This design comes from an exercise in tuning for small area on the open sky130 flow, not from production work.
RTL that was checked went through simulation tests only; none was proved equivalent to the original.
Some runs may be left out. An edit can pass the tests and still lose a function that they never use.
Function not checked in run 2: the RTL went through the layout flow alone.

--- flow/design.v: outline only ---
// module top: 16 lines
// module FIR_1M: 23 lines
// module FIR_3M: 16 lines
// module FIR_lowpass_1M_CSDMult_p000006230867637: 8 lines
// module FIR_lowpass_1M_CSDMult_p000001129405767: 8 lines
// module FIR_lowpass_1M_CSDMult_p000001131798212: 8 lines
// module FIR_lowpass_1M_CSDMult_p000001059428405: 8 lines
// module FIR_lowpass_1M_CSDMult_p000000888805650: 8 lines
// module FIR_lowpass_1M_CSDMult_p000000609599659: 8 lines
// module FIR_lowpass_1M_CSDMult_p000000193476665: 8 lines
// module FIR_lowpass_1M_CSDMult_p000000374661664: 8 lines
// module FIR_lowpass_1M_CSDMult_p000001127883012: 8 lines
// module FIR_lowpass_1M_CSDMult_p000002085059256: 8 lines
// module FIR_lowpass_1M_CSDMult_p000003282795724: 8 lines
// module FIR_lowpass_1M_CSDMult_p000004742846637: 8 lines
// module FIR_lowpass_1M_CSDMult_p000006506194605: 8 lines
// module FIR_lowpass_1M_CSDMult_p000008599368813: 8 lines
// module FIR_lowpass_1M_CSDMult_p000011069883659: 8 lines
// module FIR_lowpass_1M_CSDMult_p000013946439643: 8 lines
// module FIR_lowpass_1M_CSDMult_p000017276133406: 8 lines
// module FIR_lowpass_1M_CSDMult_p000021080645452: 8 lines
// module FIR_lowpass_1M_CSDMult_p000025426132161: 8 lines
// module FIR_lowpass_1M_CSDMult_p000030338083839: 8 lines
// module FIR_lowpass_1M_CSDMult_p000035861320810: 8 lines
// module FIR_lowpass_1M_CSDMult_p000042041087321: 8 lines
// module FIR_lowpass_1M_CSDMult_p000048917116962: 8 lines
// module FIR_lowpass_1M_CSDMult_p000056529764053: 8 lines
// module FIR_lowpass_1M_CSDMult_p000064920493347: 8 lines
// module FIR_lowpass_1M_CSDMult_p000074125018160: 8 lines
// module FIR_lowpass_1M_CSDMult_p000084183088642: 8 lines
// module FIR_lowpass_1M_CSDMult_p000095125540370: 8 lines
// module FIR_lowpass_1M_CSDMult_p000106986973297: 8 lines
// module FIR_lowpass_1M_CSDMult_p000119790790481: 8 lines
// module FIR_lowpass_1M_CSDMult_p000133564494733: 8 lines
// module FIR_lowpass_1M_CSDMult_p000148324408280: 8 lines
// module FIR_lowpass_1M_CSDMult_p000164090358799: 8 lines
// module FIR_lowpass_1M_CSDMult_p000180867759692: 8 lines
// module FIR_lowpass_1M_CSDMult_p000198663131687: 8 lines
// module FIR_lowpass_1M_CSDMult_p000217472300123: 8 lines
// module FIR_lowpass_1M_CSDMult_p000237292053153: 8 lines
// module FIR_lowpass_1M_CSDMult_p000258098322732: 8 lines
// module FIR_lowpass_1M_CSDMult_p000279877607206: 8 lines
// module FIR_lowpass_1M_CSDMult_p000302591795121: 8 lines
// module FIR_lowpass_1M_CSDMult_p000326209213016: 8 lines
// module FIR_lowpass_1M_CSDMult_p000350677635105: 8 lines
// module FIR_lowpass_1M_CSDMult_p000375947405997: 8 lines
// module FIR_lowpass_1M_CSDMult_p000401950099637: 8 lines
// module FIR_lowpass_1M_CSDMult_p000428619160480: 8 lines
// module FIR_lowpass_1M_CSDMult_p000455869515299: 8 lines
// module FIR_lowpass_1M_CSDMult_p000483617039355: 8 lines
// module FIR_lowpass_1M_CSDMult_p000511759360590: 8 lines
// module FIR_lowpass_1M_CSDMult_p000540195731439: 8 lines
// module FIR_lowpass_1M_CSDMult_p000568808396056: 8 lines
// module FIR_lowpass_1M_CSDMult_p000597480650380: 8 lines
// module FIR_lowpass_1M_CSDMult_p000626078979786: 8 lines
// module FIR_lowpass_1M_CSDMult_p000654473144185: 8 lines
// module FIR_lowpass_1M_CSDMult_p000682518613095: 8 lines
// module FIR_lowpass_1M_CSDMult_p000710070852630: 8 lines
// module FIR_lowpass_1M_CSDMult_p000736975612086: 8 lines
// module FIR_lowpass_1M_CSDMult_p000763081021879: 8 lines
// ... 1326 more modules
module top(
	input clk,
 	input  [7:0] sig,
	output  signed [7:0] out_1M, out_3M 
);
  // ...
==> flow/run.sh <==
#!/bin/bash
# synth_recipe.tcl (not shown) runs the flow's synth.tcl, then flattens the netlist and writes it again
# the make line also repeats each setting of config.mk as NAME=value (left out here)
make -C /OpenROAD-flow-scripts/flow DESIGN_CONFIG=/design/flow/config.mk WORK_HOME=/design/flow/orfs CLKGATE_MAP_FILE= SYNTH_SCRIPT=/design/flow/synth_recipe.tcl finish
==> flow/config.mk <==
export PLATFORM = sky130hd
export DESIGN_NAME = top
export DESIGN_NICKNAME = top
export VERILOG_FILES = /design/flow/design.v
export SDC_FILE = /design/flow/constraint.sdc
export NUM_CORES = 8
export LEC_CHECK = 0
export CAP_MARGIN = 20
export CORE_MARGIN = 2
export CORE_UTILIZATION = 30
export PLACE_DENSITY = 0.45
export SLEW_MARGIN = 20
==> flow/constraint.sdc <==
create_clock -name core_clock -period 10.0 [get_ports {clk}]
set_input_delay 2.0000 -clock core_clock [delete_from_list [all_inputs] [get_ports {clk}]]
set_output_delay 2.0000 -clock core_clock [all_outputs]
set_load 0.01 [all_outputs]
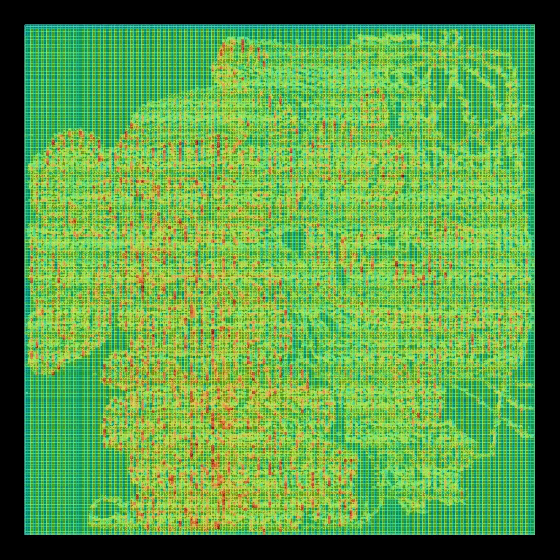
*Congestion heat map, run 1*
GRT Util Overall: 0.09422
GR peak layer: met2
drt wl/cell: 12.40 um
GRT met3 Usage: 0.01715
final core utilization: 0.3538

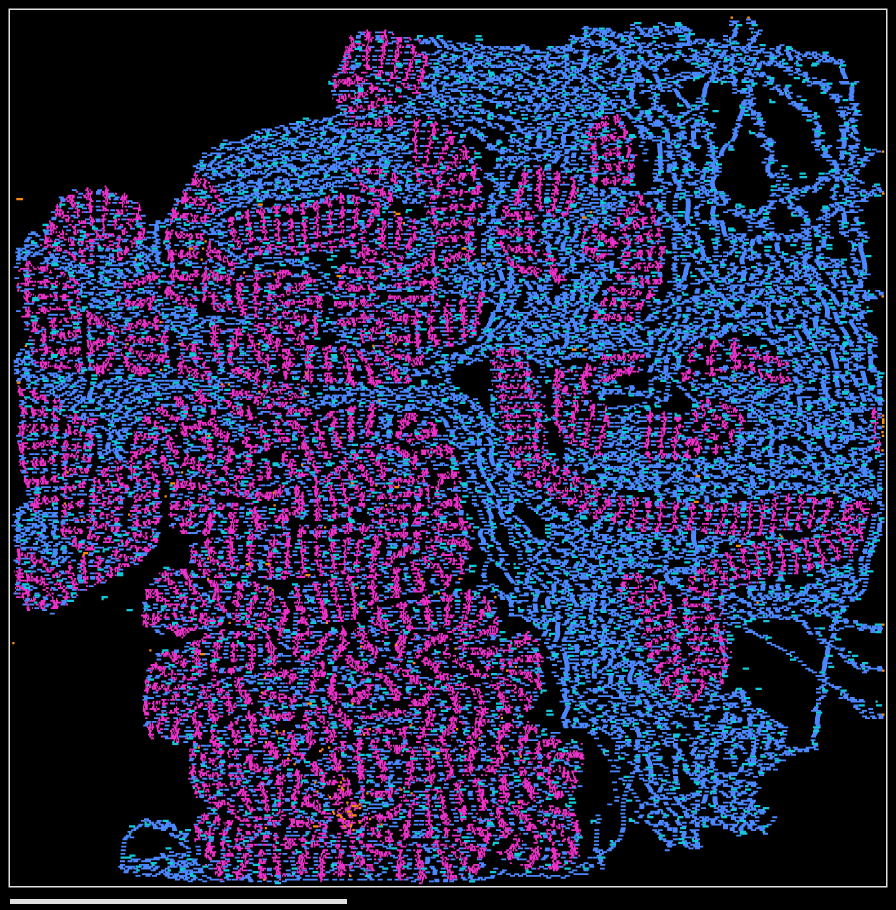
*Placement by cell class, run 1*
The bar under the picture is 500 um long.
remaining logic cells -> magenta  # cells 23465, share of their area 32%
clock drivers and dummy loads -> cyan  # cells 3072, share of their area 10%
remaining buffers and delay cells -> orange  # cells 171, share of their area 0.29%
registers -> blue  # cells 16079, share of their area 57%

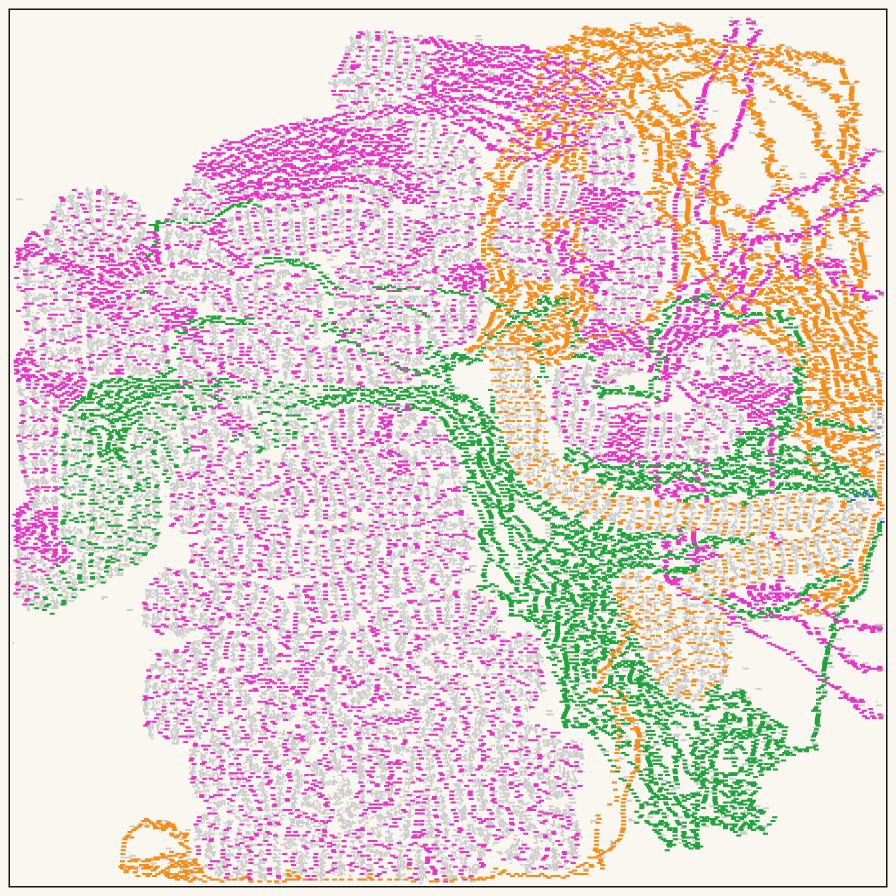
*Register map, names as in the netlist, run 1*
the_1M.the_lp_1M.delay -> green  # sequential cells 4297
the_1M.the_lp_1M.Out -> blue  # sequential cells 8, where middle right
the_1M.the_hp_1M.delay -> orange  # sequential cells 3993
the_3M.the_bp_3M.delay -> magenta  # sequential cells 7765, where all over the die

==> flow_metrics.py, run 1 <==
metrics = {
    "die": {
        "start_util": 0.3009,
        "fp.coreArea_sq_um": 1673000,
        "die_w_mm": 1.299,
        "die-area_sq_um": 1688000,
        "chipHeight_mm": 1.299,
        "io_pins": 25,
        "rows": 475,
    },
    "timing": {
        "post-route-period-util": 0.6712,
        "slew-limit-headroom": 0.3163,
        "worstMarginPinSlew_ns": 1.025,
        "fin_skew_ns": 0.1280,
        "grt_setup_unrepaired": "no",
        "finalCriticalPeriod_ns": 6.712,
        "maxSlewViolCount": 0,
        "finalSetupTns_ns": 0,
        "setup_viol": 0,
        "hold_viol": 0,
        "fmax_ghz": 0.1490,
    },
    "critical_path": {
        "cp-end-kind": "flip-flop",
        "worstSetupPathType": "in2reg",
        "crit_top_cell": "ha_1",
        "reg2reg_slack_ns": 6.18,
        "worst_path_dominant_cell_family": "adder cells",
        "path_max_fanout": 22,
        "rr_worst_depth": 9,
        "startpoint_type": "input port",
        "required_ns": 11.13,
        "cp_num_buf_inv": 3,
        "cp.depth": 13,
        "arrival_ns": 7.84,
        "crit_slowest_cell": "fa_4",
        "max_stage_delay_ns": 1.13,
        "cp_cell_sequence": "buf_16 > clkinvlp_4 > ha_1 > fa_2 > fa_4 > inv_1 > ha_1 > a21o_1 > a21oi_1 > o21ai_0 > or4_1 > a2111o_1 > o211a_1",
    },
    "drt": {
        "finalWirelength_mm": 805.9,
        "vias_per_cell": 4.160,
        "ant_nets": 0,
        "drt_iter0_markers": 10070,
        "met2_length_mm": 344.5,
        "met3WireLength_mm": 30.56,
        "vias": 270300,
        "dr.pass1.iters": 7,
        "remaining_drc_errors": 0,
        "routed.top_layer": "met4",
        "routedLengthMet1_mm": 398.6,
    },
    "min_path": {
        "hp-class": "reg2reg",
        "holdPathStages": 0,
    },
    "logic_synthesis": {
        "ys_ff_latch": 16080,
        "yosysMostFrequentCell": "dfxtp_1",
        "syn_area_per_cell_sq_um": 12.71,
        "synthTopCellsByArea": "dfxtp_1 (64%), ha_1 (11%), xnor2_1 (4.1%), xor2_1 (2.7%), fa_1 (2.0%)",
        "yosysUniqueCellTypes": 76,
        "async_reset_ff_frac": 0,
        "yosysSeqAreaShare": 0.6395,
        "synth_top_area_share": 0.6395,
        "synth_flop_cell": "dfxtp_1",
        "yosysWarnings": 6,
        "synth_common_cells": "dfxtp_1 (16080), ha_1 (4435), xnor2_1 (2373)",
        "syn_area_sq_um": 503300,
        "yosysTopAreaCell": "dfxtp_1",
        "synth_edf_count": 0,
        "synth_cells": 39610,
    },
    "placed_design": {
        "io_buffers": 21,
        "place_area_sq_um": 533000,
        "globalplace.congestion": 0.7551,
        "dpl.hpwl_mm": 501.3,
    },
    "finish": {
        "num-nets-final": 46400,
        "largest_reg_flops": 7765,
        "fin_area_sq_um": 591900,
        "areaGrowthSynthToFinish_pct": 17.60,
        "drive_above_1_share": 0.08147,
    },
    "cts": {
        "postCtsSetupRepairBufs": 0,
        "cts_max_level": 7,
        "cts_sinks": 16080,
        "cts_buffers": 1724,
        "clkLatencyLatePin_ns": 1.33,
        "clockRootBuffer": "clkbuf_16",
        "cts_hold_buf": 0,
        "clk_path_buf_depth": 6,
        "clkTransAtPathRegs_ns": 0.06,
        "cts_tree": "yes",
        "cts.repair.resized": 0,
    },
    "grt": {
        "antenna_found_initial": 14,
        "grt_pass1_vias": 277900,
        "grt_first_pass_wirelength_mm": 1366,
        "overflow": 0,
        "grt_max_degree": 155,
    },
    "job": {
        "maxCapViolCount": 0,
    },
    "status": {
        "status": "finished clean",
    },
}
-- run 1: through the flow --
| stage | setup slack [ns] | cells | hold slack [ns] |
|---|---|---|---|
| after floorplan | -25.58 | 39610 | 0.3096 |
| after global placement | 1.914 | 61900 | 0.3095 |
| after detailed placement | 1.904 | 61900 | 0.3121 |
| after CTS | 3.315 | 64970 | 0.1786 |
| after global routing | 3.134 | 64970 | 0.1898 |
| final | 3.288 | 64970 | 0.1966 |
-- run 1: layer usage --
metal,global-route usage,vias up
met5,0,-
met4,0.03764,0
met3,0.01715,2049
met2,0.1496,3119
met1,0.1267,124900
li1,-,140200
-- run 1: layout make-up --
cell class,instances,area [sq um]
sequential,16080,321900
fill,161300,1081000
tap,22180,27750
timing repair buffer,171,1643
clock buffer,2384,49510
clock inverter,688,9359
multi-input combinational,21860,175700
inverter,1602,6038
antenna,6,15.01
-- run 1: cells by family (layout without fill, tap and decap cells) --
group                      after synthesis  after routing  share of synthesized area
DFF                                  16080          16080                     0.6395
and+or+nand+nor                       6624           6624                    0.06585
AOI/OAI and AO/OA                     6299           6299                    0.08183
adders and majority gates             4963           4963                     0.1309
xor gates and xnor gates              3935           3935                    0.06851
buffers and inverters                 1667           4845                    0.01256
muxes                                   42             42                  0.0008377
other                                    0              6                          0
-- run 1: cells in the final DEF, fill, tap and decap left out, types with 249 or more instances in the layout --
master / synthesis / routed
nor3_1: 704 / 704
clkbuf_1: 14 / 290
nor4_1: 249 / 249
a21o_1: 925 / 925
a31o_2: 289 / 289
o211ai_1: 484 / 484
inv_1: 1602 / 1590
nand3_1: 293 / 293
fa_1: 510 / 505
nand2b_1: 589 / 589
xor2_1: 1561 / 1560
a21oi_1: 1663 / 1568
o21ai_0: 1383 / 1346
nand2_1: 1851 / 1851
or4_1: 252 / 252
dfxtp_1: 16080 / 16080
clkbuf_8: 0 / 353
clkbuf_16: 0 / 1741
ha_1: 4435 / 4426
o21a_1: 265 / 265
and3_1: 303 / 303
xnor2_1: 2373 / 2373
nor2_1: 1211 / 1211
clkinv_2: 0 / 272
nor2b_1: 542 / 541
## Run 2: large edit since run 1, in outline
flow/design.v: 19425 -> 3210 lines; modules unchanged: 0
  top: edited, 16 -> 3206 lines
  fa3: new, 4 lines
  removed: FIR_1M, FIR_3M, FIR_lowpass_1M_CSDMult_p000006230867637, FIR_lowpass_1M_CSDMult_p000001129405767, FIR_lowpass_1M_CSDMult_p000001131798212, FIR_lowpass_1M_CSDMult_p000001059428405, FIR_lowpass_1M_CSDMult_p000000888805650, FIR_lowpass_1M_CSDMult_p000000609599659, FIR_lowpass_1M_CSDMult_p000000193476665, FIR_lowpass_1M_CSDMult_p000000374661664, FIR_lowpass_1M_CSDMult_p000001127883012, FIR_lowpass_1M_CSDMult_p000002085059256, FIR_lowpass_1M_CSDMult_p000003282795724, FIR_lowpass_1M_CSDMult_p000004742846637, FIR_lowpass_1M_CSDMult_p000006506194605, FIR_lowpass_1M_CSDMult_p000008599368813, FIR_lowpass_1M_CSDMult_p000011069883659, FIR_lowpass_1M_CSDMult_p000013946439643, FIR_lowpass_1M_CSDMult_p000017276133406, FIR_lowpass_1M_CSDMult_p000021080645452, FIR_lowpass_1M_CSDMult_p000025426132161, FIR_lowpass_1M_CSDMult_p000030338083839, FIR_lowpass_1M_CSDMult_p000035861320810, FIR_lowpass_1M_CSDMult_p000042041087321, FIR_lowpass_1M_CSDMult_p000048917116962, FIR_lowpass_1M_CSDMult_p000056529764053, FIR_lowpass_1M_CSDMult_p000064920493347, FIR_lowpass_1M_CSDMult_p000074125018160, FIR_lowpass_1M_CSDMult_p000084183088642, FIR_lowpass_1M_CSDMult_p000095125540370 and 1355 more
==> module fa3 as of run 2 <==
module fa3(input a, input b, input c, output s, output co);
  assign s = a ^ b ^ c;
  assign co = (a & b) | (a & c) | (b & c);
endmodule
--- a/flow/config.mk
+++ b/flow/config.mk
@@ -6,7 +6,9 @@
 export NUM_CORES = 8
 export LEC_CHECK = 0
+export ABC_AREA = 1
 export CAP_MARGIN = 20
 export CORE_MARGIN = 2
-export CORE_UTILIZATION = 30
-export PLACE_DENSITY = 0.45
+export CORE_UTILIZATION = 60
+export PLACE_DENSITY = 0.7
 export SLEW_MARGIN = 20
+export SYNTH_HIERARCHICAL = 1
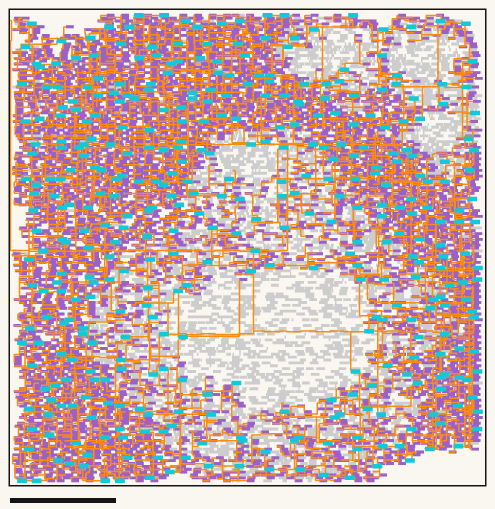
*Routed clock nets over the placement, run 2*
The bar under the picture is 100 um long.
clock-net drivers -> cyan  # count 391
clock wires -> orange  # length 42.6 mm
flip-flops -> purple  # count 4337
routed clock nets = 392

==> run 2 against run 1 <==
  * Now fails the layout checks on negative setup slack
  * Final cell count decreased by 85%
  * Core utilization increased by 36 points
  * Critical path depth up 7
  * Flip-flop and latch count down 11742
  * Non-clock buffer count up 268
  * Count of clock-buffer cells in the layout down 1843
  * Via count decreased by 84%
  * Die area decreased by 88%
  * Routed wire length down 75%
  * Highest routed layer unchanged
==> flow_metrics.py, run 2 <==
metrics = {
    "cts": {
        "clk_path_buf_depth": 4,
        "clkLatencyLatePin_ns": 0.99,
        "clkTransAtPathRegs_ns": 0.07,
        "cts_tree": "yes",
        "cts_hold_buf": 0,
        "cts_sinks": 4337,
        "clockRootBuffer": "clkbuf_16",
        "cts_max_level": 5,
        "cts_buffers": 391,
    },
    "drt": {
        "ant_nets": 0,
        "vias_per_cell": 4.507,
        "drt_iter0_markers": 2360,
        "finalWirelength_mm": 202.2,
        "dr.pass1.iters": 5,
        "remaining_drc_errors": 0,
        "wl_per_cell_um": 20.44,
        "vias": 44590,
    },
    "die": {
        "start_util": 0.6036,
        "io_pins": 25,
        "die-area_sq_um": 202200,
        "die_w_um": 449.7,
        "rows": 163,
        "chipHeight_um": 449.7,
        "fp.coreArea_sq_um": 197400,
    },
    "finish": {
        "fin_cells": 9894,
        "utilization": 0.7110,
        "drive_above_1_share": 0.2093,
        "largest_reg_flops": 959,
        "final_cell_mix": "dfxtp_1 (4294), fa_1 (1145), buf_4 (411)",
        "areaGrowthSynthToFinish_pct": 17.79,
        "num-nets-final": 8548,
        "mostFrequentLayoutCell": "dfxtp_1",
    },
    "grt": {
        "antenna_found_initial": 2,
        "grt_use_total": 0.2122,
        "grt_pass1_vias": 52480,
        "overflow": 0,
        "grt_first_pass_wirelength_mm": 316.2,
        "grt_max_degree": 18,
    },
    "critical_path": {
        "max_stage_delay_ns": 0.67,
        "cp-end-kind": "primary output",
        "arrival_ns": 9.18,
        "cp_cell_sequence": "fa_1 > fa_2 > fa_2 > fa_2 > fa_2 > fa_1 > fa_2 > fa_2 > fa_1 > fa_2 > fa_2 > fa_1 > ha_2 > fa_2 > fa_2 > fa_2 > ha_4 > xnor2_4 > xor2_4 > buf_2",
        "rr_worst_depth": 16,
        "path_max_fanout": 2,
        "required_ns": 8.00,
        "startpoint_type": "flip-flop",
        "crit_top_cell": "fa_2",
        "worstSetupPathType": "reg2out",
        "crit_slowest_cell": "fa_2",
        "reg2reg_slack_ns": 5.14,
    },
    "logic_synthesis": {
        "syn_area_per_cell_sq_um": 19.40,
        "synth_cells": 6142,
        "yosysTopAreaCell": "dfxtp_1",
        "yosysUniqueCellTypes": 15,
        "synth_common_cells": "dfxtp_1 (4337), fa_1 (1548), inv_1 (158)",
        "synth_top_area_share": 0.7286,
        "yosysSeqAreaShare": 0.7286,
        "synthTopCellsByArea": "dfxtp_1 (73%), fa_1 (26%), inv_1 (0.50%), ha_1 (0.34%), buf_4 (0.094%)",
        "async_reset_ff_frac": 0,
        "synth_flop_cell": "dfxtp_1",
        "syn_area_sq_um": 119200,
        "synth_edf_count": 0,
        "ys_ff_latch": 4337,
        "yosysMostFrequentCell": "dfxtp_1",
        "yosysWarnings": 7,
    },
    "timing": {
        "fin_skew_ns": 0.09624,
        "hold_viol": 0,
        "grt_setup_unrepaired": "yes",
        "finalCriticalPeriod_ns": 11.18,
        "worstMarginPinSlew_ns": 0.3575,
        "setup_slack_ns": -1.179,
        "slew-limit-headroom": 0.7610,
        "fmax_ghz": 0.08945,
        "maxSlewViolCount": 0,
        "finalSetupTns_ns": -3.636,
        "setup_viol": 7,
        "post-route-period-util": 1.118,
    },
    "status": {
        "so_faults": "negative setup slack",
        "status": "failed layout checks",
    },
    "placed_design": {
        "dpl.cell_count": 9209,
        "dpl.hpwl_mm": 143.3,
        "globalplace.congestion": 0.9098,
        "dp_slack_ns": -1.496,
        "io_buffers": 21,
    },
    "min_path": {
        "hp-class": "reg2reg",
        "holdPathStages": 0,
    },
    "job": {
        "maxCapViolCount": 0,
    },
}
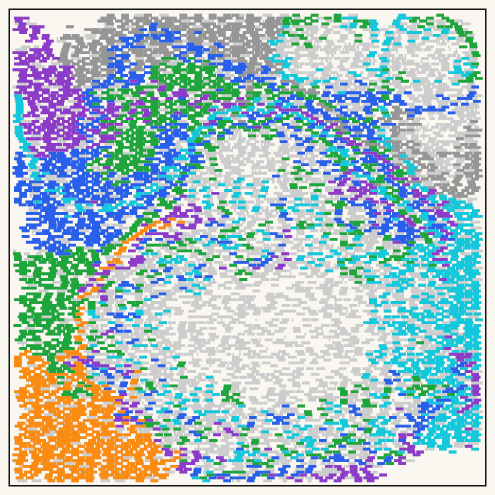
*Register map, names as in the netlist, run 2*
x3 -> orange  # sequential cells 479, where lower left
x6 -> green  # sequential cells 953, where all over the die
x4 -> purple  # sequential cells 546, where all over the die
x5 -> blue  # sequential cells 947, where all over the die
x7 -> cyan  # sequential cells 959, where all over the die
not colored = 453

[run 2: cell types whose count changed after synthesis, moves of 1444 or more]
| cell | before | now |
|---|---|---|
| a21oi_1 | 1663 | 0 |
| dfxtp_1 | 16079 | 4337 |
| xnor2_1 | 2373 | 4 |
| xor2_1 | 1561 | 1 |
| ha_1 | 4435 | 32 |
| nand2_1 | 1851 | 28 |
| inv_1 | 1602 | 158 |
[run 2: stage by stage]
step                      cell area, sq um  hold WS (ns)
final                               140400        0.2627
after global routing                140400        0.2521
after CTS                           140100        0.2496
after detailed placement            125800        0.3121
after global placement              125800        0.3097
after floorplan                     119200        0.3096
[run 2: repair_timing]
action,in CTS,in global routing
pin swaps,153,78
setup buffers,1,0
endpoints found under the hold margin,0,0
resized for setup,395,108
setup endpoints to repair,13,11
[run 2: per-layer routing]
layer	global-route usage	wire length [um]	vias up
met4	0.07026	6351	0
met2	0.3246	92930	790
met1	0.3036	91840	23030
li1	-	-	20400
met5	0	0	-
met3	0.04951	11060	368
[run 2: cells by family after synthesis]
| family | count (synthesis) | share of synthesized area |
|---|---|---|
| simple gates | 42 | 0.001449 |
| compound gates | 5 | 0.0002519 |
| flops | 4337 | 0.7286 |
| buf+inv | 173 | 0.005922 |
| xor+xnor | 5 | 0.0003675 |
| fa+ha+maj | 1580 | 0.2634 |
[run 2: final cells by class]
cell class / instances / area [sq um]
diodes: 2 / 5.005
well taps: 2640 / 3303
clock inverters: 145 / 2103
fillers: 12150 / 57060
clock buffers: 541 / 11310
multi-input cells: 1632 / 32770
repair buffers: 439 / 3401
inverters: 158 / 593.1
flip-flops and latches: 4337 / 86880
[run 2: worst max-delay path, delay by kind of cell (launching register included)]
family                   cells  cell delay (ns)
buffers and inverters        1             0.17
adder cells (fa/ha/maj)     17             7.27
XOR/XNOR                     2             0.42
flip-flops                   1             0.34
--- run 3: outline of the changes from run 2 ---
flow/design.v: 3210 -> 3213 lines; modules unchanged: 1
  top: edited, 3206 -> 3209 lines
--- a/flow/config.mk
+++ b/flow/config.mk
@@ -10,4 +10,6 @@
 export CORE_MARGIN = 2
 export CORE_UTILIZATION = 60
+export CTS_BUF_LIST = sky130_fd_sc_hd__clkbuf_2 sky130_fd_sc_hd__clkbuf_8
+export GPL_TIMING_DRIVEN = 0
 export PLACE_DENSITY = 0.7
 export SLEW_MARGIN = 20
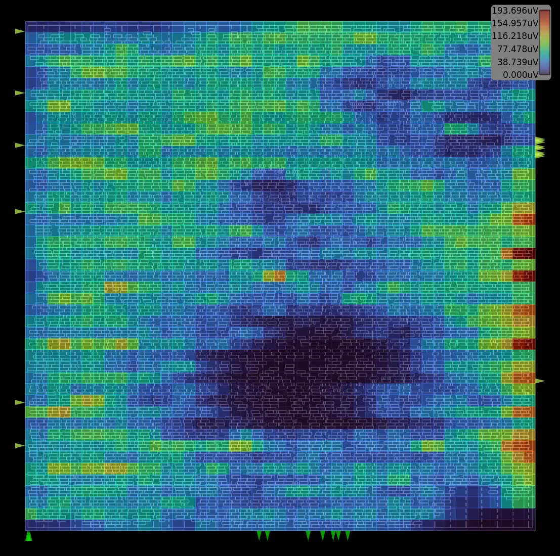
*IR drop over the die, run 3*

==> run 3 against run 2 <==
  * The run now finishes clean
  * Register-to-register slack worse by 4.3 ns
  * Die area hardly changed
  * Fmax is 22% higher
  * Worst setup slack better by 2.0 ns
  * First-iteration DRC count is 6.4% lower
  * Critical path depth stayed put
==> flow_metrics.py, run 3 <==
metrics = {
    "logic_synthesis": {
        "synth_common_cells": "dfxtp_1 (4347), fa_1 (1548), inv_1 (156)",
        "synth_compound_area_frac": 0.0002518,
        "yosysTopAreaCell": "dfxtp_1",
        "yosys.area_share.simple": 0.001448,
        "synth_top_family_by_area": "adder cells",
        "synth_xor_area_frac": 0.0003672,
        "synth_flop_cell": "dfxtp_1",
        "yosysMostFrequentCell": "dfxtp_1",
        "yosysWarnings": 7,
        "synthAdderAreaFrac": 0.2632,
        "yosysUniqueCellTypes": 14,
        "synthTopCellsByArea": "dfxtp_1 (73%), fa_1 (26%), inv_1 (0.49%), ha_1 (0.34%), nand2_1 (0.088%)",
        "syn_area_per_cell_sq_um": 19.44,
    },
    "grt": {
        "grt_use_total": 0.2014,
        "grt_pass1_vias": 51960,
        "grt_first_pass_wirelength_mm": 302.6,
        "overflow": 0,
    },
    "drt": {
        "dr.pass1.iters": 7,
        "vias": 44160,
        "vias_per_cell": 4.463,
    },
    "placed_design": {
        "place_area_sq_um": 122800,
        "dpl.cell_count": 8796,
        "globalplace.congestion": 0.9247,
        "io_buffers": 21,
    },
    "finish": {
        "areaGrowthSynthToFinish_pct": 13.83,
        "utilization": 0.6875,
        "multi_input_area_sq_um": 31640,
        "num-nets-final": 8383,
        "drive_above_1_share": 0.1512,
        "mostFrequentLayoutCell": "dfxtp_1",
        "fin_area_sq_um": 135700,
    },
    "status": {
        "status": "finished clean",
    },
    "cts": {
        "cts.repair.resized": 0,
        "clockRootBuffer": "clkbuf_8",
        "cts_tree": "yes",
        "cts_max_level": 6,
        "clkLatencyLatePin_ns": 1.06,
        "cts_buffers": 636,
    },
    "critical_path": {
        "worstSetupPathType": "reg2reg",
        "startpoint_type": "flip-flop",
        "arrival_ns": 10.07,
        "rr_worst_depth": 20,
        "reg2reg_slack_ns": 0.85,
        "path_max_fanout": 4,
    },
    "job": {
        "maxCapViolCount": 0,
    },
    "timing": {
        "setup_viol": 0,
        "grt_setup_unrepaired": "no",
        "finalSetupTns_ns": 0,
        "fmax_ghz": 0.1093,
        "worstMarginPinSlew_ns": 0.4750,
        "finalCriticalPeriod_ns": 9.148,
        "fin_skew_ns": 0.09126,
        "maxSlewViolCount": 0,
    },
    "die": {
        "start_util": 0.6040,
        "fp.coreArea_sq_um": 197400,
        "die_w_um": 449.8,
    },
}
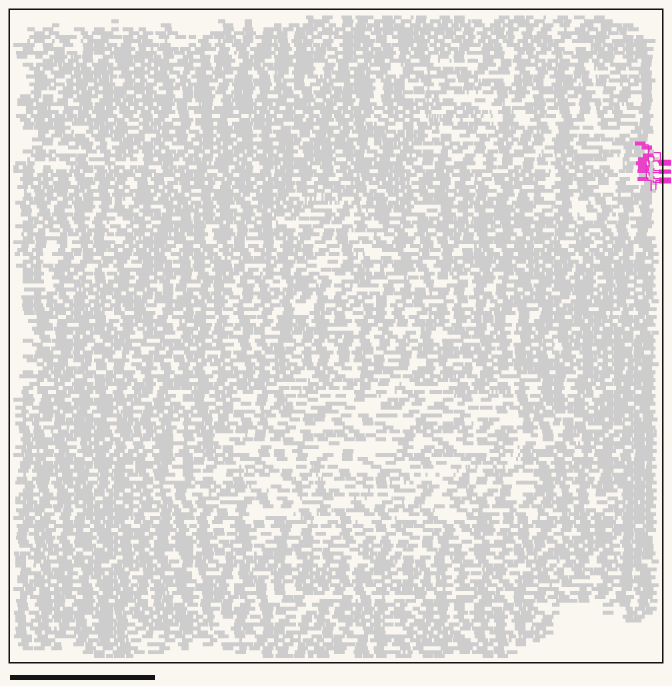
*I/O nets highlighted, run 3*
The bar under the picture is 100 um long.
out_1M -> magenta  # bits 8, direction output, edge right, end cells 8, buffers 8, wire 113 um

## run 3: cell types whose count changed after synthesis, sizes merged
cell   before   now
buf        15     0
dfxtp    4337  4347
inv       158   156
## run 3: layout make-up
cell class | count | share of cell area
flip-flops and latches | 4347 | 0.6411
multi-input cells | 1632 | 0.2331
repair buffers | 21 | 0.001549
inverters | 156 | 0.004314
clock buffers | 997 | 0.08864
diodes | 7 | 0.0001291
clock inverters | 95 | 0.006812
well taps | 2640 | 0.02434
## run 3: cells by family after synthesis
kind of cell,after synthesis
DFF,4347
xor gates and xnor gates,5
buffers and inverters,156
AOI/OAI and AO/OA,5
adders and majority gates,1580
and+or+nand+nor,42
## run 3: stage by stage
step / hold slack, ns / setup WS (ns)
6_report: 0.2801 / 0.8521
2_1_floorplan: 0.3096 / 2.000
5_1_grt: 0.2768 / 0.6664
4_1_cts: 0.2663 / 0.8263
3_5_place_dp: 0.3121 / 0.8145
3_3_place_gp: 0.3097 / 0.8221
## run 3: critical path: stages (launching register included)
cell,delay (ns)
dfxtp_1,0.43
fa_1,0.50
fa_1,0.56
fa_1,0.66
fa_1,0.67
inv_1,0.10
fa_1,0.44
fa_1,0.47
fa_1,0.47
fa_1,0.49
fa_1,0.48
fa_1,0.39
fa_1,0.42
fa_1,0.52
fa_1,0.43
fa_1,0.41
fa_1,0.39
fa_1,0.39
ha_1,0.23
xnor2_1,0.17
xor2_1,0.40
## run 3: layer usage
| layer | up-vias | wire length [um] | global-route usage |
|---|---|---|---|
| li1 | 20190 | - | - |
| met1 | 22650 | 86190 | 0.2804 |
| met2 | 925 | 84760 | 0.2924 |
| met3 | 392 | 13600 | 0.06982 |
| met4 | 2 | 6395 | 0.07933 |
| met5 | - | 217 | 0.007576 |
==> run 4, diff against run 3 <==
--- a/flow/config.mk
+++ b/flow/config.mk
@@ -9,7 +9,7 @@
 export CAP_MARGIN = 20
 export CORE_MARGIN = 2
 export CORE_UTILIZATION = 60
-export CTS_BUF_LIST = sky130_fd_sc_hd__clkbuf_2 sky130_fd_sc_hd__clkbuf_8
+export CTS_BUF_LIST = sky130_fd_sc_hd__clkbuf_4
 export GPL_TIMING_DRIVEN = 0
 export PLACE_DENSITY = 0.7
 export SLEW_MARGIN = 20
==> run 4 against run 3 <==
  * Non-clock buffer count is the same
  * Flip-flop and latch count did not move
  * Synthesized cell count is the same
  * Global-route usage grew 0.13 points
  * Largest cell class unchanged
  * Critical path type unchanged
  * Sequential share of layout area rose by 0.30 points
  * Still clean on timing, DRC and antenna
  * Count of clock-buffer cells in the layout grew 470
  * First-iteration DRC count decreased by 7.4%
  * Area after synthesis stayed put
  * Critical path depth unchanged
  * Core utilization decreased by 0.32 points
  * Highest routed layer is now met4
  * Routed wire length increased by 0.22%
==> flow_metrics.py, run 4 <==
metrics = {
    "status": {
        "status": "finished clean",
    },
    "timing": {
        "maxSlewViolCount": 0,
        "finalCriticalPeriod_ns": 9.103,
        "fmax_ghz": 0.1098,
        "hold_viol": 0,
        "setup_viol": 0,
        "slew-limit-headroom": 0.5590,
        "post-route-period-util": 0.9103,
        "grt_setup_unrepaired": "no",
        "fin_skew_ns": 0.1661,
        "fin_hold_ws_ns": 0.2503,
        "finalSetupTns_ns": 0,
        "worstMarginPinSlew_ns": 0.6615,
    },
    "die": {
        "start_util": 0.6040,
        "chipHeight_um": 449.8,
        "rows": 163,
        "die-area_sq_um": 202300,
        "die_w_um": 449.8,
        "fp.coreArea_sq_um": 197400,
        "io_pins": 25,
    },
    "drt": {
        "remaining_drc_errors": 0,
        "dr.pass1.iters": 5,
        "ant_nets": 0,
        "vias": 46270,
        "vias_per_cell": 4.411,
        "drt_iter0_markers": 2047,
        "finalWirelength_mm": 191.6,
        "wl_per_cell_um": 18.26,
    },
    "cts": {
        "cts_buffers": 967,
        "cts.repair.resized": 0,
        "clkTransAtPathRegs_ns": 0.07,
        "clk_path_buf_depth": 4,
        "cts_max_level": 6,
        "postCtsSetupRepairBufs": 0,
        "cts_tree": "yes",
        "cts_hold_buf": 0,
        "clkLatencyLatePin_ns": 1.46,
        "clockRootBuffer": "clkbuf_4",
        "cts_sinks": 4347,
    },
    "logic_synthesis": {
        "yosysUniqueCellTypes": 14,
        "yosysSeqAreaShare": 0.7298,
        "synth_flop_cell": "dfxtp_1",
        "yosysMostFrequentCell": "dfxtp_1",
        "yosysWarnings": 7,
        "synth_edf_count": 0,
        "syn_area_sq_um": 119200,
        "synth_top_area_share": 0.7298,
        "synth_common_cells": "dfxtp_1 (4347), fa_1 (1548), inv_1 (156)",
        "ys_ff_latch": 4347,
        "synth_cells": 6135,
        "yosysTopAreaCell": "dfxtp_1",
        "async_reset_ff_frac": 0,
        "synthTopCellsByArea": "dfxtp_1 (73%), fa_1 (26%), inv_1 (0.49%), ha_1 (0.34%), nand2_1 (0.088%)",
        "syn_area_per_cell_sq_um": 19.44,
    },
    "finish": {
        "num-nets-final": 8714,
        "final_cell_mix": "dfxtp_1 (4347), fa_1 (1548), clkbuf_4 (1467)",
        "fin_cells": 10490,
        "drive_above_1_share": 0.1952,
        "mostFrequentLayoutCell": "dfxtp_1",
        "areaGrowthSynthToFinish_pct": 13.30,
        "largest_reg_flops": 958,
    },
    "grt": {
        "grt_use_total": 0.2027,
        "antenna_found_initial": 5,
        "overflow": 0,
        "grt_pass1_vias": 54650,
        "grt_first_pass_wirelength_mm": 305.9,
    },
    "min_path": {
        "holdPathStages": 0,
        "hp-class": "reg2reg",
    },
    "critical_path": {
        "max_stage_delay_ns": 0.67,
        "arrival_ns": 10.42,
        "cp-end-kind": "flip-flop",
        "startpoint_type": "flip-flop",
        "required_ns": 11.32,
        "rr_worst_depth": 20,
        "reg2reg_slack_ns": 0.90,
        "worstSetupPathType": "reg2reg",
        "cp_cell_sequence": "fa_1 > fa_1 > fa_1 > fa_1 > inv_1 > fa_1 > fa_1 > fa_1 > fa_1 > fa_1 > fa_1 > fa_1 > fa_1 > fa_1 > fa_1 > fa_1 > fa_1 > ha_1 > xnor2_1 > xor2_1",
        "path_max_fanout": 4,
        "crit_top_cell": "fa_1",
        "crit_slowest_cell": "fa_1",
    },
    "placed_design": {
        "io_buffers": 21,
        "dpl.cell_count": 8796,
        "globalplace.congestion": 0.9247,
        "dpl.hpwl_mm": 138.1,
    },
    "job": {
        "maxCapViolCount": 0,
    },
}
-- run 4: area by class of cell --
type | instances | area (sq um)
diodes | 12 | 30.03
clock buffers | 1467 | 11010
clock inverters | 216 | 1308
fillers | 13260 | 62310
inverters | 156 | 585.6
multi-input cells | 1632 | 31640
flip-flops and latches | 4347 | 87020
well taps | 2640 | 3303
repair buffers | 21 | 210.2
-- run 4: metrics by stage --
step	setup slack [ns]	area [sq um]	util
global route	0.6944	135100	0.6843
CTS	0.8525	135100	0.6842
finish	0.8965	135100	0.6844
floorplan	2.000	119200	-
detailed placement	0.8145	122800	0.6218
global placement	0.8221	122800	0.6218
-- run 4: critical path: cells and delay by family, from the launching register on --
family / cells / cell delay [ns]
buffers and inverters: 1 / 0.10
XOR/XNOR: 2 / 0.55
flip-flops: 1 / 0.43
adder cells (fa/ha/maj): 17 / 7.92
-- run 4: kinds of logic (layout without fill, tap and decap cells) --
group,after synthesis,after routing,synth area share
buffers and inverters,156,1860,0.004911
AOI/OAI and AO/OA,5,5,0.0002517
adders and majority gates,1580,1580,0.2632
DFF,4347,4347,0.7298
xor gates and xnor gates,5,5,0.0003672
other,0,12,0
and+or+nand+nor,42,42,0.001448
-- run 4: metal layers --
| metal | global-route usage | vias up | wire (um) |
|---|---|---|---|
| li1 | - | 21410 | - |
| met1 | 0.2760 | 23540 | 85820 |
| met2 | 0.2929 | 1002 | 85820 |
| met3 | 0.07904 | 325 | 14050 |
| met4 | 0.08447 | 0 | 5885 |
| met5 | 0 | - | 0 |
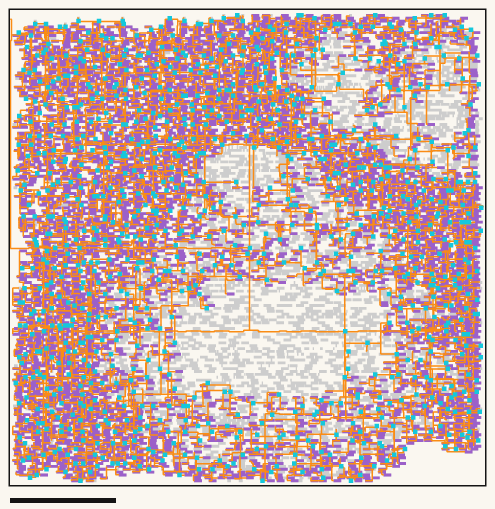
*Routed clock nets over the placement, run 4*
The bar under the picture is 100 um long.
clock-net drivers -> cyan  # count 967
flip-flops -> purple  # count 4347
clock wires -> orange  # length 46.5 mm
routed clock nets = 968

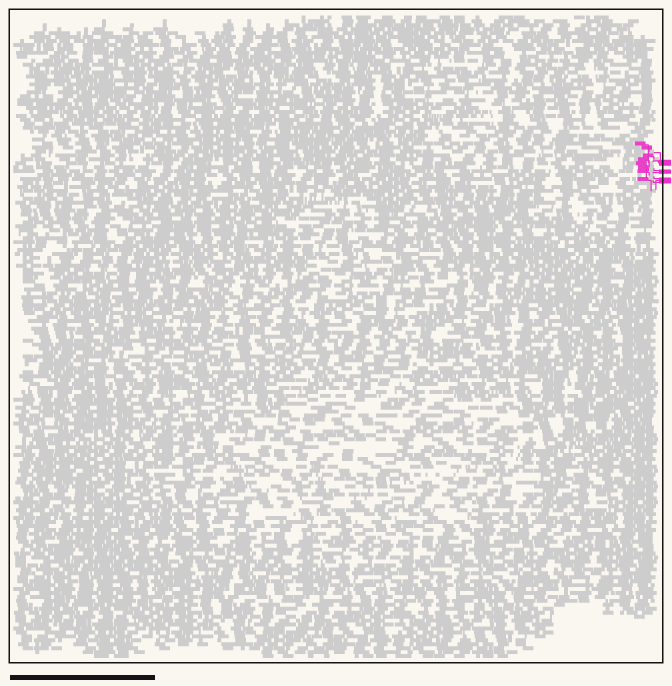
*I/O nets highlighted, run 4*
The bar under the picture is 100 um long.
out_1M -> magenta  # bits 8, direction output, edge right, end cells 8, buffers 8, wire 113 um

==> run 5, diff against run 4 <==
--- a/flow/config.mk
+++ b/flow/config.mk
@@ -9,7 +9,9 @@
 export CAP_MARGIN = 20
 export CORE_MARGIN = 2
 export CORE_UTILIZATION = 60
-export CTS_BUF_LIST = sky130_fd_sc_hd__clkbuf_4
+export CTS_BUF_LIST = sky130_fd_sc_hd__clkbuf_8
+export CTS_CLUSTER_DIAMETER = 60
+export CTS_CLUSTER_SIZE = 18
 export GPL_TIMING_DRIVEN = 0
 export PLACE_DENSITY = 0.7
 export SLEW_MARGIN = 20
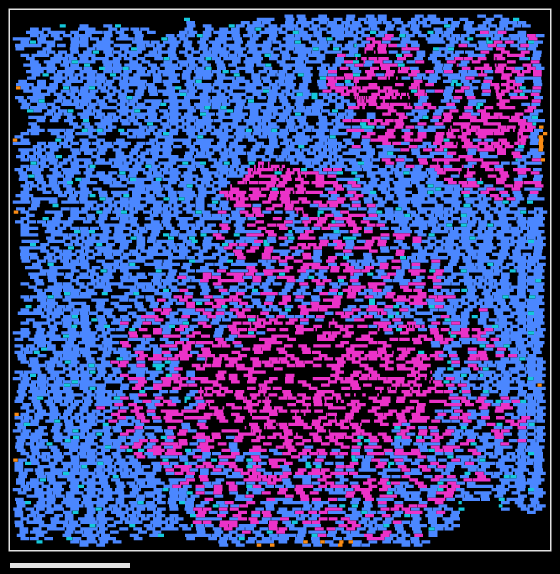
*Placement by cell class, run 5*
The bar under the picture is 100 um long.
registers -> blue  # cells 4347, share of their area 70%
clock drivers and dummy loads -> cyan  # cells 353, share of their area 3.8%
remaining logic cells -> magenta  # cells 1788, share of their area 26%
remaining buffers and delay cells -> orange  # cells 21, share of their area 0.17%

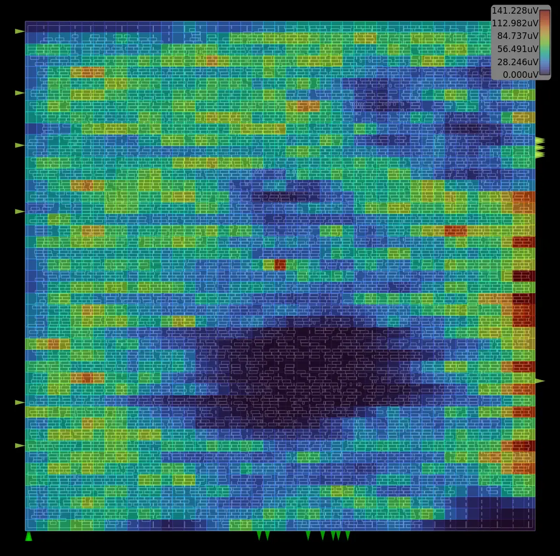
*IR drop over the die, run 5*

==> run 5 against run 4 <==
  * Count of clock-buffer cells in the layout fell by 1153
  * Final cell count fell by 13%
  * Fmax fell by 0.71%
  * Flip-flop and latch count did not move
  * Register-to-register slack got worse by 0.07 ns
  * Worst hold slack got worse by 0.0056 ns
  * Synthesized cell count did not move
  * First-iteration DRC count rose by 12%
  * Sequential share of layout area rose by 3.9 points
  * Area after synthesis did not move
  * Critical endpoint unchanged
==> flow_metrics.py, run 5 <==
metrics = {
    "status": {
        "status": "finished clean",
    },
    "die": {
        "die_w_um": 449.8,
        "die-area_sq_um": 202300,
        "fp.coreArea_sq_um": 197400,
        "start_util": 0.6040,
        "chipHeight_um": 449.8,
        "io_pins": 25,
        "rows": 163,
    },
    "critical_path": {
        "max_stage_delay_ns": 0.68,
        "cp_cell_sequence": "fa_1 > fa_1 > fa_1 > fa_1 > inv_1 > fa_1 > fa_1 > fa_1 > fa_1 > fa_1 > fa_1 > fa_1 > fa_1 > fa_1 > fa_1 > fa_1 > fa_1 > ha_1 > xnor2_1 > xor2_1",
        "startpoint_type": "flip-flop",
        "cp.depth": 20,
        "reg2reg_slack_ns": 0.83,
        "crit_slowest_cell": "fa_1",
        "path_max_fanout": 4,
        "rr_worst_depth": 20,
        "cp-end-kind": "flip-flop",
        "crit_top_cell": "fa_1",
        "arrival_ns": 10.07,
        "required_ns": 10.90,
        "worstSetupPathType": "reg2reg",
        "worst_path_dominant_cell_family": "adder cells",
        "cp_num_buf_inv": 1,
    },
    "cts": {
        "cts_max_level": 5,
        "cts_tree": "yes",
        "clkLatencyLatePin_ns": 1.09,
        "clk_path_buf_depth": 4,
        "cts_buffers": 302,
        "cts_sinks": 4347,
        "postCtsSetupRepairBufs": 0,
        "cts.repair.resized": 0,
        "clockRootBuffer": "clkbuf_8",
        "clkTransAtPathRegs_ns": 0.11,
    },
    "grt": {
        "overflow": 0,
        "grt_first_pass_wirelength_mm": 286.2,
        "antenna_found_initial": 2,
        "grt_use_total": 0.1916,
        "grt_max_degree": 19,
        "grt_pass1_vias": 47890,
    },
    "timing": {
        "worstMarginPinSlew_ns": 0.5312,
        "finalCriticalPeriod_ns": 9.169,
        "finalSetupTns_ns": 0,
        "grt_setup_unrepaired": "no",
        "fin_skew_ns": 0.1023,
        "fmax_ghz": 0.1091,
        "setup_viol": 0,
        "slew-limit-headroom": 0.6455,
        "post-route-period-util": 0.9169,
        "hold_viol": 0,
        "maxSlewViolCount": 0,
    },
    "job": {
        "maxCapViolCount": 0,
    },
    "logic_synthesis": {
        "synthTopCellsByArea": "dfxtp_1 (73%), fa_1 (26%), inv_1 (0.49%), ha_1 (0.34%), nand2_1 (0.088%)",
        "yosysTopAreaCell": "dfxtp_1",
        "synth_top_area_share": 0.7298,
        "async_reset_ff_frac": 0,
        "syn_area_sq_um": 119200,
        "synth_common_cells": "dfxtp_1 (4347), fa_1 (1548), inv_1 (156)",
        "yosysWarnings": 7,
        "synth_edf_count": 0,
        "synth_flop_cell": "dfxtp_1",
        "ys_ff_latch": 4347,
        "yosysMostFrequentCell": "dfxtp_1",
        "yosysUniqueCellTypes": 14,
        "synth_cells": 6135,
        "yosysSeqAreaShare": 0.7298,
    },
    "drt": {
        "remaining_drc_errors": 0,
        "dr.pass1.iters": 7,
        "drt_iter0_markers": 2302,
        "wl_per_cell_um": 19.86,
        "vias_per_cell": 4.544,
        "finalWirelength_mm": 181.8,
        "vias": 41590,
    },
    "finish": {
        "mostFrequentLayoutCell": "dfxtp_1",
        "final_cell_mix": "dfxtp_1 (4347), fa_1 (1548), clkbuf_8 (314)",
        "drive_above_1_share": 0.05362,
        "areaGrowthSynthToFinish_pct": 6.894,
        "largest_reg_flops": 958,
        "num-nets-final": 8049,
        "fin_cells": 9152,
        "n_fill_cell": 13670,
    },
    "min_path": {
        "holdPathStages": 0,
        "hp-class": "reg2reg",
    },
    "placed_design": {
        "dpl.hpwl_mm": 138.1,
        "io_buffers": 21,
        "dpl.cell_count": 8796,
        "globalplace.congestion": 0.9247,
    },
}
-- run 5: cell type report --
| cell class | count | area, sq um | area share |
|---|---|---|---|
| diodes | 3 | 7.507 | 0.00005890 |
| inverters | 156 | 585.6 | 0.004594 |
| multi-input cells | 1632 | 31640 | 0.2482 |
| clock inverters | 39 | 377.9 | 0.002964 |
| repair buffers | 21 | 210.2 | 0.001649 |
| clock buffers | 314 | 4322 | 0.03390 |
| flip-flops and latches | 4347 | 87020 | 0.6827 |
| well taps | 2640 | 3303 | 0.02591 |
-- run 5: logic make-up (layout without fill, tap and decap cells) --
kind of cell,count (synthesis),count (layout),synth area share
compound gates,5,5,0.0002517
xor+xnor,5,5,0.0003672
fa+ha+maj,1580,1580,0.2632
buf+inv,156,530,0.004911
flops,4347,4347,0.7298
other cells,0,3,0
simple gates,42,42,0.001448
-- run 5: per-layer routing --
layer  GRT usage  up-vias  wire length [um]
met2      0.2769      729             79040
met5           0        -                 0
met4     0.06339        0              5618
met3     0.06038      314             12770
li1            -    19100                 -
met1      0.2781    21450             84340
-- run 5: per-stage QoR --
step,hold WS [ns],cell area [sq um],worst slack [ns]
after global routing,0.2357,127500,0.6401
final,0.2447,127500,0.8311
after CTS,0.2343,127500,0.8099
after detailed placement,0.3121,122800,0.8145
after floorplan,0.3096,119200,2.000
after global placement,0.3097,122800,0.8221
### Register map, names as in the netlist, run 5

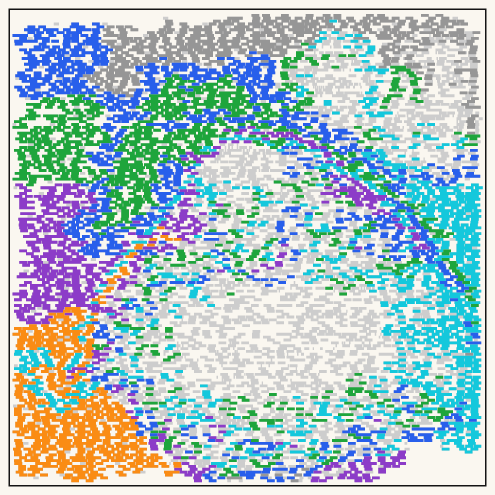

==> run 6, diff against run 5 <==
--- a/flow/config.mk
+++ b/flow/config.mk
@@ -9,9 +9,9 @@
 export CAP_MARGIN = 20
 export CORE_MARGIN = 2
 export CORE_UTILIZATION = 60
-export CTS_BUF_LIST = sky130_fd_sc_hd__clkbuf_8
-export CTS_CLUSTER_DIAMETER = 60
-export CTS_CLUSTER_SIZE = 18
+export CTS_BUF_LIST = sky130_fd_sc_hd__clkbuf_16
+export CTS_CLUSTER_DIAMETER = 80
+export CTS_CLUSTER_SIZE = 28
 export GPL_TIMING_DRIVEN = 0
 export PLACE_DENSITY = 0.7
 export SLEW_MARGIN = 20
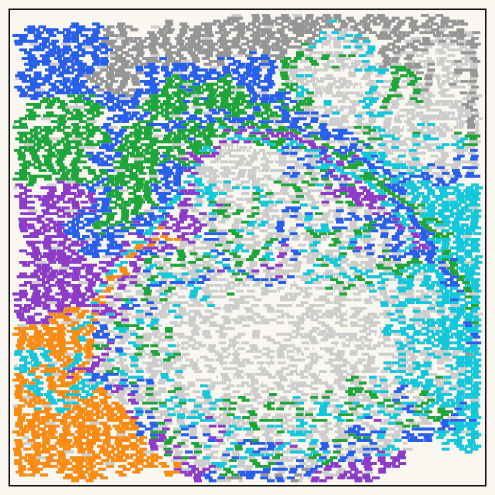
*Register map, names as in the netlist, run 6*
x4 -> purple  # sequential cells 545
x3 -> orange  # sequential cells 478, where lower left
x5 -> blue  # sequential cells 946, where all over the die
x6 -> green  # sequential cells 952, where all over the die
x7 -> cyan  # sequential cells 958
not colored = 468

==> run 6 against run 5 <==
  * Routed wire length fell by 0.25%
  * Still clean
  * Die area unchanged
  * Synthesized cell count unchanged
  * Critical path depth stayed put
  * Worst setup slack improved by 0.011 ns
  * Via count down 1.4%
  * Critical path type unchanged
==> flow_metrics.py, run 6 <==
metrics = {
    "logic_synthesis": {
        "async_reset_ff_frac": 0,
        "ys_ff_latch": 4347,
        "yosysSeqAreaShare": 0.7298,
        "synth_flop_cell": "dfxtp_1",
        "synth_common_cells": "dfxtp_1 (4347), fa_1 (1548), inv_1 (156)",
        "synth_edf_count": 0,
        "synth_top_area_share": 0.7298,
        "synthTopCellsByArea": "dfxtp_1 (73%), fa_1 (26%), inv_1 (0.49%), ha_1 (0.34%), nand2_1 (0.088%)",
        "yosysUniqueCellTypes": 14,
        "synth_cells": 6135,
    },
    "critical_path": {
        "startpoint_type": "flip-flop",
        "required_ns": 10.73,
        "reg2reg_slack_ns": 0.84,
        "max_stage_delay_ns": 0.66,
        "cp_num_buf_inv": 1,
        "cp-end-kind": "flip-flop",
    },
    "die": {
        "die-area_sq_um": 202300,
        "fp.coreArea_sq_um": 197400,
        "io_pins": 25,
    },
    "finish": {
        "num-nets-final": 7929,
        "fin_area_sq_um": 128000,
        "largest_reg_flops": 958,
        "final_cell_mix": "dfxtp_1 (4347), fa_1 (1548), clkbuf_16 (183)",
    },
    "drt": {
        "remaining_drc_errors": 0,
        "met2_length_mm": 79.57,
        "vias_per_cell": 4.544,
        "routedLengthMet1_mm": 84.41,
    },
    "job": {
        "maxCapViolCount": 0,
    },
    "timing": {
        "post-route-period-util": 0.9158,
        "finalSetupTns_ns": 0,
        "grt_setup_unrepaired": "no",
        "setup_viol": 0,
        "setup_slack_ns": 0.8423,
        "finalCriticalPeriod_ns": 9.158,
    },
    "placed_design": {
        "place_area_sq_um": 122800,
        "dpl.cell_count": 8796,
        "dpl.hpwl_mm": 138.1,
        "dp_slack_ns": 0.8145,
    },
    "cts": {
        "postCtsSetupRepairBufs": 0,
        "cts_tree": "yes",
        "clockRootBuffer": "clkbuf_16",
        "clkTransAtPathRegs_ns": 0.11,
        "cts.repair.resized": 0,
    },
    "min_path": {
        "holdPathStages": 0,
    },
    "status": {
        "status": "finished clean",
    },
    "grt": {
        "overflow": 0,
        "grt_max_degree": 29,
        "grt_use_total": 0.1904,
        "grt_pass1_vias": 46870,
    },
}
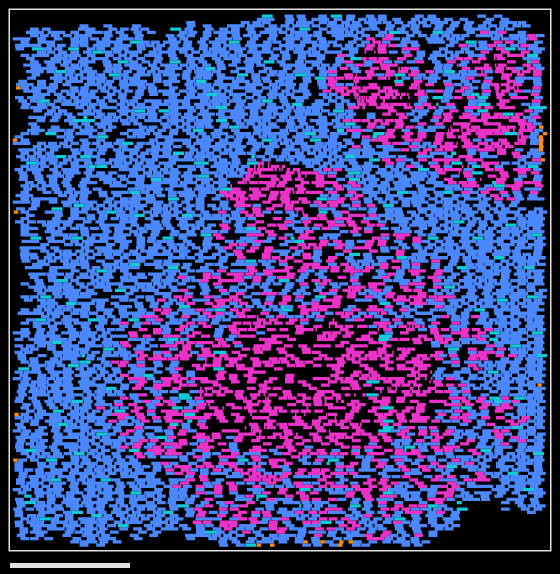
*Placement by cell class, run 6*
The bar under the picture is 100 um long.
registers -> blue  # cells 4347, share of their area 70%
remaining buffers and delay cells -> orange  # cells 21, share of their area 0.17%
remaining logic cells -> magenta  # cells 1788, share of their area 26%
clock drivers and dummy loads -> cyan  # cells 223, share of their area 4.2%

[run 6: cell counts after synthesis]
Identical to the previous run, type by type.
[run 6: cell type report]
class | count | area (sq um)
fillers | 13590 | 69440
inverters | 156 | 585.6
diodes | 2 | 5.005
clock buffers | 183 | 4579
repair buffers | 21 | 210.2
multi-input cells | 1632 | 31640
well taps | 2640 | 3303
clock inverters | 40 | 634.4
flip-flops and latches | 4347 | 87020
[run 6: metal layers]
| metal | vias up | track usage |
|---|---|---|
| li1 | 18890 | - |
| met1 | 21240 | 0.2795 |
| met2 | 596 | 0.2789 |
| met3 | 265 | 0.05448 |
| met4 | 0 | 0.05699 |
| met5 | - | 0 |
[run 6: metrics by stage]
step | utilization | hold slack, ns
after global routing | 0.6482 | 0.3029
final | 0.6483 | 0.3032
after detailed placement | 0.6218 | 0.3121
after CTS | 0.6482 | 0.2985
after global placement | 0.6218 | 0.3097
after floorplan | - | 0.3096
[run 6: logic make-up (layout without fill, tap and decap cells)]
group           count (synthesis)  after routing  share of synthesized area
compound gates                  5              5                  0.0002517
xor+xnor                        5              5                  0.0003672
fa+ha+maj                    1580           1580                     0.2632
buf+inv                       156            400                   0.004911
flops                        4347           4347                     0.7298
other cells                     0              2                          0
simple gates                   42             42                   0.001448
### Congestion heat map, run 6

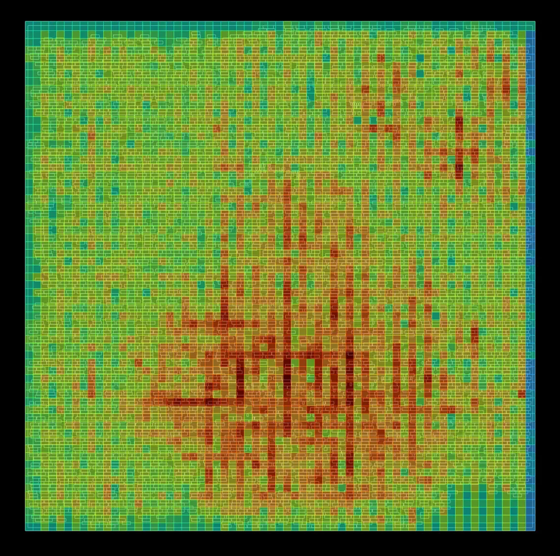

==> run 7: too many edits to list; what changed since run 6 <==
flow/design.v: 3213 -> 3274 lines; modules unchanged: 1
  top: edited, 3209 -> 3270 lines
--- a/flow/config.mk
+++ b/flow/config.mk
@@ -10,7 +10,7 @@
 export CORE_MARGIN = 2
 export CORE_UTILIZATION = 60
-export CTS_BUF_LIST = sky130_fd_sc_hd__clkbuf_16
-export CTS_CLUSTER_DIAMETER = 80
-export CTS_CLUSTER_SIZE = 28
+export CTS_BUF_LIST = sky130_fd_sc_hd__clkbuf_4
+export CTS_CLUSTER_DIAMETER = 40
+export CTS_CLUSTER_SIZE = 10
 export GPL_TIMING_DRIVEN = 0
 export PLACE_DENSITY = 0.7
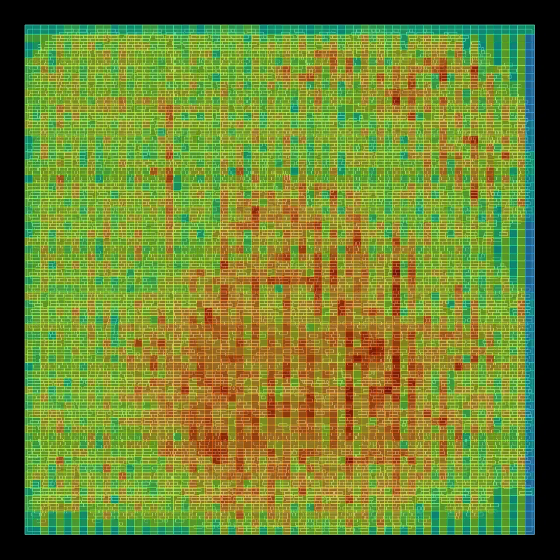
*Congestion heat map, run 7*
GRT Util Overall: 0.1992
GR Util met1: 0.2949
drt wl/cell: 19.78 um

==> run 7 against run 6 <==
  * Flip-flop and latch count unchanged
  * Register-to-register slack better by 0.17 ns
  * Final cell count up 4.9%
  * Critical endpoint unchanged
  * Still clean
  * Global-route usage up 0.88 points
  * Routed wire length up 3.3%
  * Non-clock buffer count unchanged
  * Sequential share of layout area about the same
  * Largest cell class unchanged
==> flow_metrics.py, run 7 <==
metrics = {
    "cts": {
        "cts_max_level": 6,
        "clk_path_buf_depth": 4,
        "cts_tree": "yes",
        "cts.repair.resized": 0,
        "cts_hold_buf": 0,
        "clkTransAtPathRegs_ns": 0.10,
        "clockRootBuffer": "clkbuf_4",
        "postCtsSetupRepairBufs": 0,
        "cts_buffers": 547,
    },
    "logic_synthesis": {
        "synth_edf_count": 0,
        "synth_common_cells": "dfxtp_1 (4347), fa_1 (1548), inv_1 (148)",
        "synth_cells": 6127,
        "synth_flop_cell": "dfxtp_1",
        "yosysUniqueCellTypes": 16,
        "async_reset_ff_frac": 0,
        "synth_top_area_share": 0.7299,
        "synthTopCellsByArea": "dfxtp_1 (73%), fa_1 (26%), inv_1 (0.47%), ha_1 (0.34%), nand2_1 (0.082%)",
        "yosysSeqAreaShare": 0.7299,
        "ys_ff_latch": 4347,
    },
    "grt": {
        "grt_pass1_vias": 50360,
        "grt_max_degree": 17,
        "grt_first_pass_wirelength_mm": 298.8,
        "overflow": 0,
    },
    "job": {
        "maxCapViolCount": 0,
    },
    "drt": {
        "remaining_drc_errors": 0,
        "finalWirelength_mm": 187.2,
        "drt_iter0_markers": 2069,
        "dr.pass1.iters": 5,
        "vias": 43270,
        "vias_per_cell": 4.572,
    },
    "timing": {
        "worstMarginPinSlew_ns": 0.6604,
        "fin_skew_ns": 0.07565,
        "post-route-period-util": 0.8993,
        "hold_viol": 0,
        "slew-limit-headroom": 0.5597,
        "grt_setup_unrepaired": "no",
        "fin_hold_ws_ns": 0.2618,
        "finalCriticalPeriod_ns": 8.993,
        "finalSetupTns_ns": 0,
        "fmax_ghz": 0.1112,
        "setup_viol": 0,
    },
    "placed_design": {
        "globalplace.congestion": 0.9077,
        "io_buffers": 21,
        "dpl.hpwl_mm": 140.6,
        "dpl.cell_count": 8788,
    },
    "die": {
        "io_pins": 25,
        "die_w_um": 449.8,
        "rows": 163,
        "die-area_sq_um": 202300,
        "chipHeight_um": 449.8,
        "fp.coreArea_sq_um": 197400,
    },
    "finish": {
        "seqCellArea_sq_um": 87020,
        "final_cell_mix": "dfxtp_1 (4347), fa_1 (1548), clkbuf_4 (579)",
        "areaGrowthSynthToFinish_pct": 7.393,
        "drive_above_1_share": 0.09647,
        "mostFrequentLayoutCell": "dfxtp_1",
        "n_fill_cell": 13860,
        "num-nets-final": 8286,
        "multi_input_area_sq_um": 31640,
        "largest_reg_flops": 958,
        "utilization": 0.6486,
        "fin_cells": 9464,
    },
    "min_path": {
        "holdPathStages": 0,
    },
    "critical_path": {
        "required_ns": 11.19,
        "path_max_fanout": 4,
        "reg2reg_slack_ns": 1.01,
        "rr_worst_depth": 20,
        "cp-end-kind": "flip-flop",
        "startpoint_type": "flip-flop",
    },
    "status": {
        "status": "finished clean",
    },
}
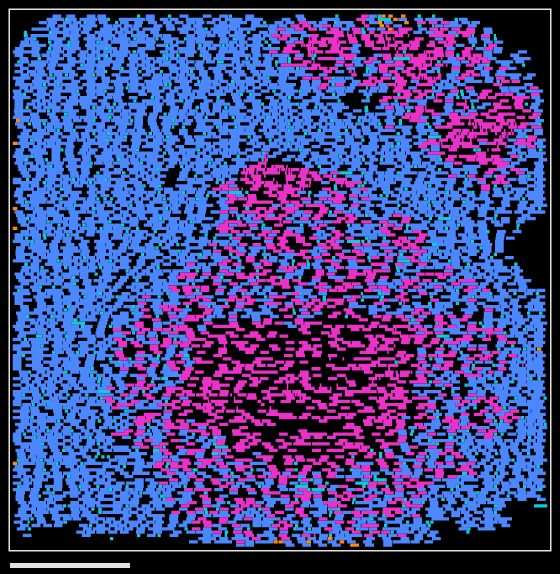
*Placement by cell class, run 7*
The bar under the picture is 100 um long.
clock drivers and dummy loads -> cyan  # cells 673, share of their area 4.2%
registers -> blue  # cells 4347, share of their area 70%
remaining logic cells -> magenta  # cells 1780, share of their area 26%
remaining buffers and delay cells -> orange  # cells 21, share of their area 0.17%

-- run 7: kinds of logic (layout without fill, tap and decap cells) --
logic type | Yosys count | in the layout | synth area share
buf+inv | 150 | 844 | 0.004722
simple gates | 36 | 36 | 0.001238
compound gates | 9 | 9 | 0.0004197
xor+xnor | 5 | 5 | 0.0004304
other cells | 0 | 3 | 0
flops | 4347 | 4347 | 0.7299
fa+ha+maj | 1580 | 1580 | 0.2633
-- run 7: metrics by stage --
stage | setup WS (ns) | area [sq um]
final | 1.007 | 128000
after global routing | 0.7682 | 128000
after CTS | 0.9348 | 128000
after detailed placement | 0.9608 | 122700
after global placement | 0.9916 | 122700
after floorplan | 2.090 | 119200
-- run 7: layout make-up --
| cell class | count | area share |
|---|---|---|
| Clock inverter | 94 | 0.007397 |
| Antenna cell | 3 | 0.00005863 |
| Sequential cell | 4347 | 0.6797 |
| Timing Repair Buffer | 21 | 0.001642 |
| Tap cell | 2640 | 0.02580 |
| Inverter | 150 | 0.004397 |
| Multi-Input combinational cell | 1630 | 0.2471 |
| Clock buffer | 579 | 0.03395 |
-- run 7: per-layer routing --
layer	track usage	routed length, um	up-vias
li1	-	-	19850
met1	0.2949	89440	22360
met2	0.2964	84550	778
met3	0.04852	9412	287
met4	0.05778	3810	0
met5	0	0	-
-- run 7: critical path, stage by stage, from the launching register on --
cell	delay, ns
dfxtp_1	0.59
fa_1	0.51
fa_1	0.70
fa_1	0.60
fa_1	0.49
fa_1	0.41
fa_1	0.47
fa_1	0.52
fa_1	0.53
fa_1	0.58
fa_1	0.45
fa_1	0.45
fa_1	0.40
fa_1	0.46
fa_1	0.40
fa_1	0.38
inv_1	0.08
fa_1	0.17
ha_1	0.17
xnor2_1	0.13
xor2_1	0.35
### Routed clock nets over the placement, run 7

The bar under the picture is 100 um long.
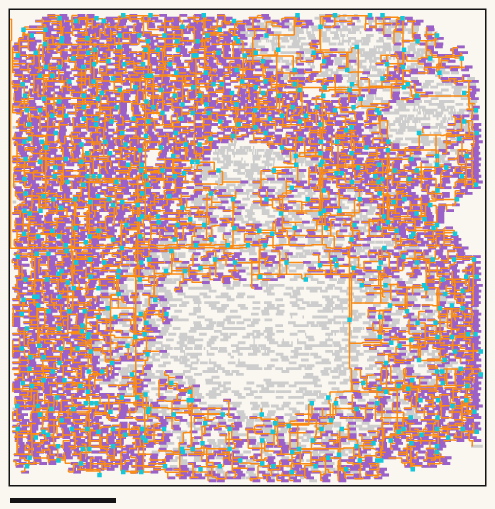

==> run 8, diff against run 7 <==
--- a/flow/config.mk
+++ b/flow/config.mk
@@ -9,9 +9,9 @@
 export CAP_MARGIN = 20
 export CORE_MARGIN = 2
 export CORE_UTILIZATION = 60
-export CTS_BUF_LIST = sky130_fd_sc_hd__clkbuf_4
-export CTS_CLUSTER_DIAMETER = 40
-export CTS_CLUSTER_SIZE = 10
+export CTS_BUF_LIST = sky130_fd_sc_hd__clkbuf_4 sky130_fd_sc_hd__clkbuf_8
+export CTS_CLUSTER_DIAMETER = 50
+export CTS_CLUSTER_SIZE = 16
 export GPL_TIMING_DRIVEN = 0
 export PLACE_DENSITY = 0.7
 export SLEW_MARGIN = 20
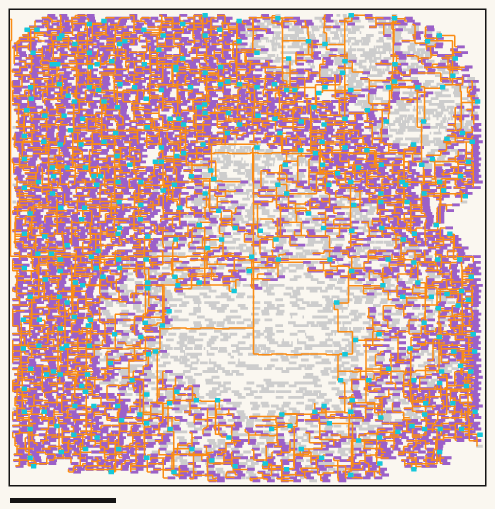
*Routed clock nets over the placement, run 8*
The bar under the picture is 100 um long.
flip-flops -> purple  # count 4347
clock wires -> orange  # length 38.7 mm
clock-net drivers -> cyan  # count 344
flops lie = all over the die

==> run 8 against run 7 <==
  * Global-route usage down 0.33 points
  * Clock skew is 0.014 ns higher
  * First-iteration DRC count grew 2.4%
==> flow_metrics.py, run 8 <==
metrics = {
    "status": {
        "status": "finished clean",
    },
    "logic_synthesis": {
        "synth_edf_count": 0,
        "yosysUniqueCellTypes": 16,
        "ys_ff_latch": 4347,
        "synth_top_area_share": 0.7299,
        "synth_xor_area_frac": 0.0004303,
        "synthMuxAreaShare": 0,
        "synth_compound_area_frac": 0.0004198,
        "synth_common_cells": "dfxtp_1 (4347), fa_1 (1548), inv_1 (148)",
        "yosys.area_share.simple": 0.001238,
        "synth_cells": 6127,
        "synthAdderAreaFrac": 0.2633,
        "synth_top_family_by_area": "adder cells",
        "yosysSeqAreaShare": 0.7299,
        "async_reset_ff_frac": 0,
    },
    "die": {
        "io_pins": 25,
        "die-area_sq_um": 202300,
        "fp.coreArea_sq_um": 197400,
        "die_w_um": 449.8,
        "rows": 163,
    },
    "finish": {
        "drive_above_1_share": 0.06485,
        "final_cell_mix": "dfxtp_1 (4347), fa_1 (1548), clkbuf_8 (360)",
        "num-nets-final": 8083,
        "fin_area_sq_um": 128400,
        "areaGrowthSynthToFinish_pct": 7.692,
        "utilization": 0.6504,
    },
    "cts": {
        "cts_max_level": 5,
        "postCtsSetupRepairBufs": 0,
        "clk_path_buf_depth": 4,
        "cts_tree": "yes",
        "clockRootBuffer": "clkbuf_8",
        "cts_buffers": 344,
        "cts_hold_buf": 0,
    },
    "min_path": {
        "holdPathStages": 0,
    },
    "timing": {
        "setup_viol": 0,
        "post-route-period-util": 0.8947,
        "fin_skew_ns": 0.08977,
        "finalCriticalPeriod_ns": 8.947,
        "grt_setup_unrepaired": "no",
        "finalSetupTns_ns": 0,
        "fmax_ghz": 0.1118,
        "hold_viol": 0,
        "slew-limit-headroom": 0.6921,
        "setup_slack_ns": 1.053,
        "worstMarginPinSlew_ns": 0.4614,
    },
    "placed_design": {
        "place_area_sq_um": 122700,
        "dp_slack_ns": 0.9608,
        "globalplace.congestion": 0.9077,
    },
    "job": {
        "maxCapViolCount": 0,
    },
    "drt": {
        "remaining_drc_errors": 0,
        "vias": 41960,
        "dr.pass1.iters": 5,
        "wl_per_cell_um": 20.11,
        "finalWirelength_mm": 185.3,
        "drt_iter0_markers": 2118,
    },
    "critical_path": {
        "rr_worst_depth": 20,
        "path_max_fanout": 4,
        "required_ns": 10.95,
    },
    "grt": {
        "grt_first_pass_wirelength_mm": 293.1,
        "grt_max_degree": 17,
        "grt_pass1_vias": 48460,
        "overflow": 0,
        "grt_use_total": 0.1959,
    },
}
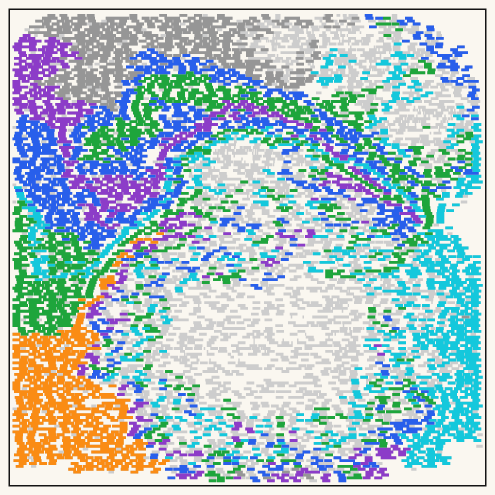
*Register map, names as in the netlist, run 8*
x6 -> green  # sequential cells 952, where all over the die
x3 -> orange  # sequential cells 478, where lower left
x5 -> blue  # sequential cells 946, where all over the die
x4 -> purple  # sequential cells 545, where all over the die
x7 -> cyan  # sequential cells 958, where all over the die
not colored = 468

[run 8: per-layer routing]
metal | wire length, um | up-vias | GRT usage
met5 | 0 | - | 0
met4 | 4284 | 0 | 0.05207
met3 | 8427 | 316 | 0.04022
met2 | 83150 | 623 | 0.2934
met1 | 89480 | 21820 | 0.2955
li1 | - | 19200 | -
[run 8: worst max-delay path: stages, from the launching register on]
cell and delay [ns]:
dfxtp_1 0.59, fa_1 0.50, fa_1 0.69, fa_1 0.58
fa_1 0.48, fa_1 0.41, fa_1 0.47, fa_1 0.51
fa_1 0.53, fa_1 0.58, fa_1 0.46, fa_1 0.45
fa_1 0.40, fa_1 0.46, fa_1 0.40, fa_1 0.38
inv_1 0.08, fa_1 0.17, ha_1 0.17, xnor2_1 0.13
xor2_1 0.36
[run 8: logic make-up (layout without fill, tap and decap cells)]
family,Yosys count,in the layout
and+or+nand+nor,36,36
AOI/OAI and AO/OA,9,9
adders and majority gates,1580,1580
xor gates and xnor gates,5,5
other,0,7
buffers and inverters,150,592
DFF,4347,4347
[run 8: metrics by stage]
stage | hold WS [ns] | instances
3_3_place_gp | 0.3098 | 8788
5_1_grt | 0.2669 | 9215
6_report | 0.2665 | 9216
4_1_cts | 0.2556 | 9209
3_5_place_dp | 0.3121 | 8788
2_1_floorplan | 0.3096 | 6127
[run 8: final cells by class]
| type | instances | area (sq um) |
|---|---|---|
| Clock inverter | 55 | 639.4 |
| Fill cell | 13580 | 69020 |
| Clock buffer | 366 | 5000 |
| Tap cell | 2640 | 3303 |
| Antenna cell | 7 | 17.52 |
| Multi-Input combinational cell | 1630 | 31640 |
| Sequential cell | 4347 | 87020 |
| Timing Repair Buffer | 21 | 210.2 |
| Inverter | 150 | 563.0 |
==> run 9, diff against run 8 <==
--- a/flow/config.mk
+++ b/flow/config.mk
@@ -9,8 +9,8 @@
 export CAP_MARGIN = 20
 export CORE_MARGIN = 2
 export CORE_UTILIZATION = 60
-export CTS_BUF_LIST = sky130_fd_sc_hd__clkbuf_4 sky130_fd_sc_hd__clkbuf_8
-export CTS_CLUSTER_DIAMETER = 50
+export CTS_BUF_LIST = sky130_fd_sc_hd__clkbuf_8
+export CTS_CLUSTER_DIAMETER = 80
 export CTS_CLUSTER_SIZE = 16
 export GPL_TIMING_DRIVEN = 0
 export PLACE_DENSITY = 0.7
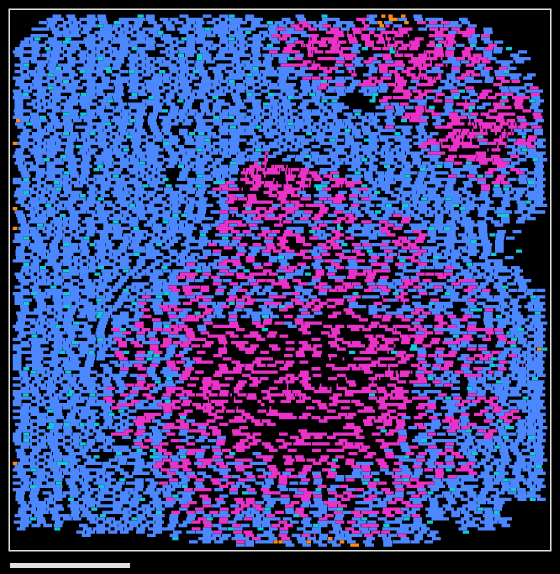
*Placement by cell class, run 9*
The bar under the picture is 100 um long.
registers -> blue  # cells 4347, share of their area 70%
remaining logic cells -> magenta  # cells 1780, share of their area 26%
remaining buffers and delay cells -> orange  # cells 21, share of their area 0.17%
clock drivers and dummy loads -> cyan  # cells 346, share of their area 3.8%

==> run 9 against run 8 <==
  * Still clean
  * Worst setup slack worse by 0.013 ns
  * Critical path depth is 1 higher
  * Count of clock-buffer cells in the layout is 37 lower
  * Clock skew is 0.0096 ns higher
  * Sequential share of layout area is 0.50 points higher
  * First-iteration DRC count is 1.2% lower
  * Non-clock buffer count stayed put
  * Design area is 0.73% lower
  * Die area stayed put
  * Fmax is 0.15% lower
  * Synthesized cell count stayed put
  * Critical endpoint unchanged
==> flow_metrics.py, run 9 <==
metrics = {
    "logic_synthesis": {
        "synth_edf_count": 0,
        "yosysSeqAreaShare": 0.7299,
        "synth_common_cells": "dfxtp_1 (4347), fa_1 (1548), inv_1 (148)",
        "synth_top_area_share": 0.7299,
    },
    "die": {
        "rows": 163,
        "die-area_sq_um": 202300,
        "die_w_um": 449.8,
        "fp.coreArea_sq_um": 197400,
    },
    "drt": {
        "vias": 41860,
        "wl_per_cell_um": 20.24,
        "remaining_drc_errors": 0,
        "finalWirelength_mm": 185.0,
        "drt_iter0_markers": 2093,
        "dr.pass1.iters": 5,
    },
    "critical_path": {
        "max_stage_delay_ns": 0.78,
        "path_max_fanout": 3,
        "crit_top_cell": "fa_1",
        "cp.depth": 21,
        "cp_cell_sequence": "fa_1 > fa_1 > fa_1 > fa_1 > fa_1 > fa_1 > fa_1 > fa_1 > fa_1 > fa_1 > fa_1 > inv_1 > fa_1 > fa_1 > fa_1 > fa_1 > inv_1 > fa_1 > ha_1 > xnor2_1 > xor2_1",
        "rr_worst_depth": 21,
        "worst_path_dominant_cell_family": "adder cells",
    },
    "grt": {
        "grt_max_degree": 17,
        "overflow": 0,
        "grt_use_total": 0.1959,
        "grt_pass1_vias": 48240,
    },
    "timing": {
        "finalSetupTns_ns": 0,
        "fmax_ghz": 0.1116,
        "finalCriticalPeriod_ns": 8.960,
        "post-route-period-util": 0.8960,
        "slew-limit-headroom": 0.6892,
        "hold_viol": 0,
        "setup_viol": 0,
        "fin_skew_ns": 0.09933,
        "grt_setup_unrepaired": "no",
    },
    "finish": {
        "drive_above_1_share": 0.05405,
        "final_cell_mix": "dfxtp_1 (4347), fa_1 (1548), clkbuf_8 (329)",
        "fin_cells": 9139,
    },
    "cts": {
        "cts_hold_buf": 0,
        "cts_max_level": 5,
        "postCtsSetupRepairBufs": 0,
        "clk_path_buf_depth": 4,
        "cts_buffers": 325,
        "cts_tree": "yes",
    },
    "min_path": {
        "holdPathStages": 0,
    },
    "status": {
        "status": "finished clean",
    },
    "job": {
        "maxCapViolCount": 0,
    },
    "placed_design": {
        "globalplace.congestion": 0.9077,
    },
}
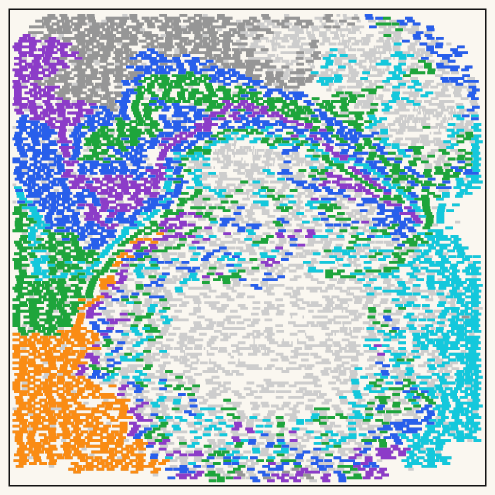
*Register map, names as in the netlist, run 9*
x5 -> blue  # sequential cells 946, where all over the die
x3 -> orange  # sequential cells 478, where lower left
x7 -> cyan  # sequential cells 958, where all over the die
x4 -> purple  # sequential cells 545, where all over the die
x6 -> green  # sequential cells 952, where all over the die

## run 9: final cells by class
| cell class | instances | area (sq um) |
|---|---|---|
| Clock inverter | 17 | 180.2 |
| Clock buffer | 329 | 4528 |
| Multi-Input combinational cell | 1630 | 31640 |
| Inverter | 150 | 563.0 |
| Fill cell | 13700 | 69960 |
| Sequential cell | 4347 | 87020 |
| Antenna cell | 5 | 12.51 |
| Tap cell | 2640 | 3303 |
| Timing Repair Buffer | 21 | 210.2 |
## run 9: logic make-up after synthesis
kind of cell	count (synthesis)	share of synthesized area
XOR/XNOR	5	0.0004304
AND/OR/NAND/NOR	36	0.001238
flip-flops	4347	0.7299
buffers and inverters	150	0.004722
AO/OA/AOI/OAI	9	0.0004197
adder cells (fa/ha/maj)	1580	0.2633
## run 9: per-layer routing
layer | wire length [um] | part of all wire | vias up | global-route usage
met2 | 82790 | 0.45 | 623 | 0.2928
met5 | 0 | 0 | - | 0
met4 | 4759 | 0.026 | 0 | 0.05437
met1 | 89090 | 0.48 | 21800 | 0.2966
met3 | 8358 | 0.045 | 334 | 0.03775
li1 | - | - | 19110 | -
## run 9: through the flow
stage               cell area, sq um  setup WS, ns
floorplan                     119200         2.090
global placement              122700        0.9916
detailed placement            122700        0.9608
CTS                           127400        0.9421
global route                  127500        0.7394
finish                        127500         1.040
==> run 10, diff against run 9 <==
--- a/flow/config.mk
+++ b/flow/config.mk
@@ -10,8 +10,8 @@
 export CORE_MARGIN = 2
 export CORE_UTILIZATION = 60
 export CTS_BUF_LIST = sky130_fd_sc_hd__clkbuf_8
-export CTS_CLUSTER_DIAMETER = 80
-export CTS_CLUSTER_SIZE = 16
+export CTS_CLUSTER_DIAMETER = 60
+export CTS_CLUSTER_SIZE = 20
 export GPL_TIMING_DRIVEN = 0
 export PLACE_DENSITY = 0.7
 export SLEW_MARGIN = 20
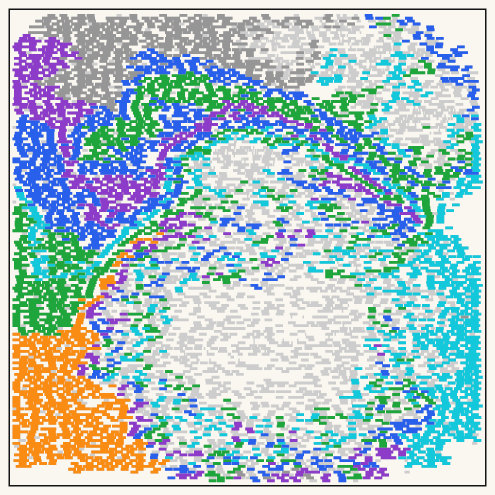
*Register map, names as in the netlist, run 10*
x3 -> orange  # sequential cells 478, where lower left
x7 -> cyan  # sequential cells 958, where all over the die
x5 -> blue  # sequential cells 946, where all over the die
x6 -> green  # sequential cells 952, where all over the die
x4 -> purple  # sequential cells 545, where all over the die
not colored = 468

==> run 10 against run 9 <==
  * Via count down 0.65%
  * Area after synthesis unchanged
  * Count of clock-buffer cells in the layout down 39
  * Critical path depth down 1
  * Routed wire length down 0.44%
  * Critical endpoint unchanged
  * Highest routed layer unchanged
==> flow_metrics.py, run 10 <==
metrics = {
    "logic_synthesis": {
        "synth_top_area_share": 0.7299,
        "synth_common_cells": "dfxtp_1 (4347), fa_1 (1548), inv_1 (148)",
        "yosysSeqAreaShare": 0.7299,
    },
    "finish": {
        "areaGrowthSynthToFinish_pct": 6.747,
        "fin_cells": 9132,
        "final_cell_mix": "dfxtp_1 (4347), fa_1 (1548), clkbuf_8 (290)",
        "drive_above_1_share": 0.05138,
        "n_fill_cell": 13710,
        "multi_input_area_sq_um": 31640,
        "seqCellArea_sq_um": 87020,
        "num-nets-final": 8019,
        "fin_area_sq_um": 127300,
    },
    "die": {
        "die_w_um": 449.8,
        "rows": 163,
        "die-area_sq_um": 202300,
        "fp.coreArea_sq_um": 197400,
    },
    "timing": {
        "maxSlewViolCount": 0,
        "finalSetupTns_ns": 0,
        "fin_skew_ns": 0.07980,
        "setup_viol": 0,
        "post-route-period-util": 0.8967,
        "hold_viol": 0,
        "setup_slack_ns": 1.033,
        "finalCriticalPeriod_ns": 8.967,
        "slew-limit-headroom": 0.7063,
        "fmax_ghz": 0.1115,
        "grt_setup_unrepaired": "no",
    },
    "min_path": {
        "holdPathStages": 0,
    },
    "grt": {
        "grt_max_degree": 21,
        "grt_pass1_vias": 47640,
        "overflow": 0,
        "grt_use_total": 0.1945,
    },
    "cts": {
        "cts_tree": "yes",
        "postCtsSetupRepairBufs": 0,
        "cts_max_level": 5,
        "clk_path_buf_depth": 4,
        "clkLatencyLatePin_ns": 1.08,
    },
    "drt": {
        "drt_iter0_markers": 2206,
        "remaining_drc_errors": 0,
        "finalWirelength_mm": 184.2,
        "wl_per_cell_um": 20.17,
        "dr.pass1.iters": 5,
        "vias": 41590,
    },
    "critical_path": {
        "rr_worst_depth": 20,
        "path_max_fanout": 4,
        "worstSetupPathType": "reg2reg",
        "reg2reg_slack_ns": 1.03,
        "arrival_ns": 9.90,
    },
    "job": {
        "maxCapViolCount": 0,
    },
    "status": {
        "status": "finished clean",
    },
    "placed_design": {
        "dpl.hpwl_mm": 140.6,
        "globalplace.congestion": 0.9077,
        "dp_slack_ns": 0.9608,
    },
}
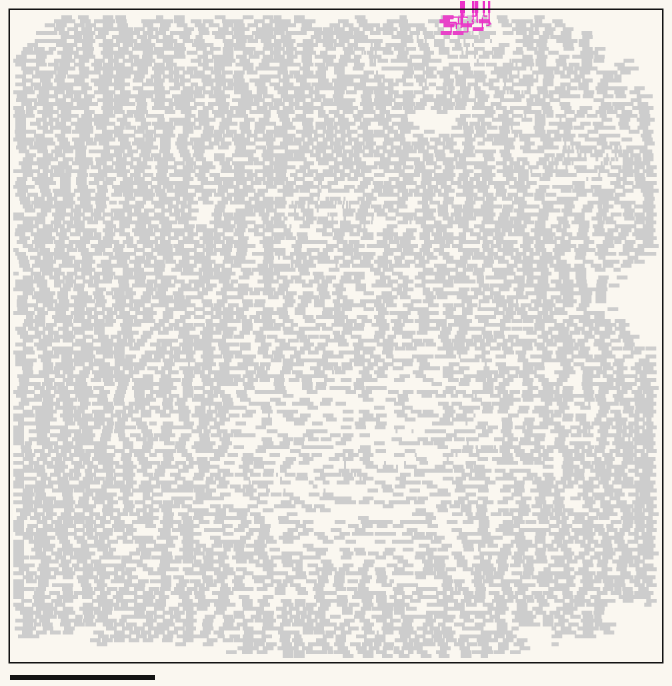
*I/O nets highlighted, run 10*
The bar under the picture is 100 um long.
out_1M -> magenta  # bits 8, direction output, edge top, end cells 8, buffers 8, wire 128 um

## run 10: metal layers
metal / vias up / GRT usage / share of wire
met4: 0 / 0.05275 / 0.024
met2: 605 / 0.2904 / 0.45
met3: 293 / 0.03581 / 0.044
met5: - / 0 / 0
li1: 19050 / - / -
met1: 21640 / 0.2967 / 0.49
## run 10: per-stage QoR
stage | hold slack, ns
6_report | 0.2678
5_1_grt | 0.2638
4_1_cts | 0.2560
3_5_place_dp | 0.3121
3_3_place_gp | 0.3098
2_1_floorplan | 0.3096
## run 10: logic make-up after synthesis
group	count (synthesis)	share of synthesized area
xor gates and xnor gates	5	0.0004304
AOI/OAI and AO/OA	9	0.0004197
and+or+nand+nor	36	0.001238
adders and majority gates	1580	0.2633
DFF	4347	0.7299
buffers and inverters	150	0.004722
## run 10: critical path: stages (launching register included)
cell and delay (ns):
dfxtp_1 0.60, fa_1 0.50, fa_1 0.69, fa_1 0.59, fa_1 0.49, fa_1 0.41
fa_1 0.47, fa_1 0.51, fa_1 0.53, fa_1 0.58, fa_1 0.45, fa_1 0.45
fa_1 0.40, fa_1 0.46, fa_1 0.40, fa_1 0.38, inv_1 0.08, fa_1 0.18
ha_1 0.17, xnor2_1 0.13, xor2_1 0.35
## run 10: cell type report
cell class                 count  share of cell area
inverter                     150            0.004424
timing repair buffer          21            0.001652
sequential                  4347              0.6838
clock buffer                 290             0.03136
multi-input combinational   1630              0.2486
tap                         2640             0.02595
clock inverter                43            0.004021
antenna                       11           0.0002163
==> run 11, diff against run 10 <==
==> flow/flow/run.sh (new file) <==
#!/bin/bash
bash standard.sh CTS_ARGS="-sink_clustering_enable -repair_clock_nets -sink_clustering_size 20 -sink_clustering_max_diameter 60 -buf_list sky130_fd_sc_hd__clkbuf_8 -dont_use_dummy_load" finish > standard.log 2>&1
==> flow/standard.sh (new file) <==
#!/bin/bash
# synth_recipe.tcl (not shown) runs the flow's synth.tcl, then flattens the netlist and writes it again
# the make line also repeats each setting of config.mk as NAME=value (left out here)
make -C /OpenROAD-flow-scripts/flow DESIGN_CONFIG=/design/flow/config.mk WORK_HOME=/design/flow/orfs CLKGATE_MAP_FILE= SYNTH_SCRIPT=/design/flow/synth_recipe.tcl "${@:-finish}"
--- a/flow/config.mk
+++ b/flow/config.mk
@@ -9,9 +9,6 @@
 export CAP_MARGIN = 20
 export CORE_MARGIN = 2
 export CORE_UTILIZATION = 60
-export CTS_BUF_LIST = sky130_fd_sc_hd__clkbuf_8
-export CTS_CLUSTER_DIAMETER = 60
-export CTS_CLUSTER_SIZE = 20
 export GPL_TIMING_DRIVEN = 0
 export PLACE_DENSITY = 0.7
 export SLEW_MARGIN = 20
removed: flow/run.sh
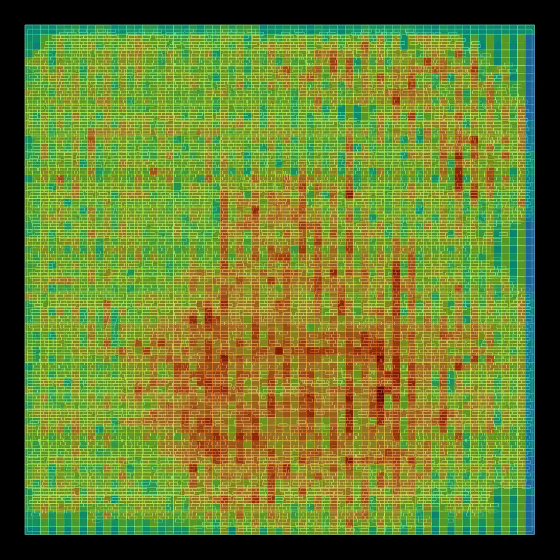
*Congestion heat map, run 11*
final core utilization: 0.6413
GRT met3 Usage: 0.03588
GRT Util Overall: 0.1942
GR peak layer: met1

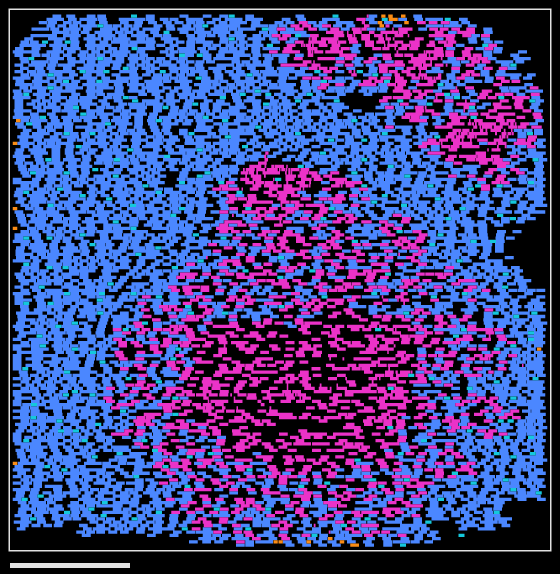
*Placement by cell class, run 11*
The bar under the picture is 100 um long.
clock-net drivers -> cyan  # cells 280, share of their area 3.1%
remaining buffers and delay cells -> orange  # cells 21, share of their area 0.17%
remaining logic cells -> magenta  # cells 1780, share of their area 26%
registers -> blue  # cells 4347, share of their area 71%

==> run 11 against run 10 <==
  * Highest routed layer unchanged
  * Routed wire length is 0.26% lower
  * Fmax up 0.49%
  * Critical endpoint unchanged
  * Register-to-register slack gained 0.04 ns
  * Core utilization fell by 0.34 points
  * Worst hold slack worse by 0.047 ns
  * Count of clock-buffer cells in the layout is 10 lower
  * Synthesized cell count is the same
  * Area after synthesis did not move
  * Non-clock buffer count stayed put
  * Largest cell class unchanged
  * Critical path type unchanged
==> flow_metrics.py, run 11 <==
metrics = {
    "logic_synthesis": {
        "synth_xor_area_frac": 0.0004303,
        "synth_top_area_share": 0.7299,
        "yosys.area_share.simple": 0.001238,
        "synthMuxAreaShare": 0,
        "synth_common_cells": "dfxtp_1 (4347), fa_1 (1548), inv_1 (148)",
        "synth_compound_area_frac": 0.0004198,
        "yosysSeqAreaShare": 0.7299,
        "synth_top_family_by_area": "adder cells",
    },
    "drt": {
        "drt_iter0_markers": 2124,
        "remaining_drc_errors": 0,
        "dr.pass1.iters": 5,
        "vias": 41420,
        "finalWirelength_mm": 183.7,
        "wl_per_cell_um": 20.25,
    },
    "grt": {
        "grt_pass1_vias": 47560,
        "overflow": 0,
    },
    "die": {
        "die-area_sq_um": 202300,
        "die_w_um": 449.8,
        "fp.coreArea_sq_um": 197400,
        "rows": 163,
    },
    "cts": {
        "clkLatencyLatePin_ns": 1.08,
        "postCtsSetupRepairBufs": 0,
        "cts_tree": "yes",
    },
    "finish": {
        "fin_area_sq_um": 126600,
        "final_cell_mix": "dfxtp_1 (4347), fa_1 (1548), clkbuf_8 (280)",
        "num-nets-final": 8019,
        "areaGrowthSynthToFinish_pct": 6.192,
        "n_fill_cell": 13780,
        "drive_above_1_share": 0.04434,
    },
    "timing": {
        "hold_viol": 0,
        "grt_setup_unrepaired": "no",
        "finalCriticalPeriod_ns": 8.924,
        "slew-limit-headroom": 0.7061,
        "setup_slack_ns": 1.076,
        "post-route-period-util": 0.8924,
        "fin_skew_ns": 0.1038,
        "finalSetupTns_ns": 0,
    },
    "placed_design": {
        "dp_slack_ns": 0.9608,
        "globalplace.congestion": 0.9077,
    },
    "critical_path": {
        "reg2reg_slack_ns": 1.08,
        "worstSetupPathType": "reg2reg",
        "arrival_ns": 9.86,
    },
    "status": {
        "status": "finished clean",
    },
}
-- run 11: logic make-up (layout without fill, tap and decap cells) --
group / after synthesis / in the layout
AO/OA/AOI/OAI: 9 / 9
adder cells (fa/ha/maj): 1580 / 1580
buffers and inverters: 150 / 451
other: 0 / 6
XOR/XNOR: 5 / 5
AND/OR/NAND/NOR: 36 / 36
flip-flops: 4347 / 4347
-- run 11: metrics by stage --
stage,instances,hold slack [ns]
global placement,8788,0.3098
detailed placement,8788,0.3121
CTS,9068,0.1952
floorplan,6127,0.3096
global route,9074,0.1842
finish,9074,0.2208
-- run 11: layer usage --
layer / routed length [um] / track usage
met5: 0 / 0
met4: 4547 / 0.05301
met3: 7451 / 0.03588
met2: 82070 / 0.2903
met1: 89650 / 0.2955
-- run 11: worst max-delay path, cell delays in order (launching register included) --
cell and delay (ns):
dfxtp_1 0.60, fa_1 0.50, fa_1 0.69, fa_1 0.59, fa_1 0.49, fa_1 0.41, fa_1 0.47, fa_1 0.51
fa_1 0.53, fa_1 0.58, fa_1 0.45, fa_1 0.45, fa_1 0.40, fa_1 0.46, fa_1 0.40, fa_1 0.38
inv_1 0.08, fa_1 0.18, ha_1 0.17, xnor2_1 0.13, xor2_1 0.33
-- run 11: area by class of cell --
type / count / area share
flip-flops and latches: 4347 / 0.6873
repair buffers: 21 / 0.001660
clock buffers: 280 / 0.03044
diodes: 6 / 0.0001186
inverters: 150 / 0.004447
well taps: 2640 / 0.02609
multi-input cells: 1630 / 0.2499
==> run 12, diff against run 11 <==
==> flow/flow/run.sh (replaced) <==
#!/bin/bash
bash standard.sh CTS_ARGS="-sink_clustering_enable -repair_clock_nets -sink_clustering_size 16 -sink_clustering_max_diameter 60 -buf_list sky130_fd_sc_hd__clkbuf_8 -dont_use_dummy_load" finish > standard.log 2>&1
==> run 12 against run 11 <==
  * Count of clock-buffer cells in the layout grew 51
  * Worst hold slack better by 0.055 ns
  * Global-route usage up 0.10 points
  * Non-clock buffer count stayed put
  * Final cell count increased by 0.51%
  * Via count up 0.74%
  * Register-to-register slack got worse by 0.03 ns
  * Critical endpoint unchanged
  * Largest cell class unchanged
==> flow_metrics.py, run 12 <==
metrics = {
    "drt": {
        "vias": 41720,
        "ant_nets": 0,
        "vias_per_cell": 4.575,
        "dr.pass1.iters": 5,
        "wl_per_cell_um": 20.20,
        "finalWirelength_mm": 184.2,
        "remaining_drc_errors": 0,
        "drt_iter0_markers": 2199,
    },
    "critical_path": {
        "arrival_ns": 9.86,
        "startpoint_type": "flip-flop",
        "rr_worst_depth": 20,
        "cp-end-kind": "flip-flop",
        "reg2reg_slack_ns": 1.04,
        "required_ns": 10.91,
        "worstSetupPathType": "reg2reg",
        "path_max_fanout": 4,
    },
    "finish": {
        "num-nets-final": 8070,
        "areaGrowthSynthToFinish_pct": 6.770,
        "drive_above_1_share": 0.05186,
        "largest_reg_flops": 958,
        "final_cell_mix": "dfxtp_1 (4347), fa_1 (1548), clkbuf_8 (331)",
        "mostFrequentLayoutCell": "dfxtp_1",
    },
    "placed_design": {
        "globalplace.congestion": 0.9077,
        "io_buffers": 21,
        "dpl.hpwl_mm": 140.6,
    },
    "die": {
        "chipHeight_um": 449.8,
        "start_util": 0.6039,
        "rows": 163,
        "fp.coreArea_sq_um": 197400,
        "die-area_sq_um": 202300,
        "die_w_um": 449.8,
    },
    "cts": {
        "clk_path_buf_depth": 4,
        "clkLatencyLatePin_ns": 1.04,
        "cts_tree": "yes",
        "clockRootBuffer": "clkbuf_8",
        "postCtsSetupRepairBufs": 0,
    },
    "grt": {
        "grt_use_total": 0.1952,
        "antenna_found_initial": 2,
        "grt_max_degree": 17,
        "grt_first_pass_wirelength_mm": 291.8,
        "overflow": 0,
        "grt_pass1_vias": 48190,
    },
    "logic_synthesis": {
        "yosysTopAreaCell": "dfxtp_1",
        "synth_xor_area_frac": 0.0004303,
        "synth_edf_count": 0,
        "yosys.area_share.simple": 0.001238,
        "yosysSeqAreaShare": 0.7299,
        "yosysUniqueCellTypes": 16,
        "synth_common_cells": "dfxtp_1 (4347), fa_1 (1548), inv_1 (148)",
        "synthAdderAreaFrac": 0.2633,
        "yosysMostFrequentCell": "dfxtp_1",
        "syn_area_per_cell_sq_um": 19.46,
        "synth_compound_area_frac": 0.0004198,
        "synth_flop_cell": "dfxtp_1",
        "synthMuxAreaShare": 0,
        "synth_top_area_share": 0.7299,
        "async_reset_ff_frac": 0,
        "synth_top_family_by_area": "adder cells",
        "synthTopCellsByArea": "dfxtp_1 (73%), fa_1 (26%), inv_1 (0.47%), ha_1 (0.34%), nand2_1 (0.082%)",
        "yosysWarnings": 7,
        "ys_ff_latch": 4347,
    },
    "timing": {
        "finalSetupTns_ns": 0,
        "post-route-period-util": 0.8955,
        "fmax_ghz": 0.1117,
        "finalCriticalPeriod_ns": 8.955,
        "maxSlewViolCount": 0,
        "slew-limit-headroom": 0.6980,
        "fin_hold_ws_ns": 0.2753,
        "grt_setup_unrepaired": "no",
        "fin_skew_ns": 0.1087,
        "hold_viol": 0,
        "setup_viol": 0,
    },
    "job": {
        "maxCapViolCount": 0,
    },
    "min_path": {
        "holdPathStages": 0,
    },
    "status": {
        "status": "finished clean",
    },
}
==> run 12: cell count changes in the layout (fill, tap and decap cells not counted) <==
cell | previous run | this run
diode_2 | 6 | 1
clkbuf_8 | 280 | 331
==> run 12: worst max-delay path, cell delays in order (launching register included) <==
cell and delay (ns):
dfxtp_1 0.58, fa_1 0.50, fa_1 0.69, fa_1 0.60, fa_1 0.49, fa_1 0.41, fa_1 0.47, fa_1 0.52
fa_1 0.53, fa_1 0.58, fa_1 0.45, fa_1 0.45, fa_1 0.41, fa_1 0.46, fa_1 0.40, fa_1 0.38
inv_1 0.08, fa_1 0.18, ha_1 0.17, xnor2_1 0.13, xor2_1 0.36
==> run 12: cell families (layout without fill, tap and decap cells) <==
kind of cell,count (synthesis),after routing
xor+xnor,5,5
flops,4347,4347
fa+ha+maj,1580,1580
other cells,0,1
buf+inv,150,502
compound gates,9,9
simple gates,36,36
==> run 12: stage by stage <==
stage	cell area (sq um)	instances	setup slack (ns)	utilization
detailed placement	122700	8788	0.9608	0.6217
floorplan	119200	6127	2.090	-
finish	127300	9120	1.045	0.6448
global placement	122700	8788	0.9916	0.6217
CTS	127300	9119	0.9712	0.6448
global route	127300	9120	0.7728	0.6448
==> run 12: final cells by class <==
class                   count  area, sq um
fillers                 13740        70120
clock buffers             331         4556
well taps                2640         3303
diodes                      1        2.502
flip-flops and latches   4347        87020
inverters                 150        563.0
multi-input cells        1630        31640
repair buffers             21        210.2
==> run 12: layer usage <==
layer	global-route usage	wire (um)	share of wire
met2	0.2918	82470	0.45
met4	0.04803	3726	0.020
met5	0	0	0
met1	0.2957	89070	0.48
met3	0.04104	8917	0.048
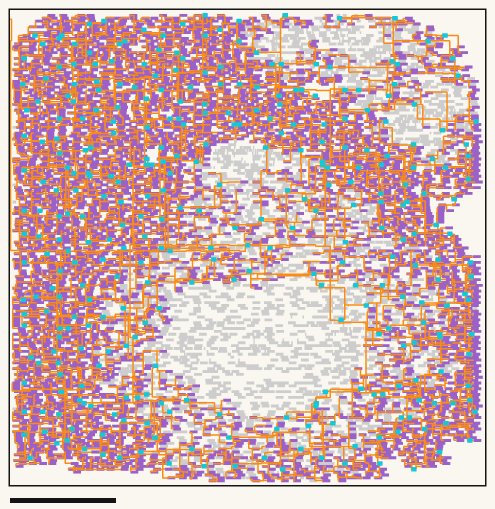
*Routed clock nets over the placement, run 12*
The bar under the picture is 100 um long.
clock wires -> orange  # length 38.0 mm
flip-flops -> purple  # count 4347
clock-net drivers -> cyan  # count 331
routed clock nets = 332
flops lie = all over the die

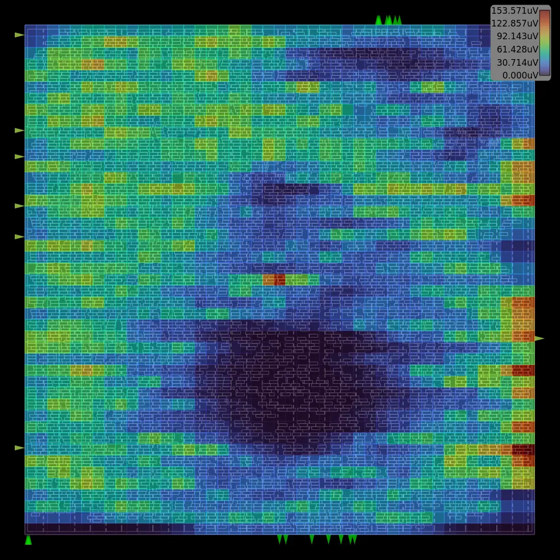
*IR drop over the die, run 12*

==> run 13, diff against run 12 <==
==> flow/flow/run.sh (replaced) <==
#!/bin/bash
bash standard.sh CTS_ARGS="-sink_clustering_enable -repair_clock_nets -sink_clustering_size 10 -sink_clustering_max_diameter 40 -buf_list sky130_fd_sc_hd__clkbuf_4 -dont_use_dummy_load" finish > standard.log 2>&1
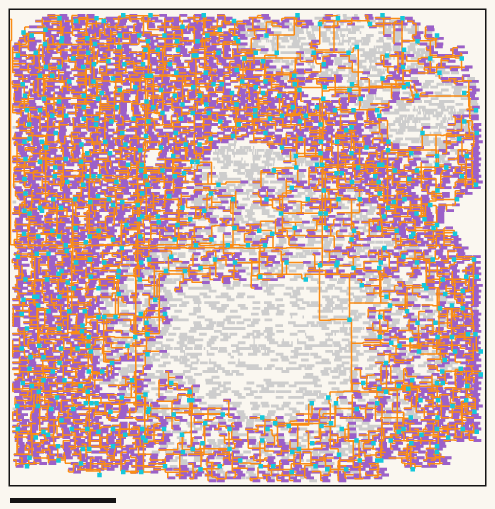
*Routed clock nets over the placement, run 13*
The bar under the picture is 100 um long.
clock-net drivers -> cyan  # count 547
clock wires -> orange  # length 40.4 mm
flip-flops -> purple  # count 4347
routed clock nets = 548
flops lie = all over the die

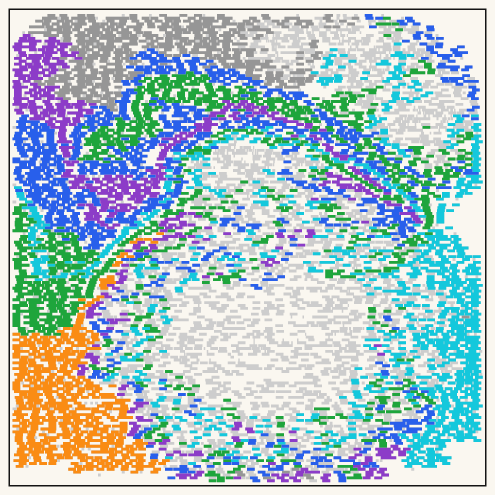
*Register map, names as in the netlist, run 13*
x7 -> cyan  # sequential cells 958, where all over the die
x6 -> green  # sequential cells 952, where all over the die
x5 -> blue  # sequential cells 946, where all over the die
x4 -> purple  # sequential cells 545, where all over the die
x3 -> orange  # sequential cells 478, where lower left
not colored = 468

==> run 13 against run 12 <==
  * Via count increased by 3.2%
  * Highest routed layer unchanged
  * Largest cell class unchanged
  * Synthesized cell count unchanged
  * Critical path depth unchanged
  * Worst hold slack got worse by 0.030 ns
  * Routed wire length increased by 1.3%
==> flow_metrics.py, run 13 <==
metrics = {
    "status": {
        "status": "finished clean",
    },
    "drt": {
        "vias_per_cell": 4.612,
        "remaining_drc_errors": 0,
        "wl_per_cell_um": 19.98,
        "finalWirelength_mm": 186.6,
        "ant_nets": 0,
        "dr.pass1.iters": 5,
        "drt_iter0_markers": 2051,
        "vias": 43060,
    },
    "timing": {
        "maxSlewViolCount": 0,
        "worstMarginPinSlew_ns": 0.6622,
        "slew-limit-headroom": 0.5585,
        "fmax_ghz": 0.1111,
        "setup_viol": 0,
        "post-route-period-util": 0.9004,
        "finalSetupTns_ns": 0,
        "hold_viol": 0,
        "grt_setup_unrepaired": "no",
        "finalCriticalPeriod_ns": 9.004,
        "fin_skew_ns": 0.1060,
    },
    "finish": {
        "drive_above_1_share": 0.08245,
        "areaGrowthSynthToFinish_pct": 6.395,
        "final_cell_mix": "dfxtp_1 (4347), fa_1 (1548), clkbuf_4 (547)",
        "fin_area_sq_um": 126900,
        "n_fill_cell": 13980,
        "num-nets-final": 8286,
        "mostFrequentLayoutCell": "dfxtp_1",
        "largest_reg_flops": 958,
    },
    "cts": {
        "clkLatencyLatePin_ns": 1.35,
        "cts.repair.resized": 0,
        "postCtsSetupRepairBufs": 0,
        "cts_tree": "yes",
        "clkTransAtPathRegs_ns": 0.10,
        "clk_path_buf_depth": 4,
        "cts_buffers": 547,
        "clockRootBuffer": "clkbuf_4",
    },
    "logic_synthesis": {
        "yosysUniqueCellTypes": 16,
        "synth_edf_count": 0,
        "synthTopCellsByArea": "dfxtp_1 (73%), fa_1 (26%), inv_1 (0.47%), ha_1 (0.34%), nand2_1 (0.082%)",
        "syn_area_per_cell_sq_um": 19.46,
        "yosysSeqAreaShare": 0.7299,
        "async_reset_ff_frac": 0,
        "yosysTopAreaCell": "dfxtp_1",
        "yosysWarnings": 7,
        "synth_cells": 6127,
        "synth_top_area_share": 0.7299,
        "synth_common_cells": "dfxtp_1 (4347), fa_1 (1548), inv_1 (148)",
        "ys_ff_latch": 4347,
        "yosysMostFrequentCell": "dfxtp_1",
        "synth_flop_cell": "dfxtp_1",
        "syn_area_sq_um": 119200,
    },
    "grt": {
        "grtUsageMet1": 0.2945,
        "grt_max_degree": 17,
        "overflow": 0,
        "antenna_found_initial": 2,
        "grt_first_pass_wirelength_mm": 297.8,
        "top_usage_layer": "met2",
        "met2_usage": 0.2948,
        "grt_pass1_vias": 50120,
        "grt_use_total": 0.1987,
        "use_met3": 0.04805,
    },
    "die": {
        "die_w_um": 449.8,
        "rows": 163,
        "fp.coreArea_sq_um": 197400,
        "start_util": 0.6039,
        "io_pins": 25,
        "die-area_sq_um": 202300,
        "chipHeight_um": 449.8,
    },
    "min_path": {
        "holdPathStages": 0,
    },
    "placed_design": {
        "globalplace.congestion": 0.9077,
        "io_buffers": 21,
        "place_area_sq_um": 122700,
        "dpl.hpwl_mm": 140.6,
    },
    "critical_path": {
        "arrival_ns": 10.20,
        "path_max_fanout": 4,
        "worstSetupPathType": "reg2reg",
        "reg2reg_slack_ns": 1.0,
        "cp-end-kind": "flip-flop",
        "startpoint_type": "flip-flop",
        "rr_worst_depth": 20,
        "required_ns": 11.20,
    },
    "job": {
        "maxCapViolCount": 0,
    },
}
[run 13: layout make-up]
class	count	area [sq um]	share of cell area
diodes	2	5.005	0.00003945
flip-flops and latches	4347	87020	0.6860
clock buffers	547	4106	0.03237
well taps	2640	3303	0.02604
inverters	150	563.0	0.004439
multi-input cells	1630	31640	0.2494
repair buffers	21	210.2	0.001657
[run 13: per-layer routing]
| metal | up-vias | wire length (um) | part of all wire |
|---|---|---|---|
| met5 | - | 0 | 0 |
| met3 | 298 | 9677 | 0.052 |
| met2 | 781 | 83920 | 0.45 |
| met4 | 0 | 4171 | 0.022 |
| li1 | 19720 | - | - |
| met1 | 22260 | 88800 | 0.48 |
[run 13: logic make-up (layout without fill, tap and decap cells)]
kind of cell | count (synthesis) | after routing | synth area share
AOI/OAI and AO/OA | 9 | 9 | 0.0004197
xor gates and xnor gates | 5 | 5 | 0.0004304
adders and majority gates | 1580 | 1580 | 0.2633
buffers and inverters | 150 | 718 | 0.004722
DFF | 4347 | 4347 | 0.7299
other | 0 | 2 | 0
and+or+nand+nor | 36 | 36 | 0.001238
[run 13: critical path, cell delays in order, from the launching register on]
cell	delay [ns]
dfxtp_1	0.60
fa_1	0.51
fa_1	0.69
fa_1	0.59
fa_1	0.49
fa_1	0.41
fa_1	0.47
fa_1	0.52
fa_1	0.53
fa_1	0.58
fa_1	0.46
fa_1	0.45
fa_1	0.40
fa_1	0.46
fa_1	0.40
fa_1	0.38
inv_1	0.08
fa_1	0.18
ha_1	0.17
xnor2_1	0.13
xor2_1	0.34
[run 13: stage by stage]
step	utilization	cells	hold slack (ns)	setup WS [ns]
2_1_floorplan	-	6127	0.3096	2.090
3_3_place_gp	0.6217	8788	0.3098	0.9916
3_5_place_dp	0.6217	8788	0.3121	0.9608
4_1_cts	0.6425	9335	0.2317	0.9415
5_1_grt	0.6425	9337	0.2391	0.7644
6_report	0.6425	9337	0.2449	0.9957
--- run 14: outline of the changes from run 13 ---
flow/design.v: 3274 -> 1784 lines; modules unchanged: 1
  top: edited, 3270 -> 1780 lines
==> flow/run.sh (new file) <==
#!/bin/bash
# synth_recipe.tcl (not shown) runs the flow's synth.tcl, then flattens the netlist and writes it again
# the make line also repeats each setting of config.mk as NAME=value (left out here)
make -C /OpenROAD-flow-scripts/flow DESIGN_CONFIG=/design/flow/config.mk WORK_HOME=/design/flow/orfs CLKGATE_MAP_FILE= SYNTH_SCRIPT=/design/flow/synth_recipe.tcl finish
--- a/flow/config.mk
+++ b/flow/config.mk
@@ -10,6 +10,10 @@
 export CORE_MARGIN = 2
 export CORE_UTILIZATION = 60
+export CTS_BUF_LIST = sky130_fd_sc_hd__clkbuf_8
+export CTS_CLUSTER_DIAMETER = 60
+export CTS_CLUSTER_SIZE = 20
 export GPL_TIMING_DRIVEN = 0
 export PLACE_DENSITY = 0.7
 export SLEW_MARGIN = 20
 export SYNTH_HIERARCHICAL = 1
+export SYNTH_MEMORY_MAX_BITS = 65536
removed: flow/flow/run.sh
removed: flow/standard.sh
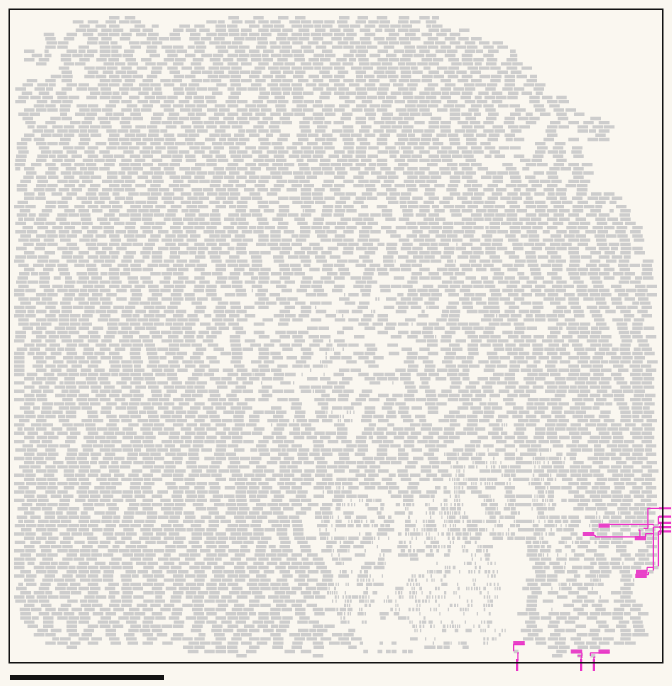
*I/O nets highlighted, run 14*
The bar under the picture is 100 um long.
out_1M -> magenta  # bits 8, direction output, edge 5 right, 3 bottom, end cells 8, buffers 8, wire 224 um

==> run 14 against run 13 <==
  * Routed wire length down 31%
  * Synthesized cell count down 5.5%
  * Flip-flop and latch count up 66
  * Global-route usage down 4.9 points
  * Critical path type unchanged
  * Critical endpoint is now bh[10]
==> flow_metrics.py, run 14 <==
metrics = {
    "status": {
        "status": "finished clean",
    },
    "critical_path": {
        "path_max_fanout": 10,
        "worstSetupPathType": "reg2reg",
        "startpoint_type": "flip-flop",
        "reg2reg_slack_ns": 0.52,
        "crit_top_cell": "fa_1",
        "required_ns": 10.89,
        "crit_slowest_cell": "fa_1",
        "max_stage_delay_ns": 0.58,
        "rr_worst_depth": 28,
        "arrival_ns": 10.37,
        "cp-end-kind": "flip-flop",
    },
    "die": {
        "start_util": 0.6040,
        "fp.coreArea_sq_um": 174000,
        "die-area_sq_um": 178500,
        "rows": 153,
        "io_pins": 25,
        "chipHeight_um": 422.5,
        "die_w_um": 422.5,
    },
    "cts": {
        "cts_hold_buf": 0,
        "cts.repair.resized": 0,
        "clk_path_buf_depth": 4,
        "clkTransAtPathRegs_ns": 0.11,
        "clkLatencyLatePin_ns": 1.02,
        "clockRootBuffer": "clkbuf_8",
        "cts_tree": "yes",
        "postCtsSetupRepairBufs": 0,
        "cts_max_level": 5,
        "cts_sinks": 4413,
        "cts_buffers": 280,
    },
    "timing": {
        "finalSetupTns_ns": 0,
        "slew-limit-headroom": 0.4130,
        "worstMarginPinSlew_ns": 0.8793,
        "fin_skew_ns": 0.06970,
        "grt_setup_unrepaired": "no",
        "setup_viol": 0,
        "fmax_ghz": 0.1055,
        "setup_slack_ns": 0.5169,
        "fin_hold_ws_ns": 0.2896,
        "hold_viol": 0,
        "post-route-period-util": 0.9483,
        "finalCriticalPeriod_ns": 9.483,
        "maxSlewViolCount": 0,
    },
    "min_path": {
        "hp-class": "reg2reg",
        "holdPathStages": 0,
    },
    "logic_synthesis": {
        "syn_area_per_cell_sq_um": 18.14,
        "synth_top_area_share": 0.8391,
        "synthTopCellsByArea": "dfxtp_1 (84%), fa_1 (11%), ha_1 (1.2%), inv_1 (0.68%), nand2_1 (0.66%)",
        "synth_flop_cell": "dfxtp_1",
        "syn_area_sq_um": 105100,
        "yosysUniqueCellTypes": 52,
        "synth_cells": 5792,
        "ys_ff_latch": 4413,
        "yosysMostFrequentCell": "dfxtp_1",
        "synth_edf_count": 8,
        "yosysSeqAreaShare": 0.8414,
        "yosysTopAreaCell": "dfxtp_1",
        "async_reset_ff_frac": 0,
        "yosysWarnings": 7,
        "synth_common_cells": "dfxtp_1 (4405), fa_1 (598), inv_1 (191)",
    },
    "finish": {
        "fin_cells": 8463,
        "mostFrequentLayoutCell": "dfxtp_1",
        "largest_reg_flops": 958,
        "num-nets-final": 6803,
        "drive_above_1_share": 0.06716,
        "areaGrowthSynthToFinish_pct": 7.133,
        "final_cell_mix": "dfxtp_1 (4405), fa_1 (598), clkbuf_8 (287)",
        "utilization": 0.6470,
    },
    "drt": {
        "vias": 36680,
        "dr.pass1.iters": 5,
        "drt_iter0_markers": 1696,
        "vias_per_cell": 4.334,
        "wl_per_cell_um": 15.11,
        "finalWirelength_mm": 127.9,
        "ant_nets": 0,
        "remaining_drc_errors": 0,
    },
    "grt": {
        "grtUsageMet1": 0.2259,
        "grt_max_degree": 22,
        "grt_pass1_vias": 39240,
        "overflow": 0,
        "met2_usage": 0.2152,
        "antenna_found_initial": 2,
        "top_usage_layer": "met1",
        "grt_use_total": 0.1500,
        "use_met3": 0.02995,
        "grt_first_pass_wirelength_mm": 210.3,
    },
    "placed_design": {
        "dp_slack_ns": 0.01530,
        "dpl.hpwl_mm": 82.68,
        "io_buffers": 21,
        "globalplace.congestion": 0.8312,
        "dpl.cell_count": 8141,
    },
    "job": {
        "maxCapViolCount": 0,
    },
}
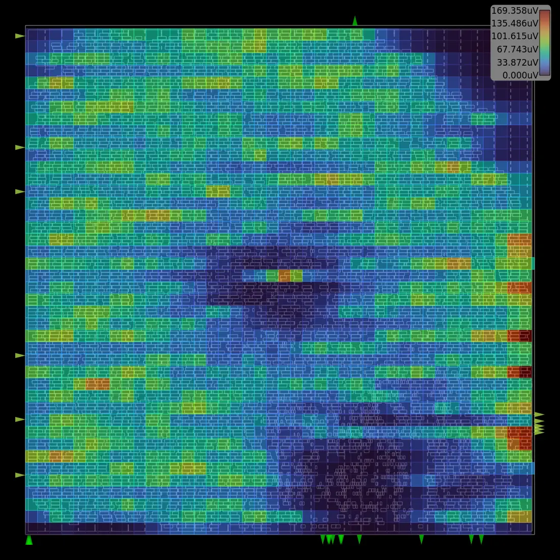
*IR drop over the die, run 14*

-- run 14: cell count changes after synthesis, moves of 26 or more --
cell	previous run	this run
nor2_1	6	48
fa_1	1548	598
ha_1	32	98
inv_1	148	191
a21oi_1	1	27
nand2_1	26	184
nand3_1	2	43
dfxtp_1	4347	4405
-- run 14: metrics by stage --
step / area, sq um
after floorplan: 105100
after global placement: 108200
after detailed placement: 108200
after CTS: 112600
after global routing: 112600
final: 112600
-- run 14: worst max-delay path, delay by kind of cell (launching register included) --
kind                     cells  cell delay (ns)
XOR/XNOR                     2             0.30
AO/OA/AOI/OAI                1             0.25
AND/OR/NAND/NOR              4             0.45
flip-flops                   1             0.51
buffers and inverters        4             0.66
adder cells (fa/ha/maj)     17             7.25
-- run 14: kinds of logic after synthesis --
family | synth area share
buffers and inverters | 0.009250
other | 0.00007146
adder cells (fa/ha/maj) | 0.1256
flip-flops | 0.8414
AND/OR/NAND/NOR | 0.01446
AO/OA/AOI/OAI | 0.004965
multiplexers | 0.001512
XOR/XNOR | 0.002786
-- run 14: area by class of cell --
class | count | area [sq um]
plain buffers | 23 | 196.4
well taps | 2325 | 2909
inverters | 205 | 777.0
clock buffers | 287 | 3950
clock inverters | 32 | 384.1
flip-flops and latches | 4413 | 88420
repair buffers | 23 | 222.7
multi-input cells | 1152 | 15720
fillers | 11890 | 61420
diodes | 3 | 7.507
-- run 14: layer usage --
| metal | wire length, um | vias up |
|---|---|---|
| li1 | - | 18170 |
| met1 | 65420 | 17780 |
| met2 | 53530 | 424 |
| met3 | 4416 | 308 |
| met4 | 4483 | 0 |
| met5 | 0 | - |

==> re-timing with driven ports <==
Ports are ideal in the flow. The routed layouts listed here were re-timed in OpenROAD.
Step 1, drivers: a clkbuf_16 drives clk and a buf_2 each remaining input, both assumed.
Step 2 times the ports against the registers' clock, not the clock port: input delays grow and output delays shrink by t, the midpoint of the rising clock arrivals with the driver on.
Slacks: ideal / step 1 / step 2; pairs: ideal / step 1.
| run | t (ns) | setup slack, ns | clock arrival spread, ns |
|---|---|---|---|
| run 1 | 1.444 | 3.288 / 3.371 / 1.927 | 0.198 / 0.198 |
| run 2 | 1.015 | -1.179 / -1.260 / -0.245 | 0.120 / 0.120 |
| run 3 | 1.095 | 0.852 / 0.852 / 0.852 | 0.093 / 0.093 |
| run 4 | 1.450 | 0.897 / 0.897 / 0.897 | 0.169 / 0.169 |
| run 5 | 1.114 | 0.831 / 0.831 / 0.831 | 0.110 / 0.110 |
| run 6 | 0.909 | 0.842 / 0.842 / 0.842 | 0.077 / 0.077 |
| run 7 | 1.383 | 1.007 / 1.007 / 1.007 | 0.118 / 0.118 |
| run 8 | 1.120 | 1.053 / 1.053 / 1.053 | 0.107 / 0.107 |
| run 9 | 1.105 | 1.040 / 1.040 / 1.040 | 0.109 / 0.109 |
| run 10 | 1.123 | 1.033 / 1.033 / 1.033 | 0.116 / 0.115 |
| run 11 | 1.103 | 1.076 / 1.076 / 1.076 | 0.147 / 0.147 |
| run 12 | 1.078 | 1.045 / 1.045 / 1.045 | 0.136 / 0.136 |
| run 13 | 1.371 | 0.996 / 0.996 / 0.996 | 0.144 / 0.145 |
| run 14 | 1.062 | 0.517 / 0.517 / 0.517 | 0.091 / 0.091 |
The setup slack of run 1, which loses most, moves by +0.083 ns with the drivers and by -1.361 ns with both steps.
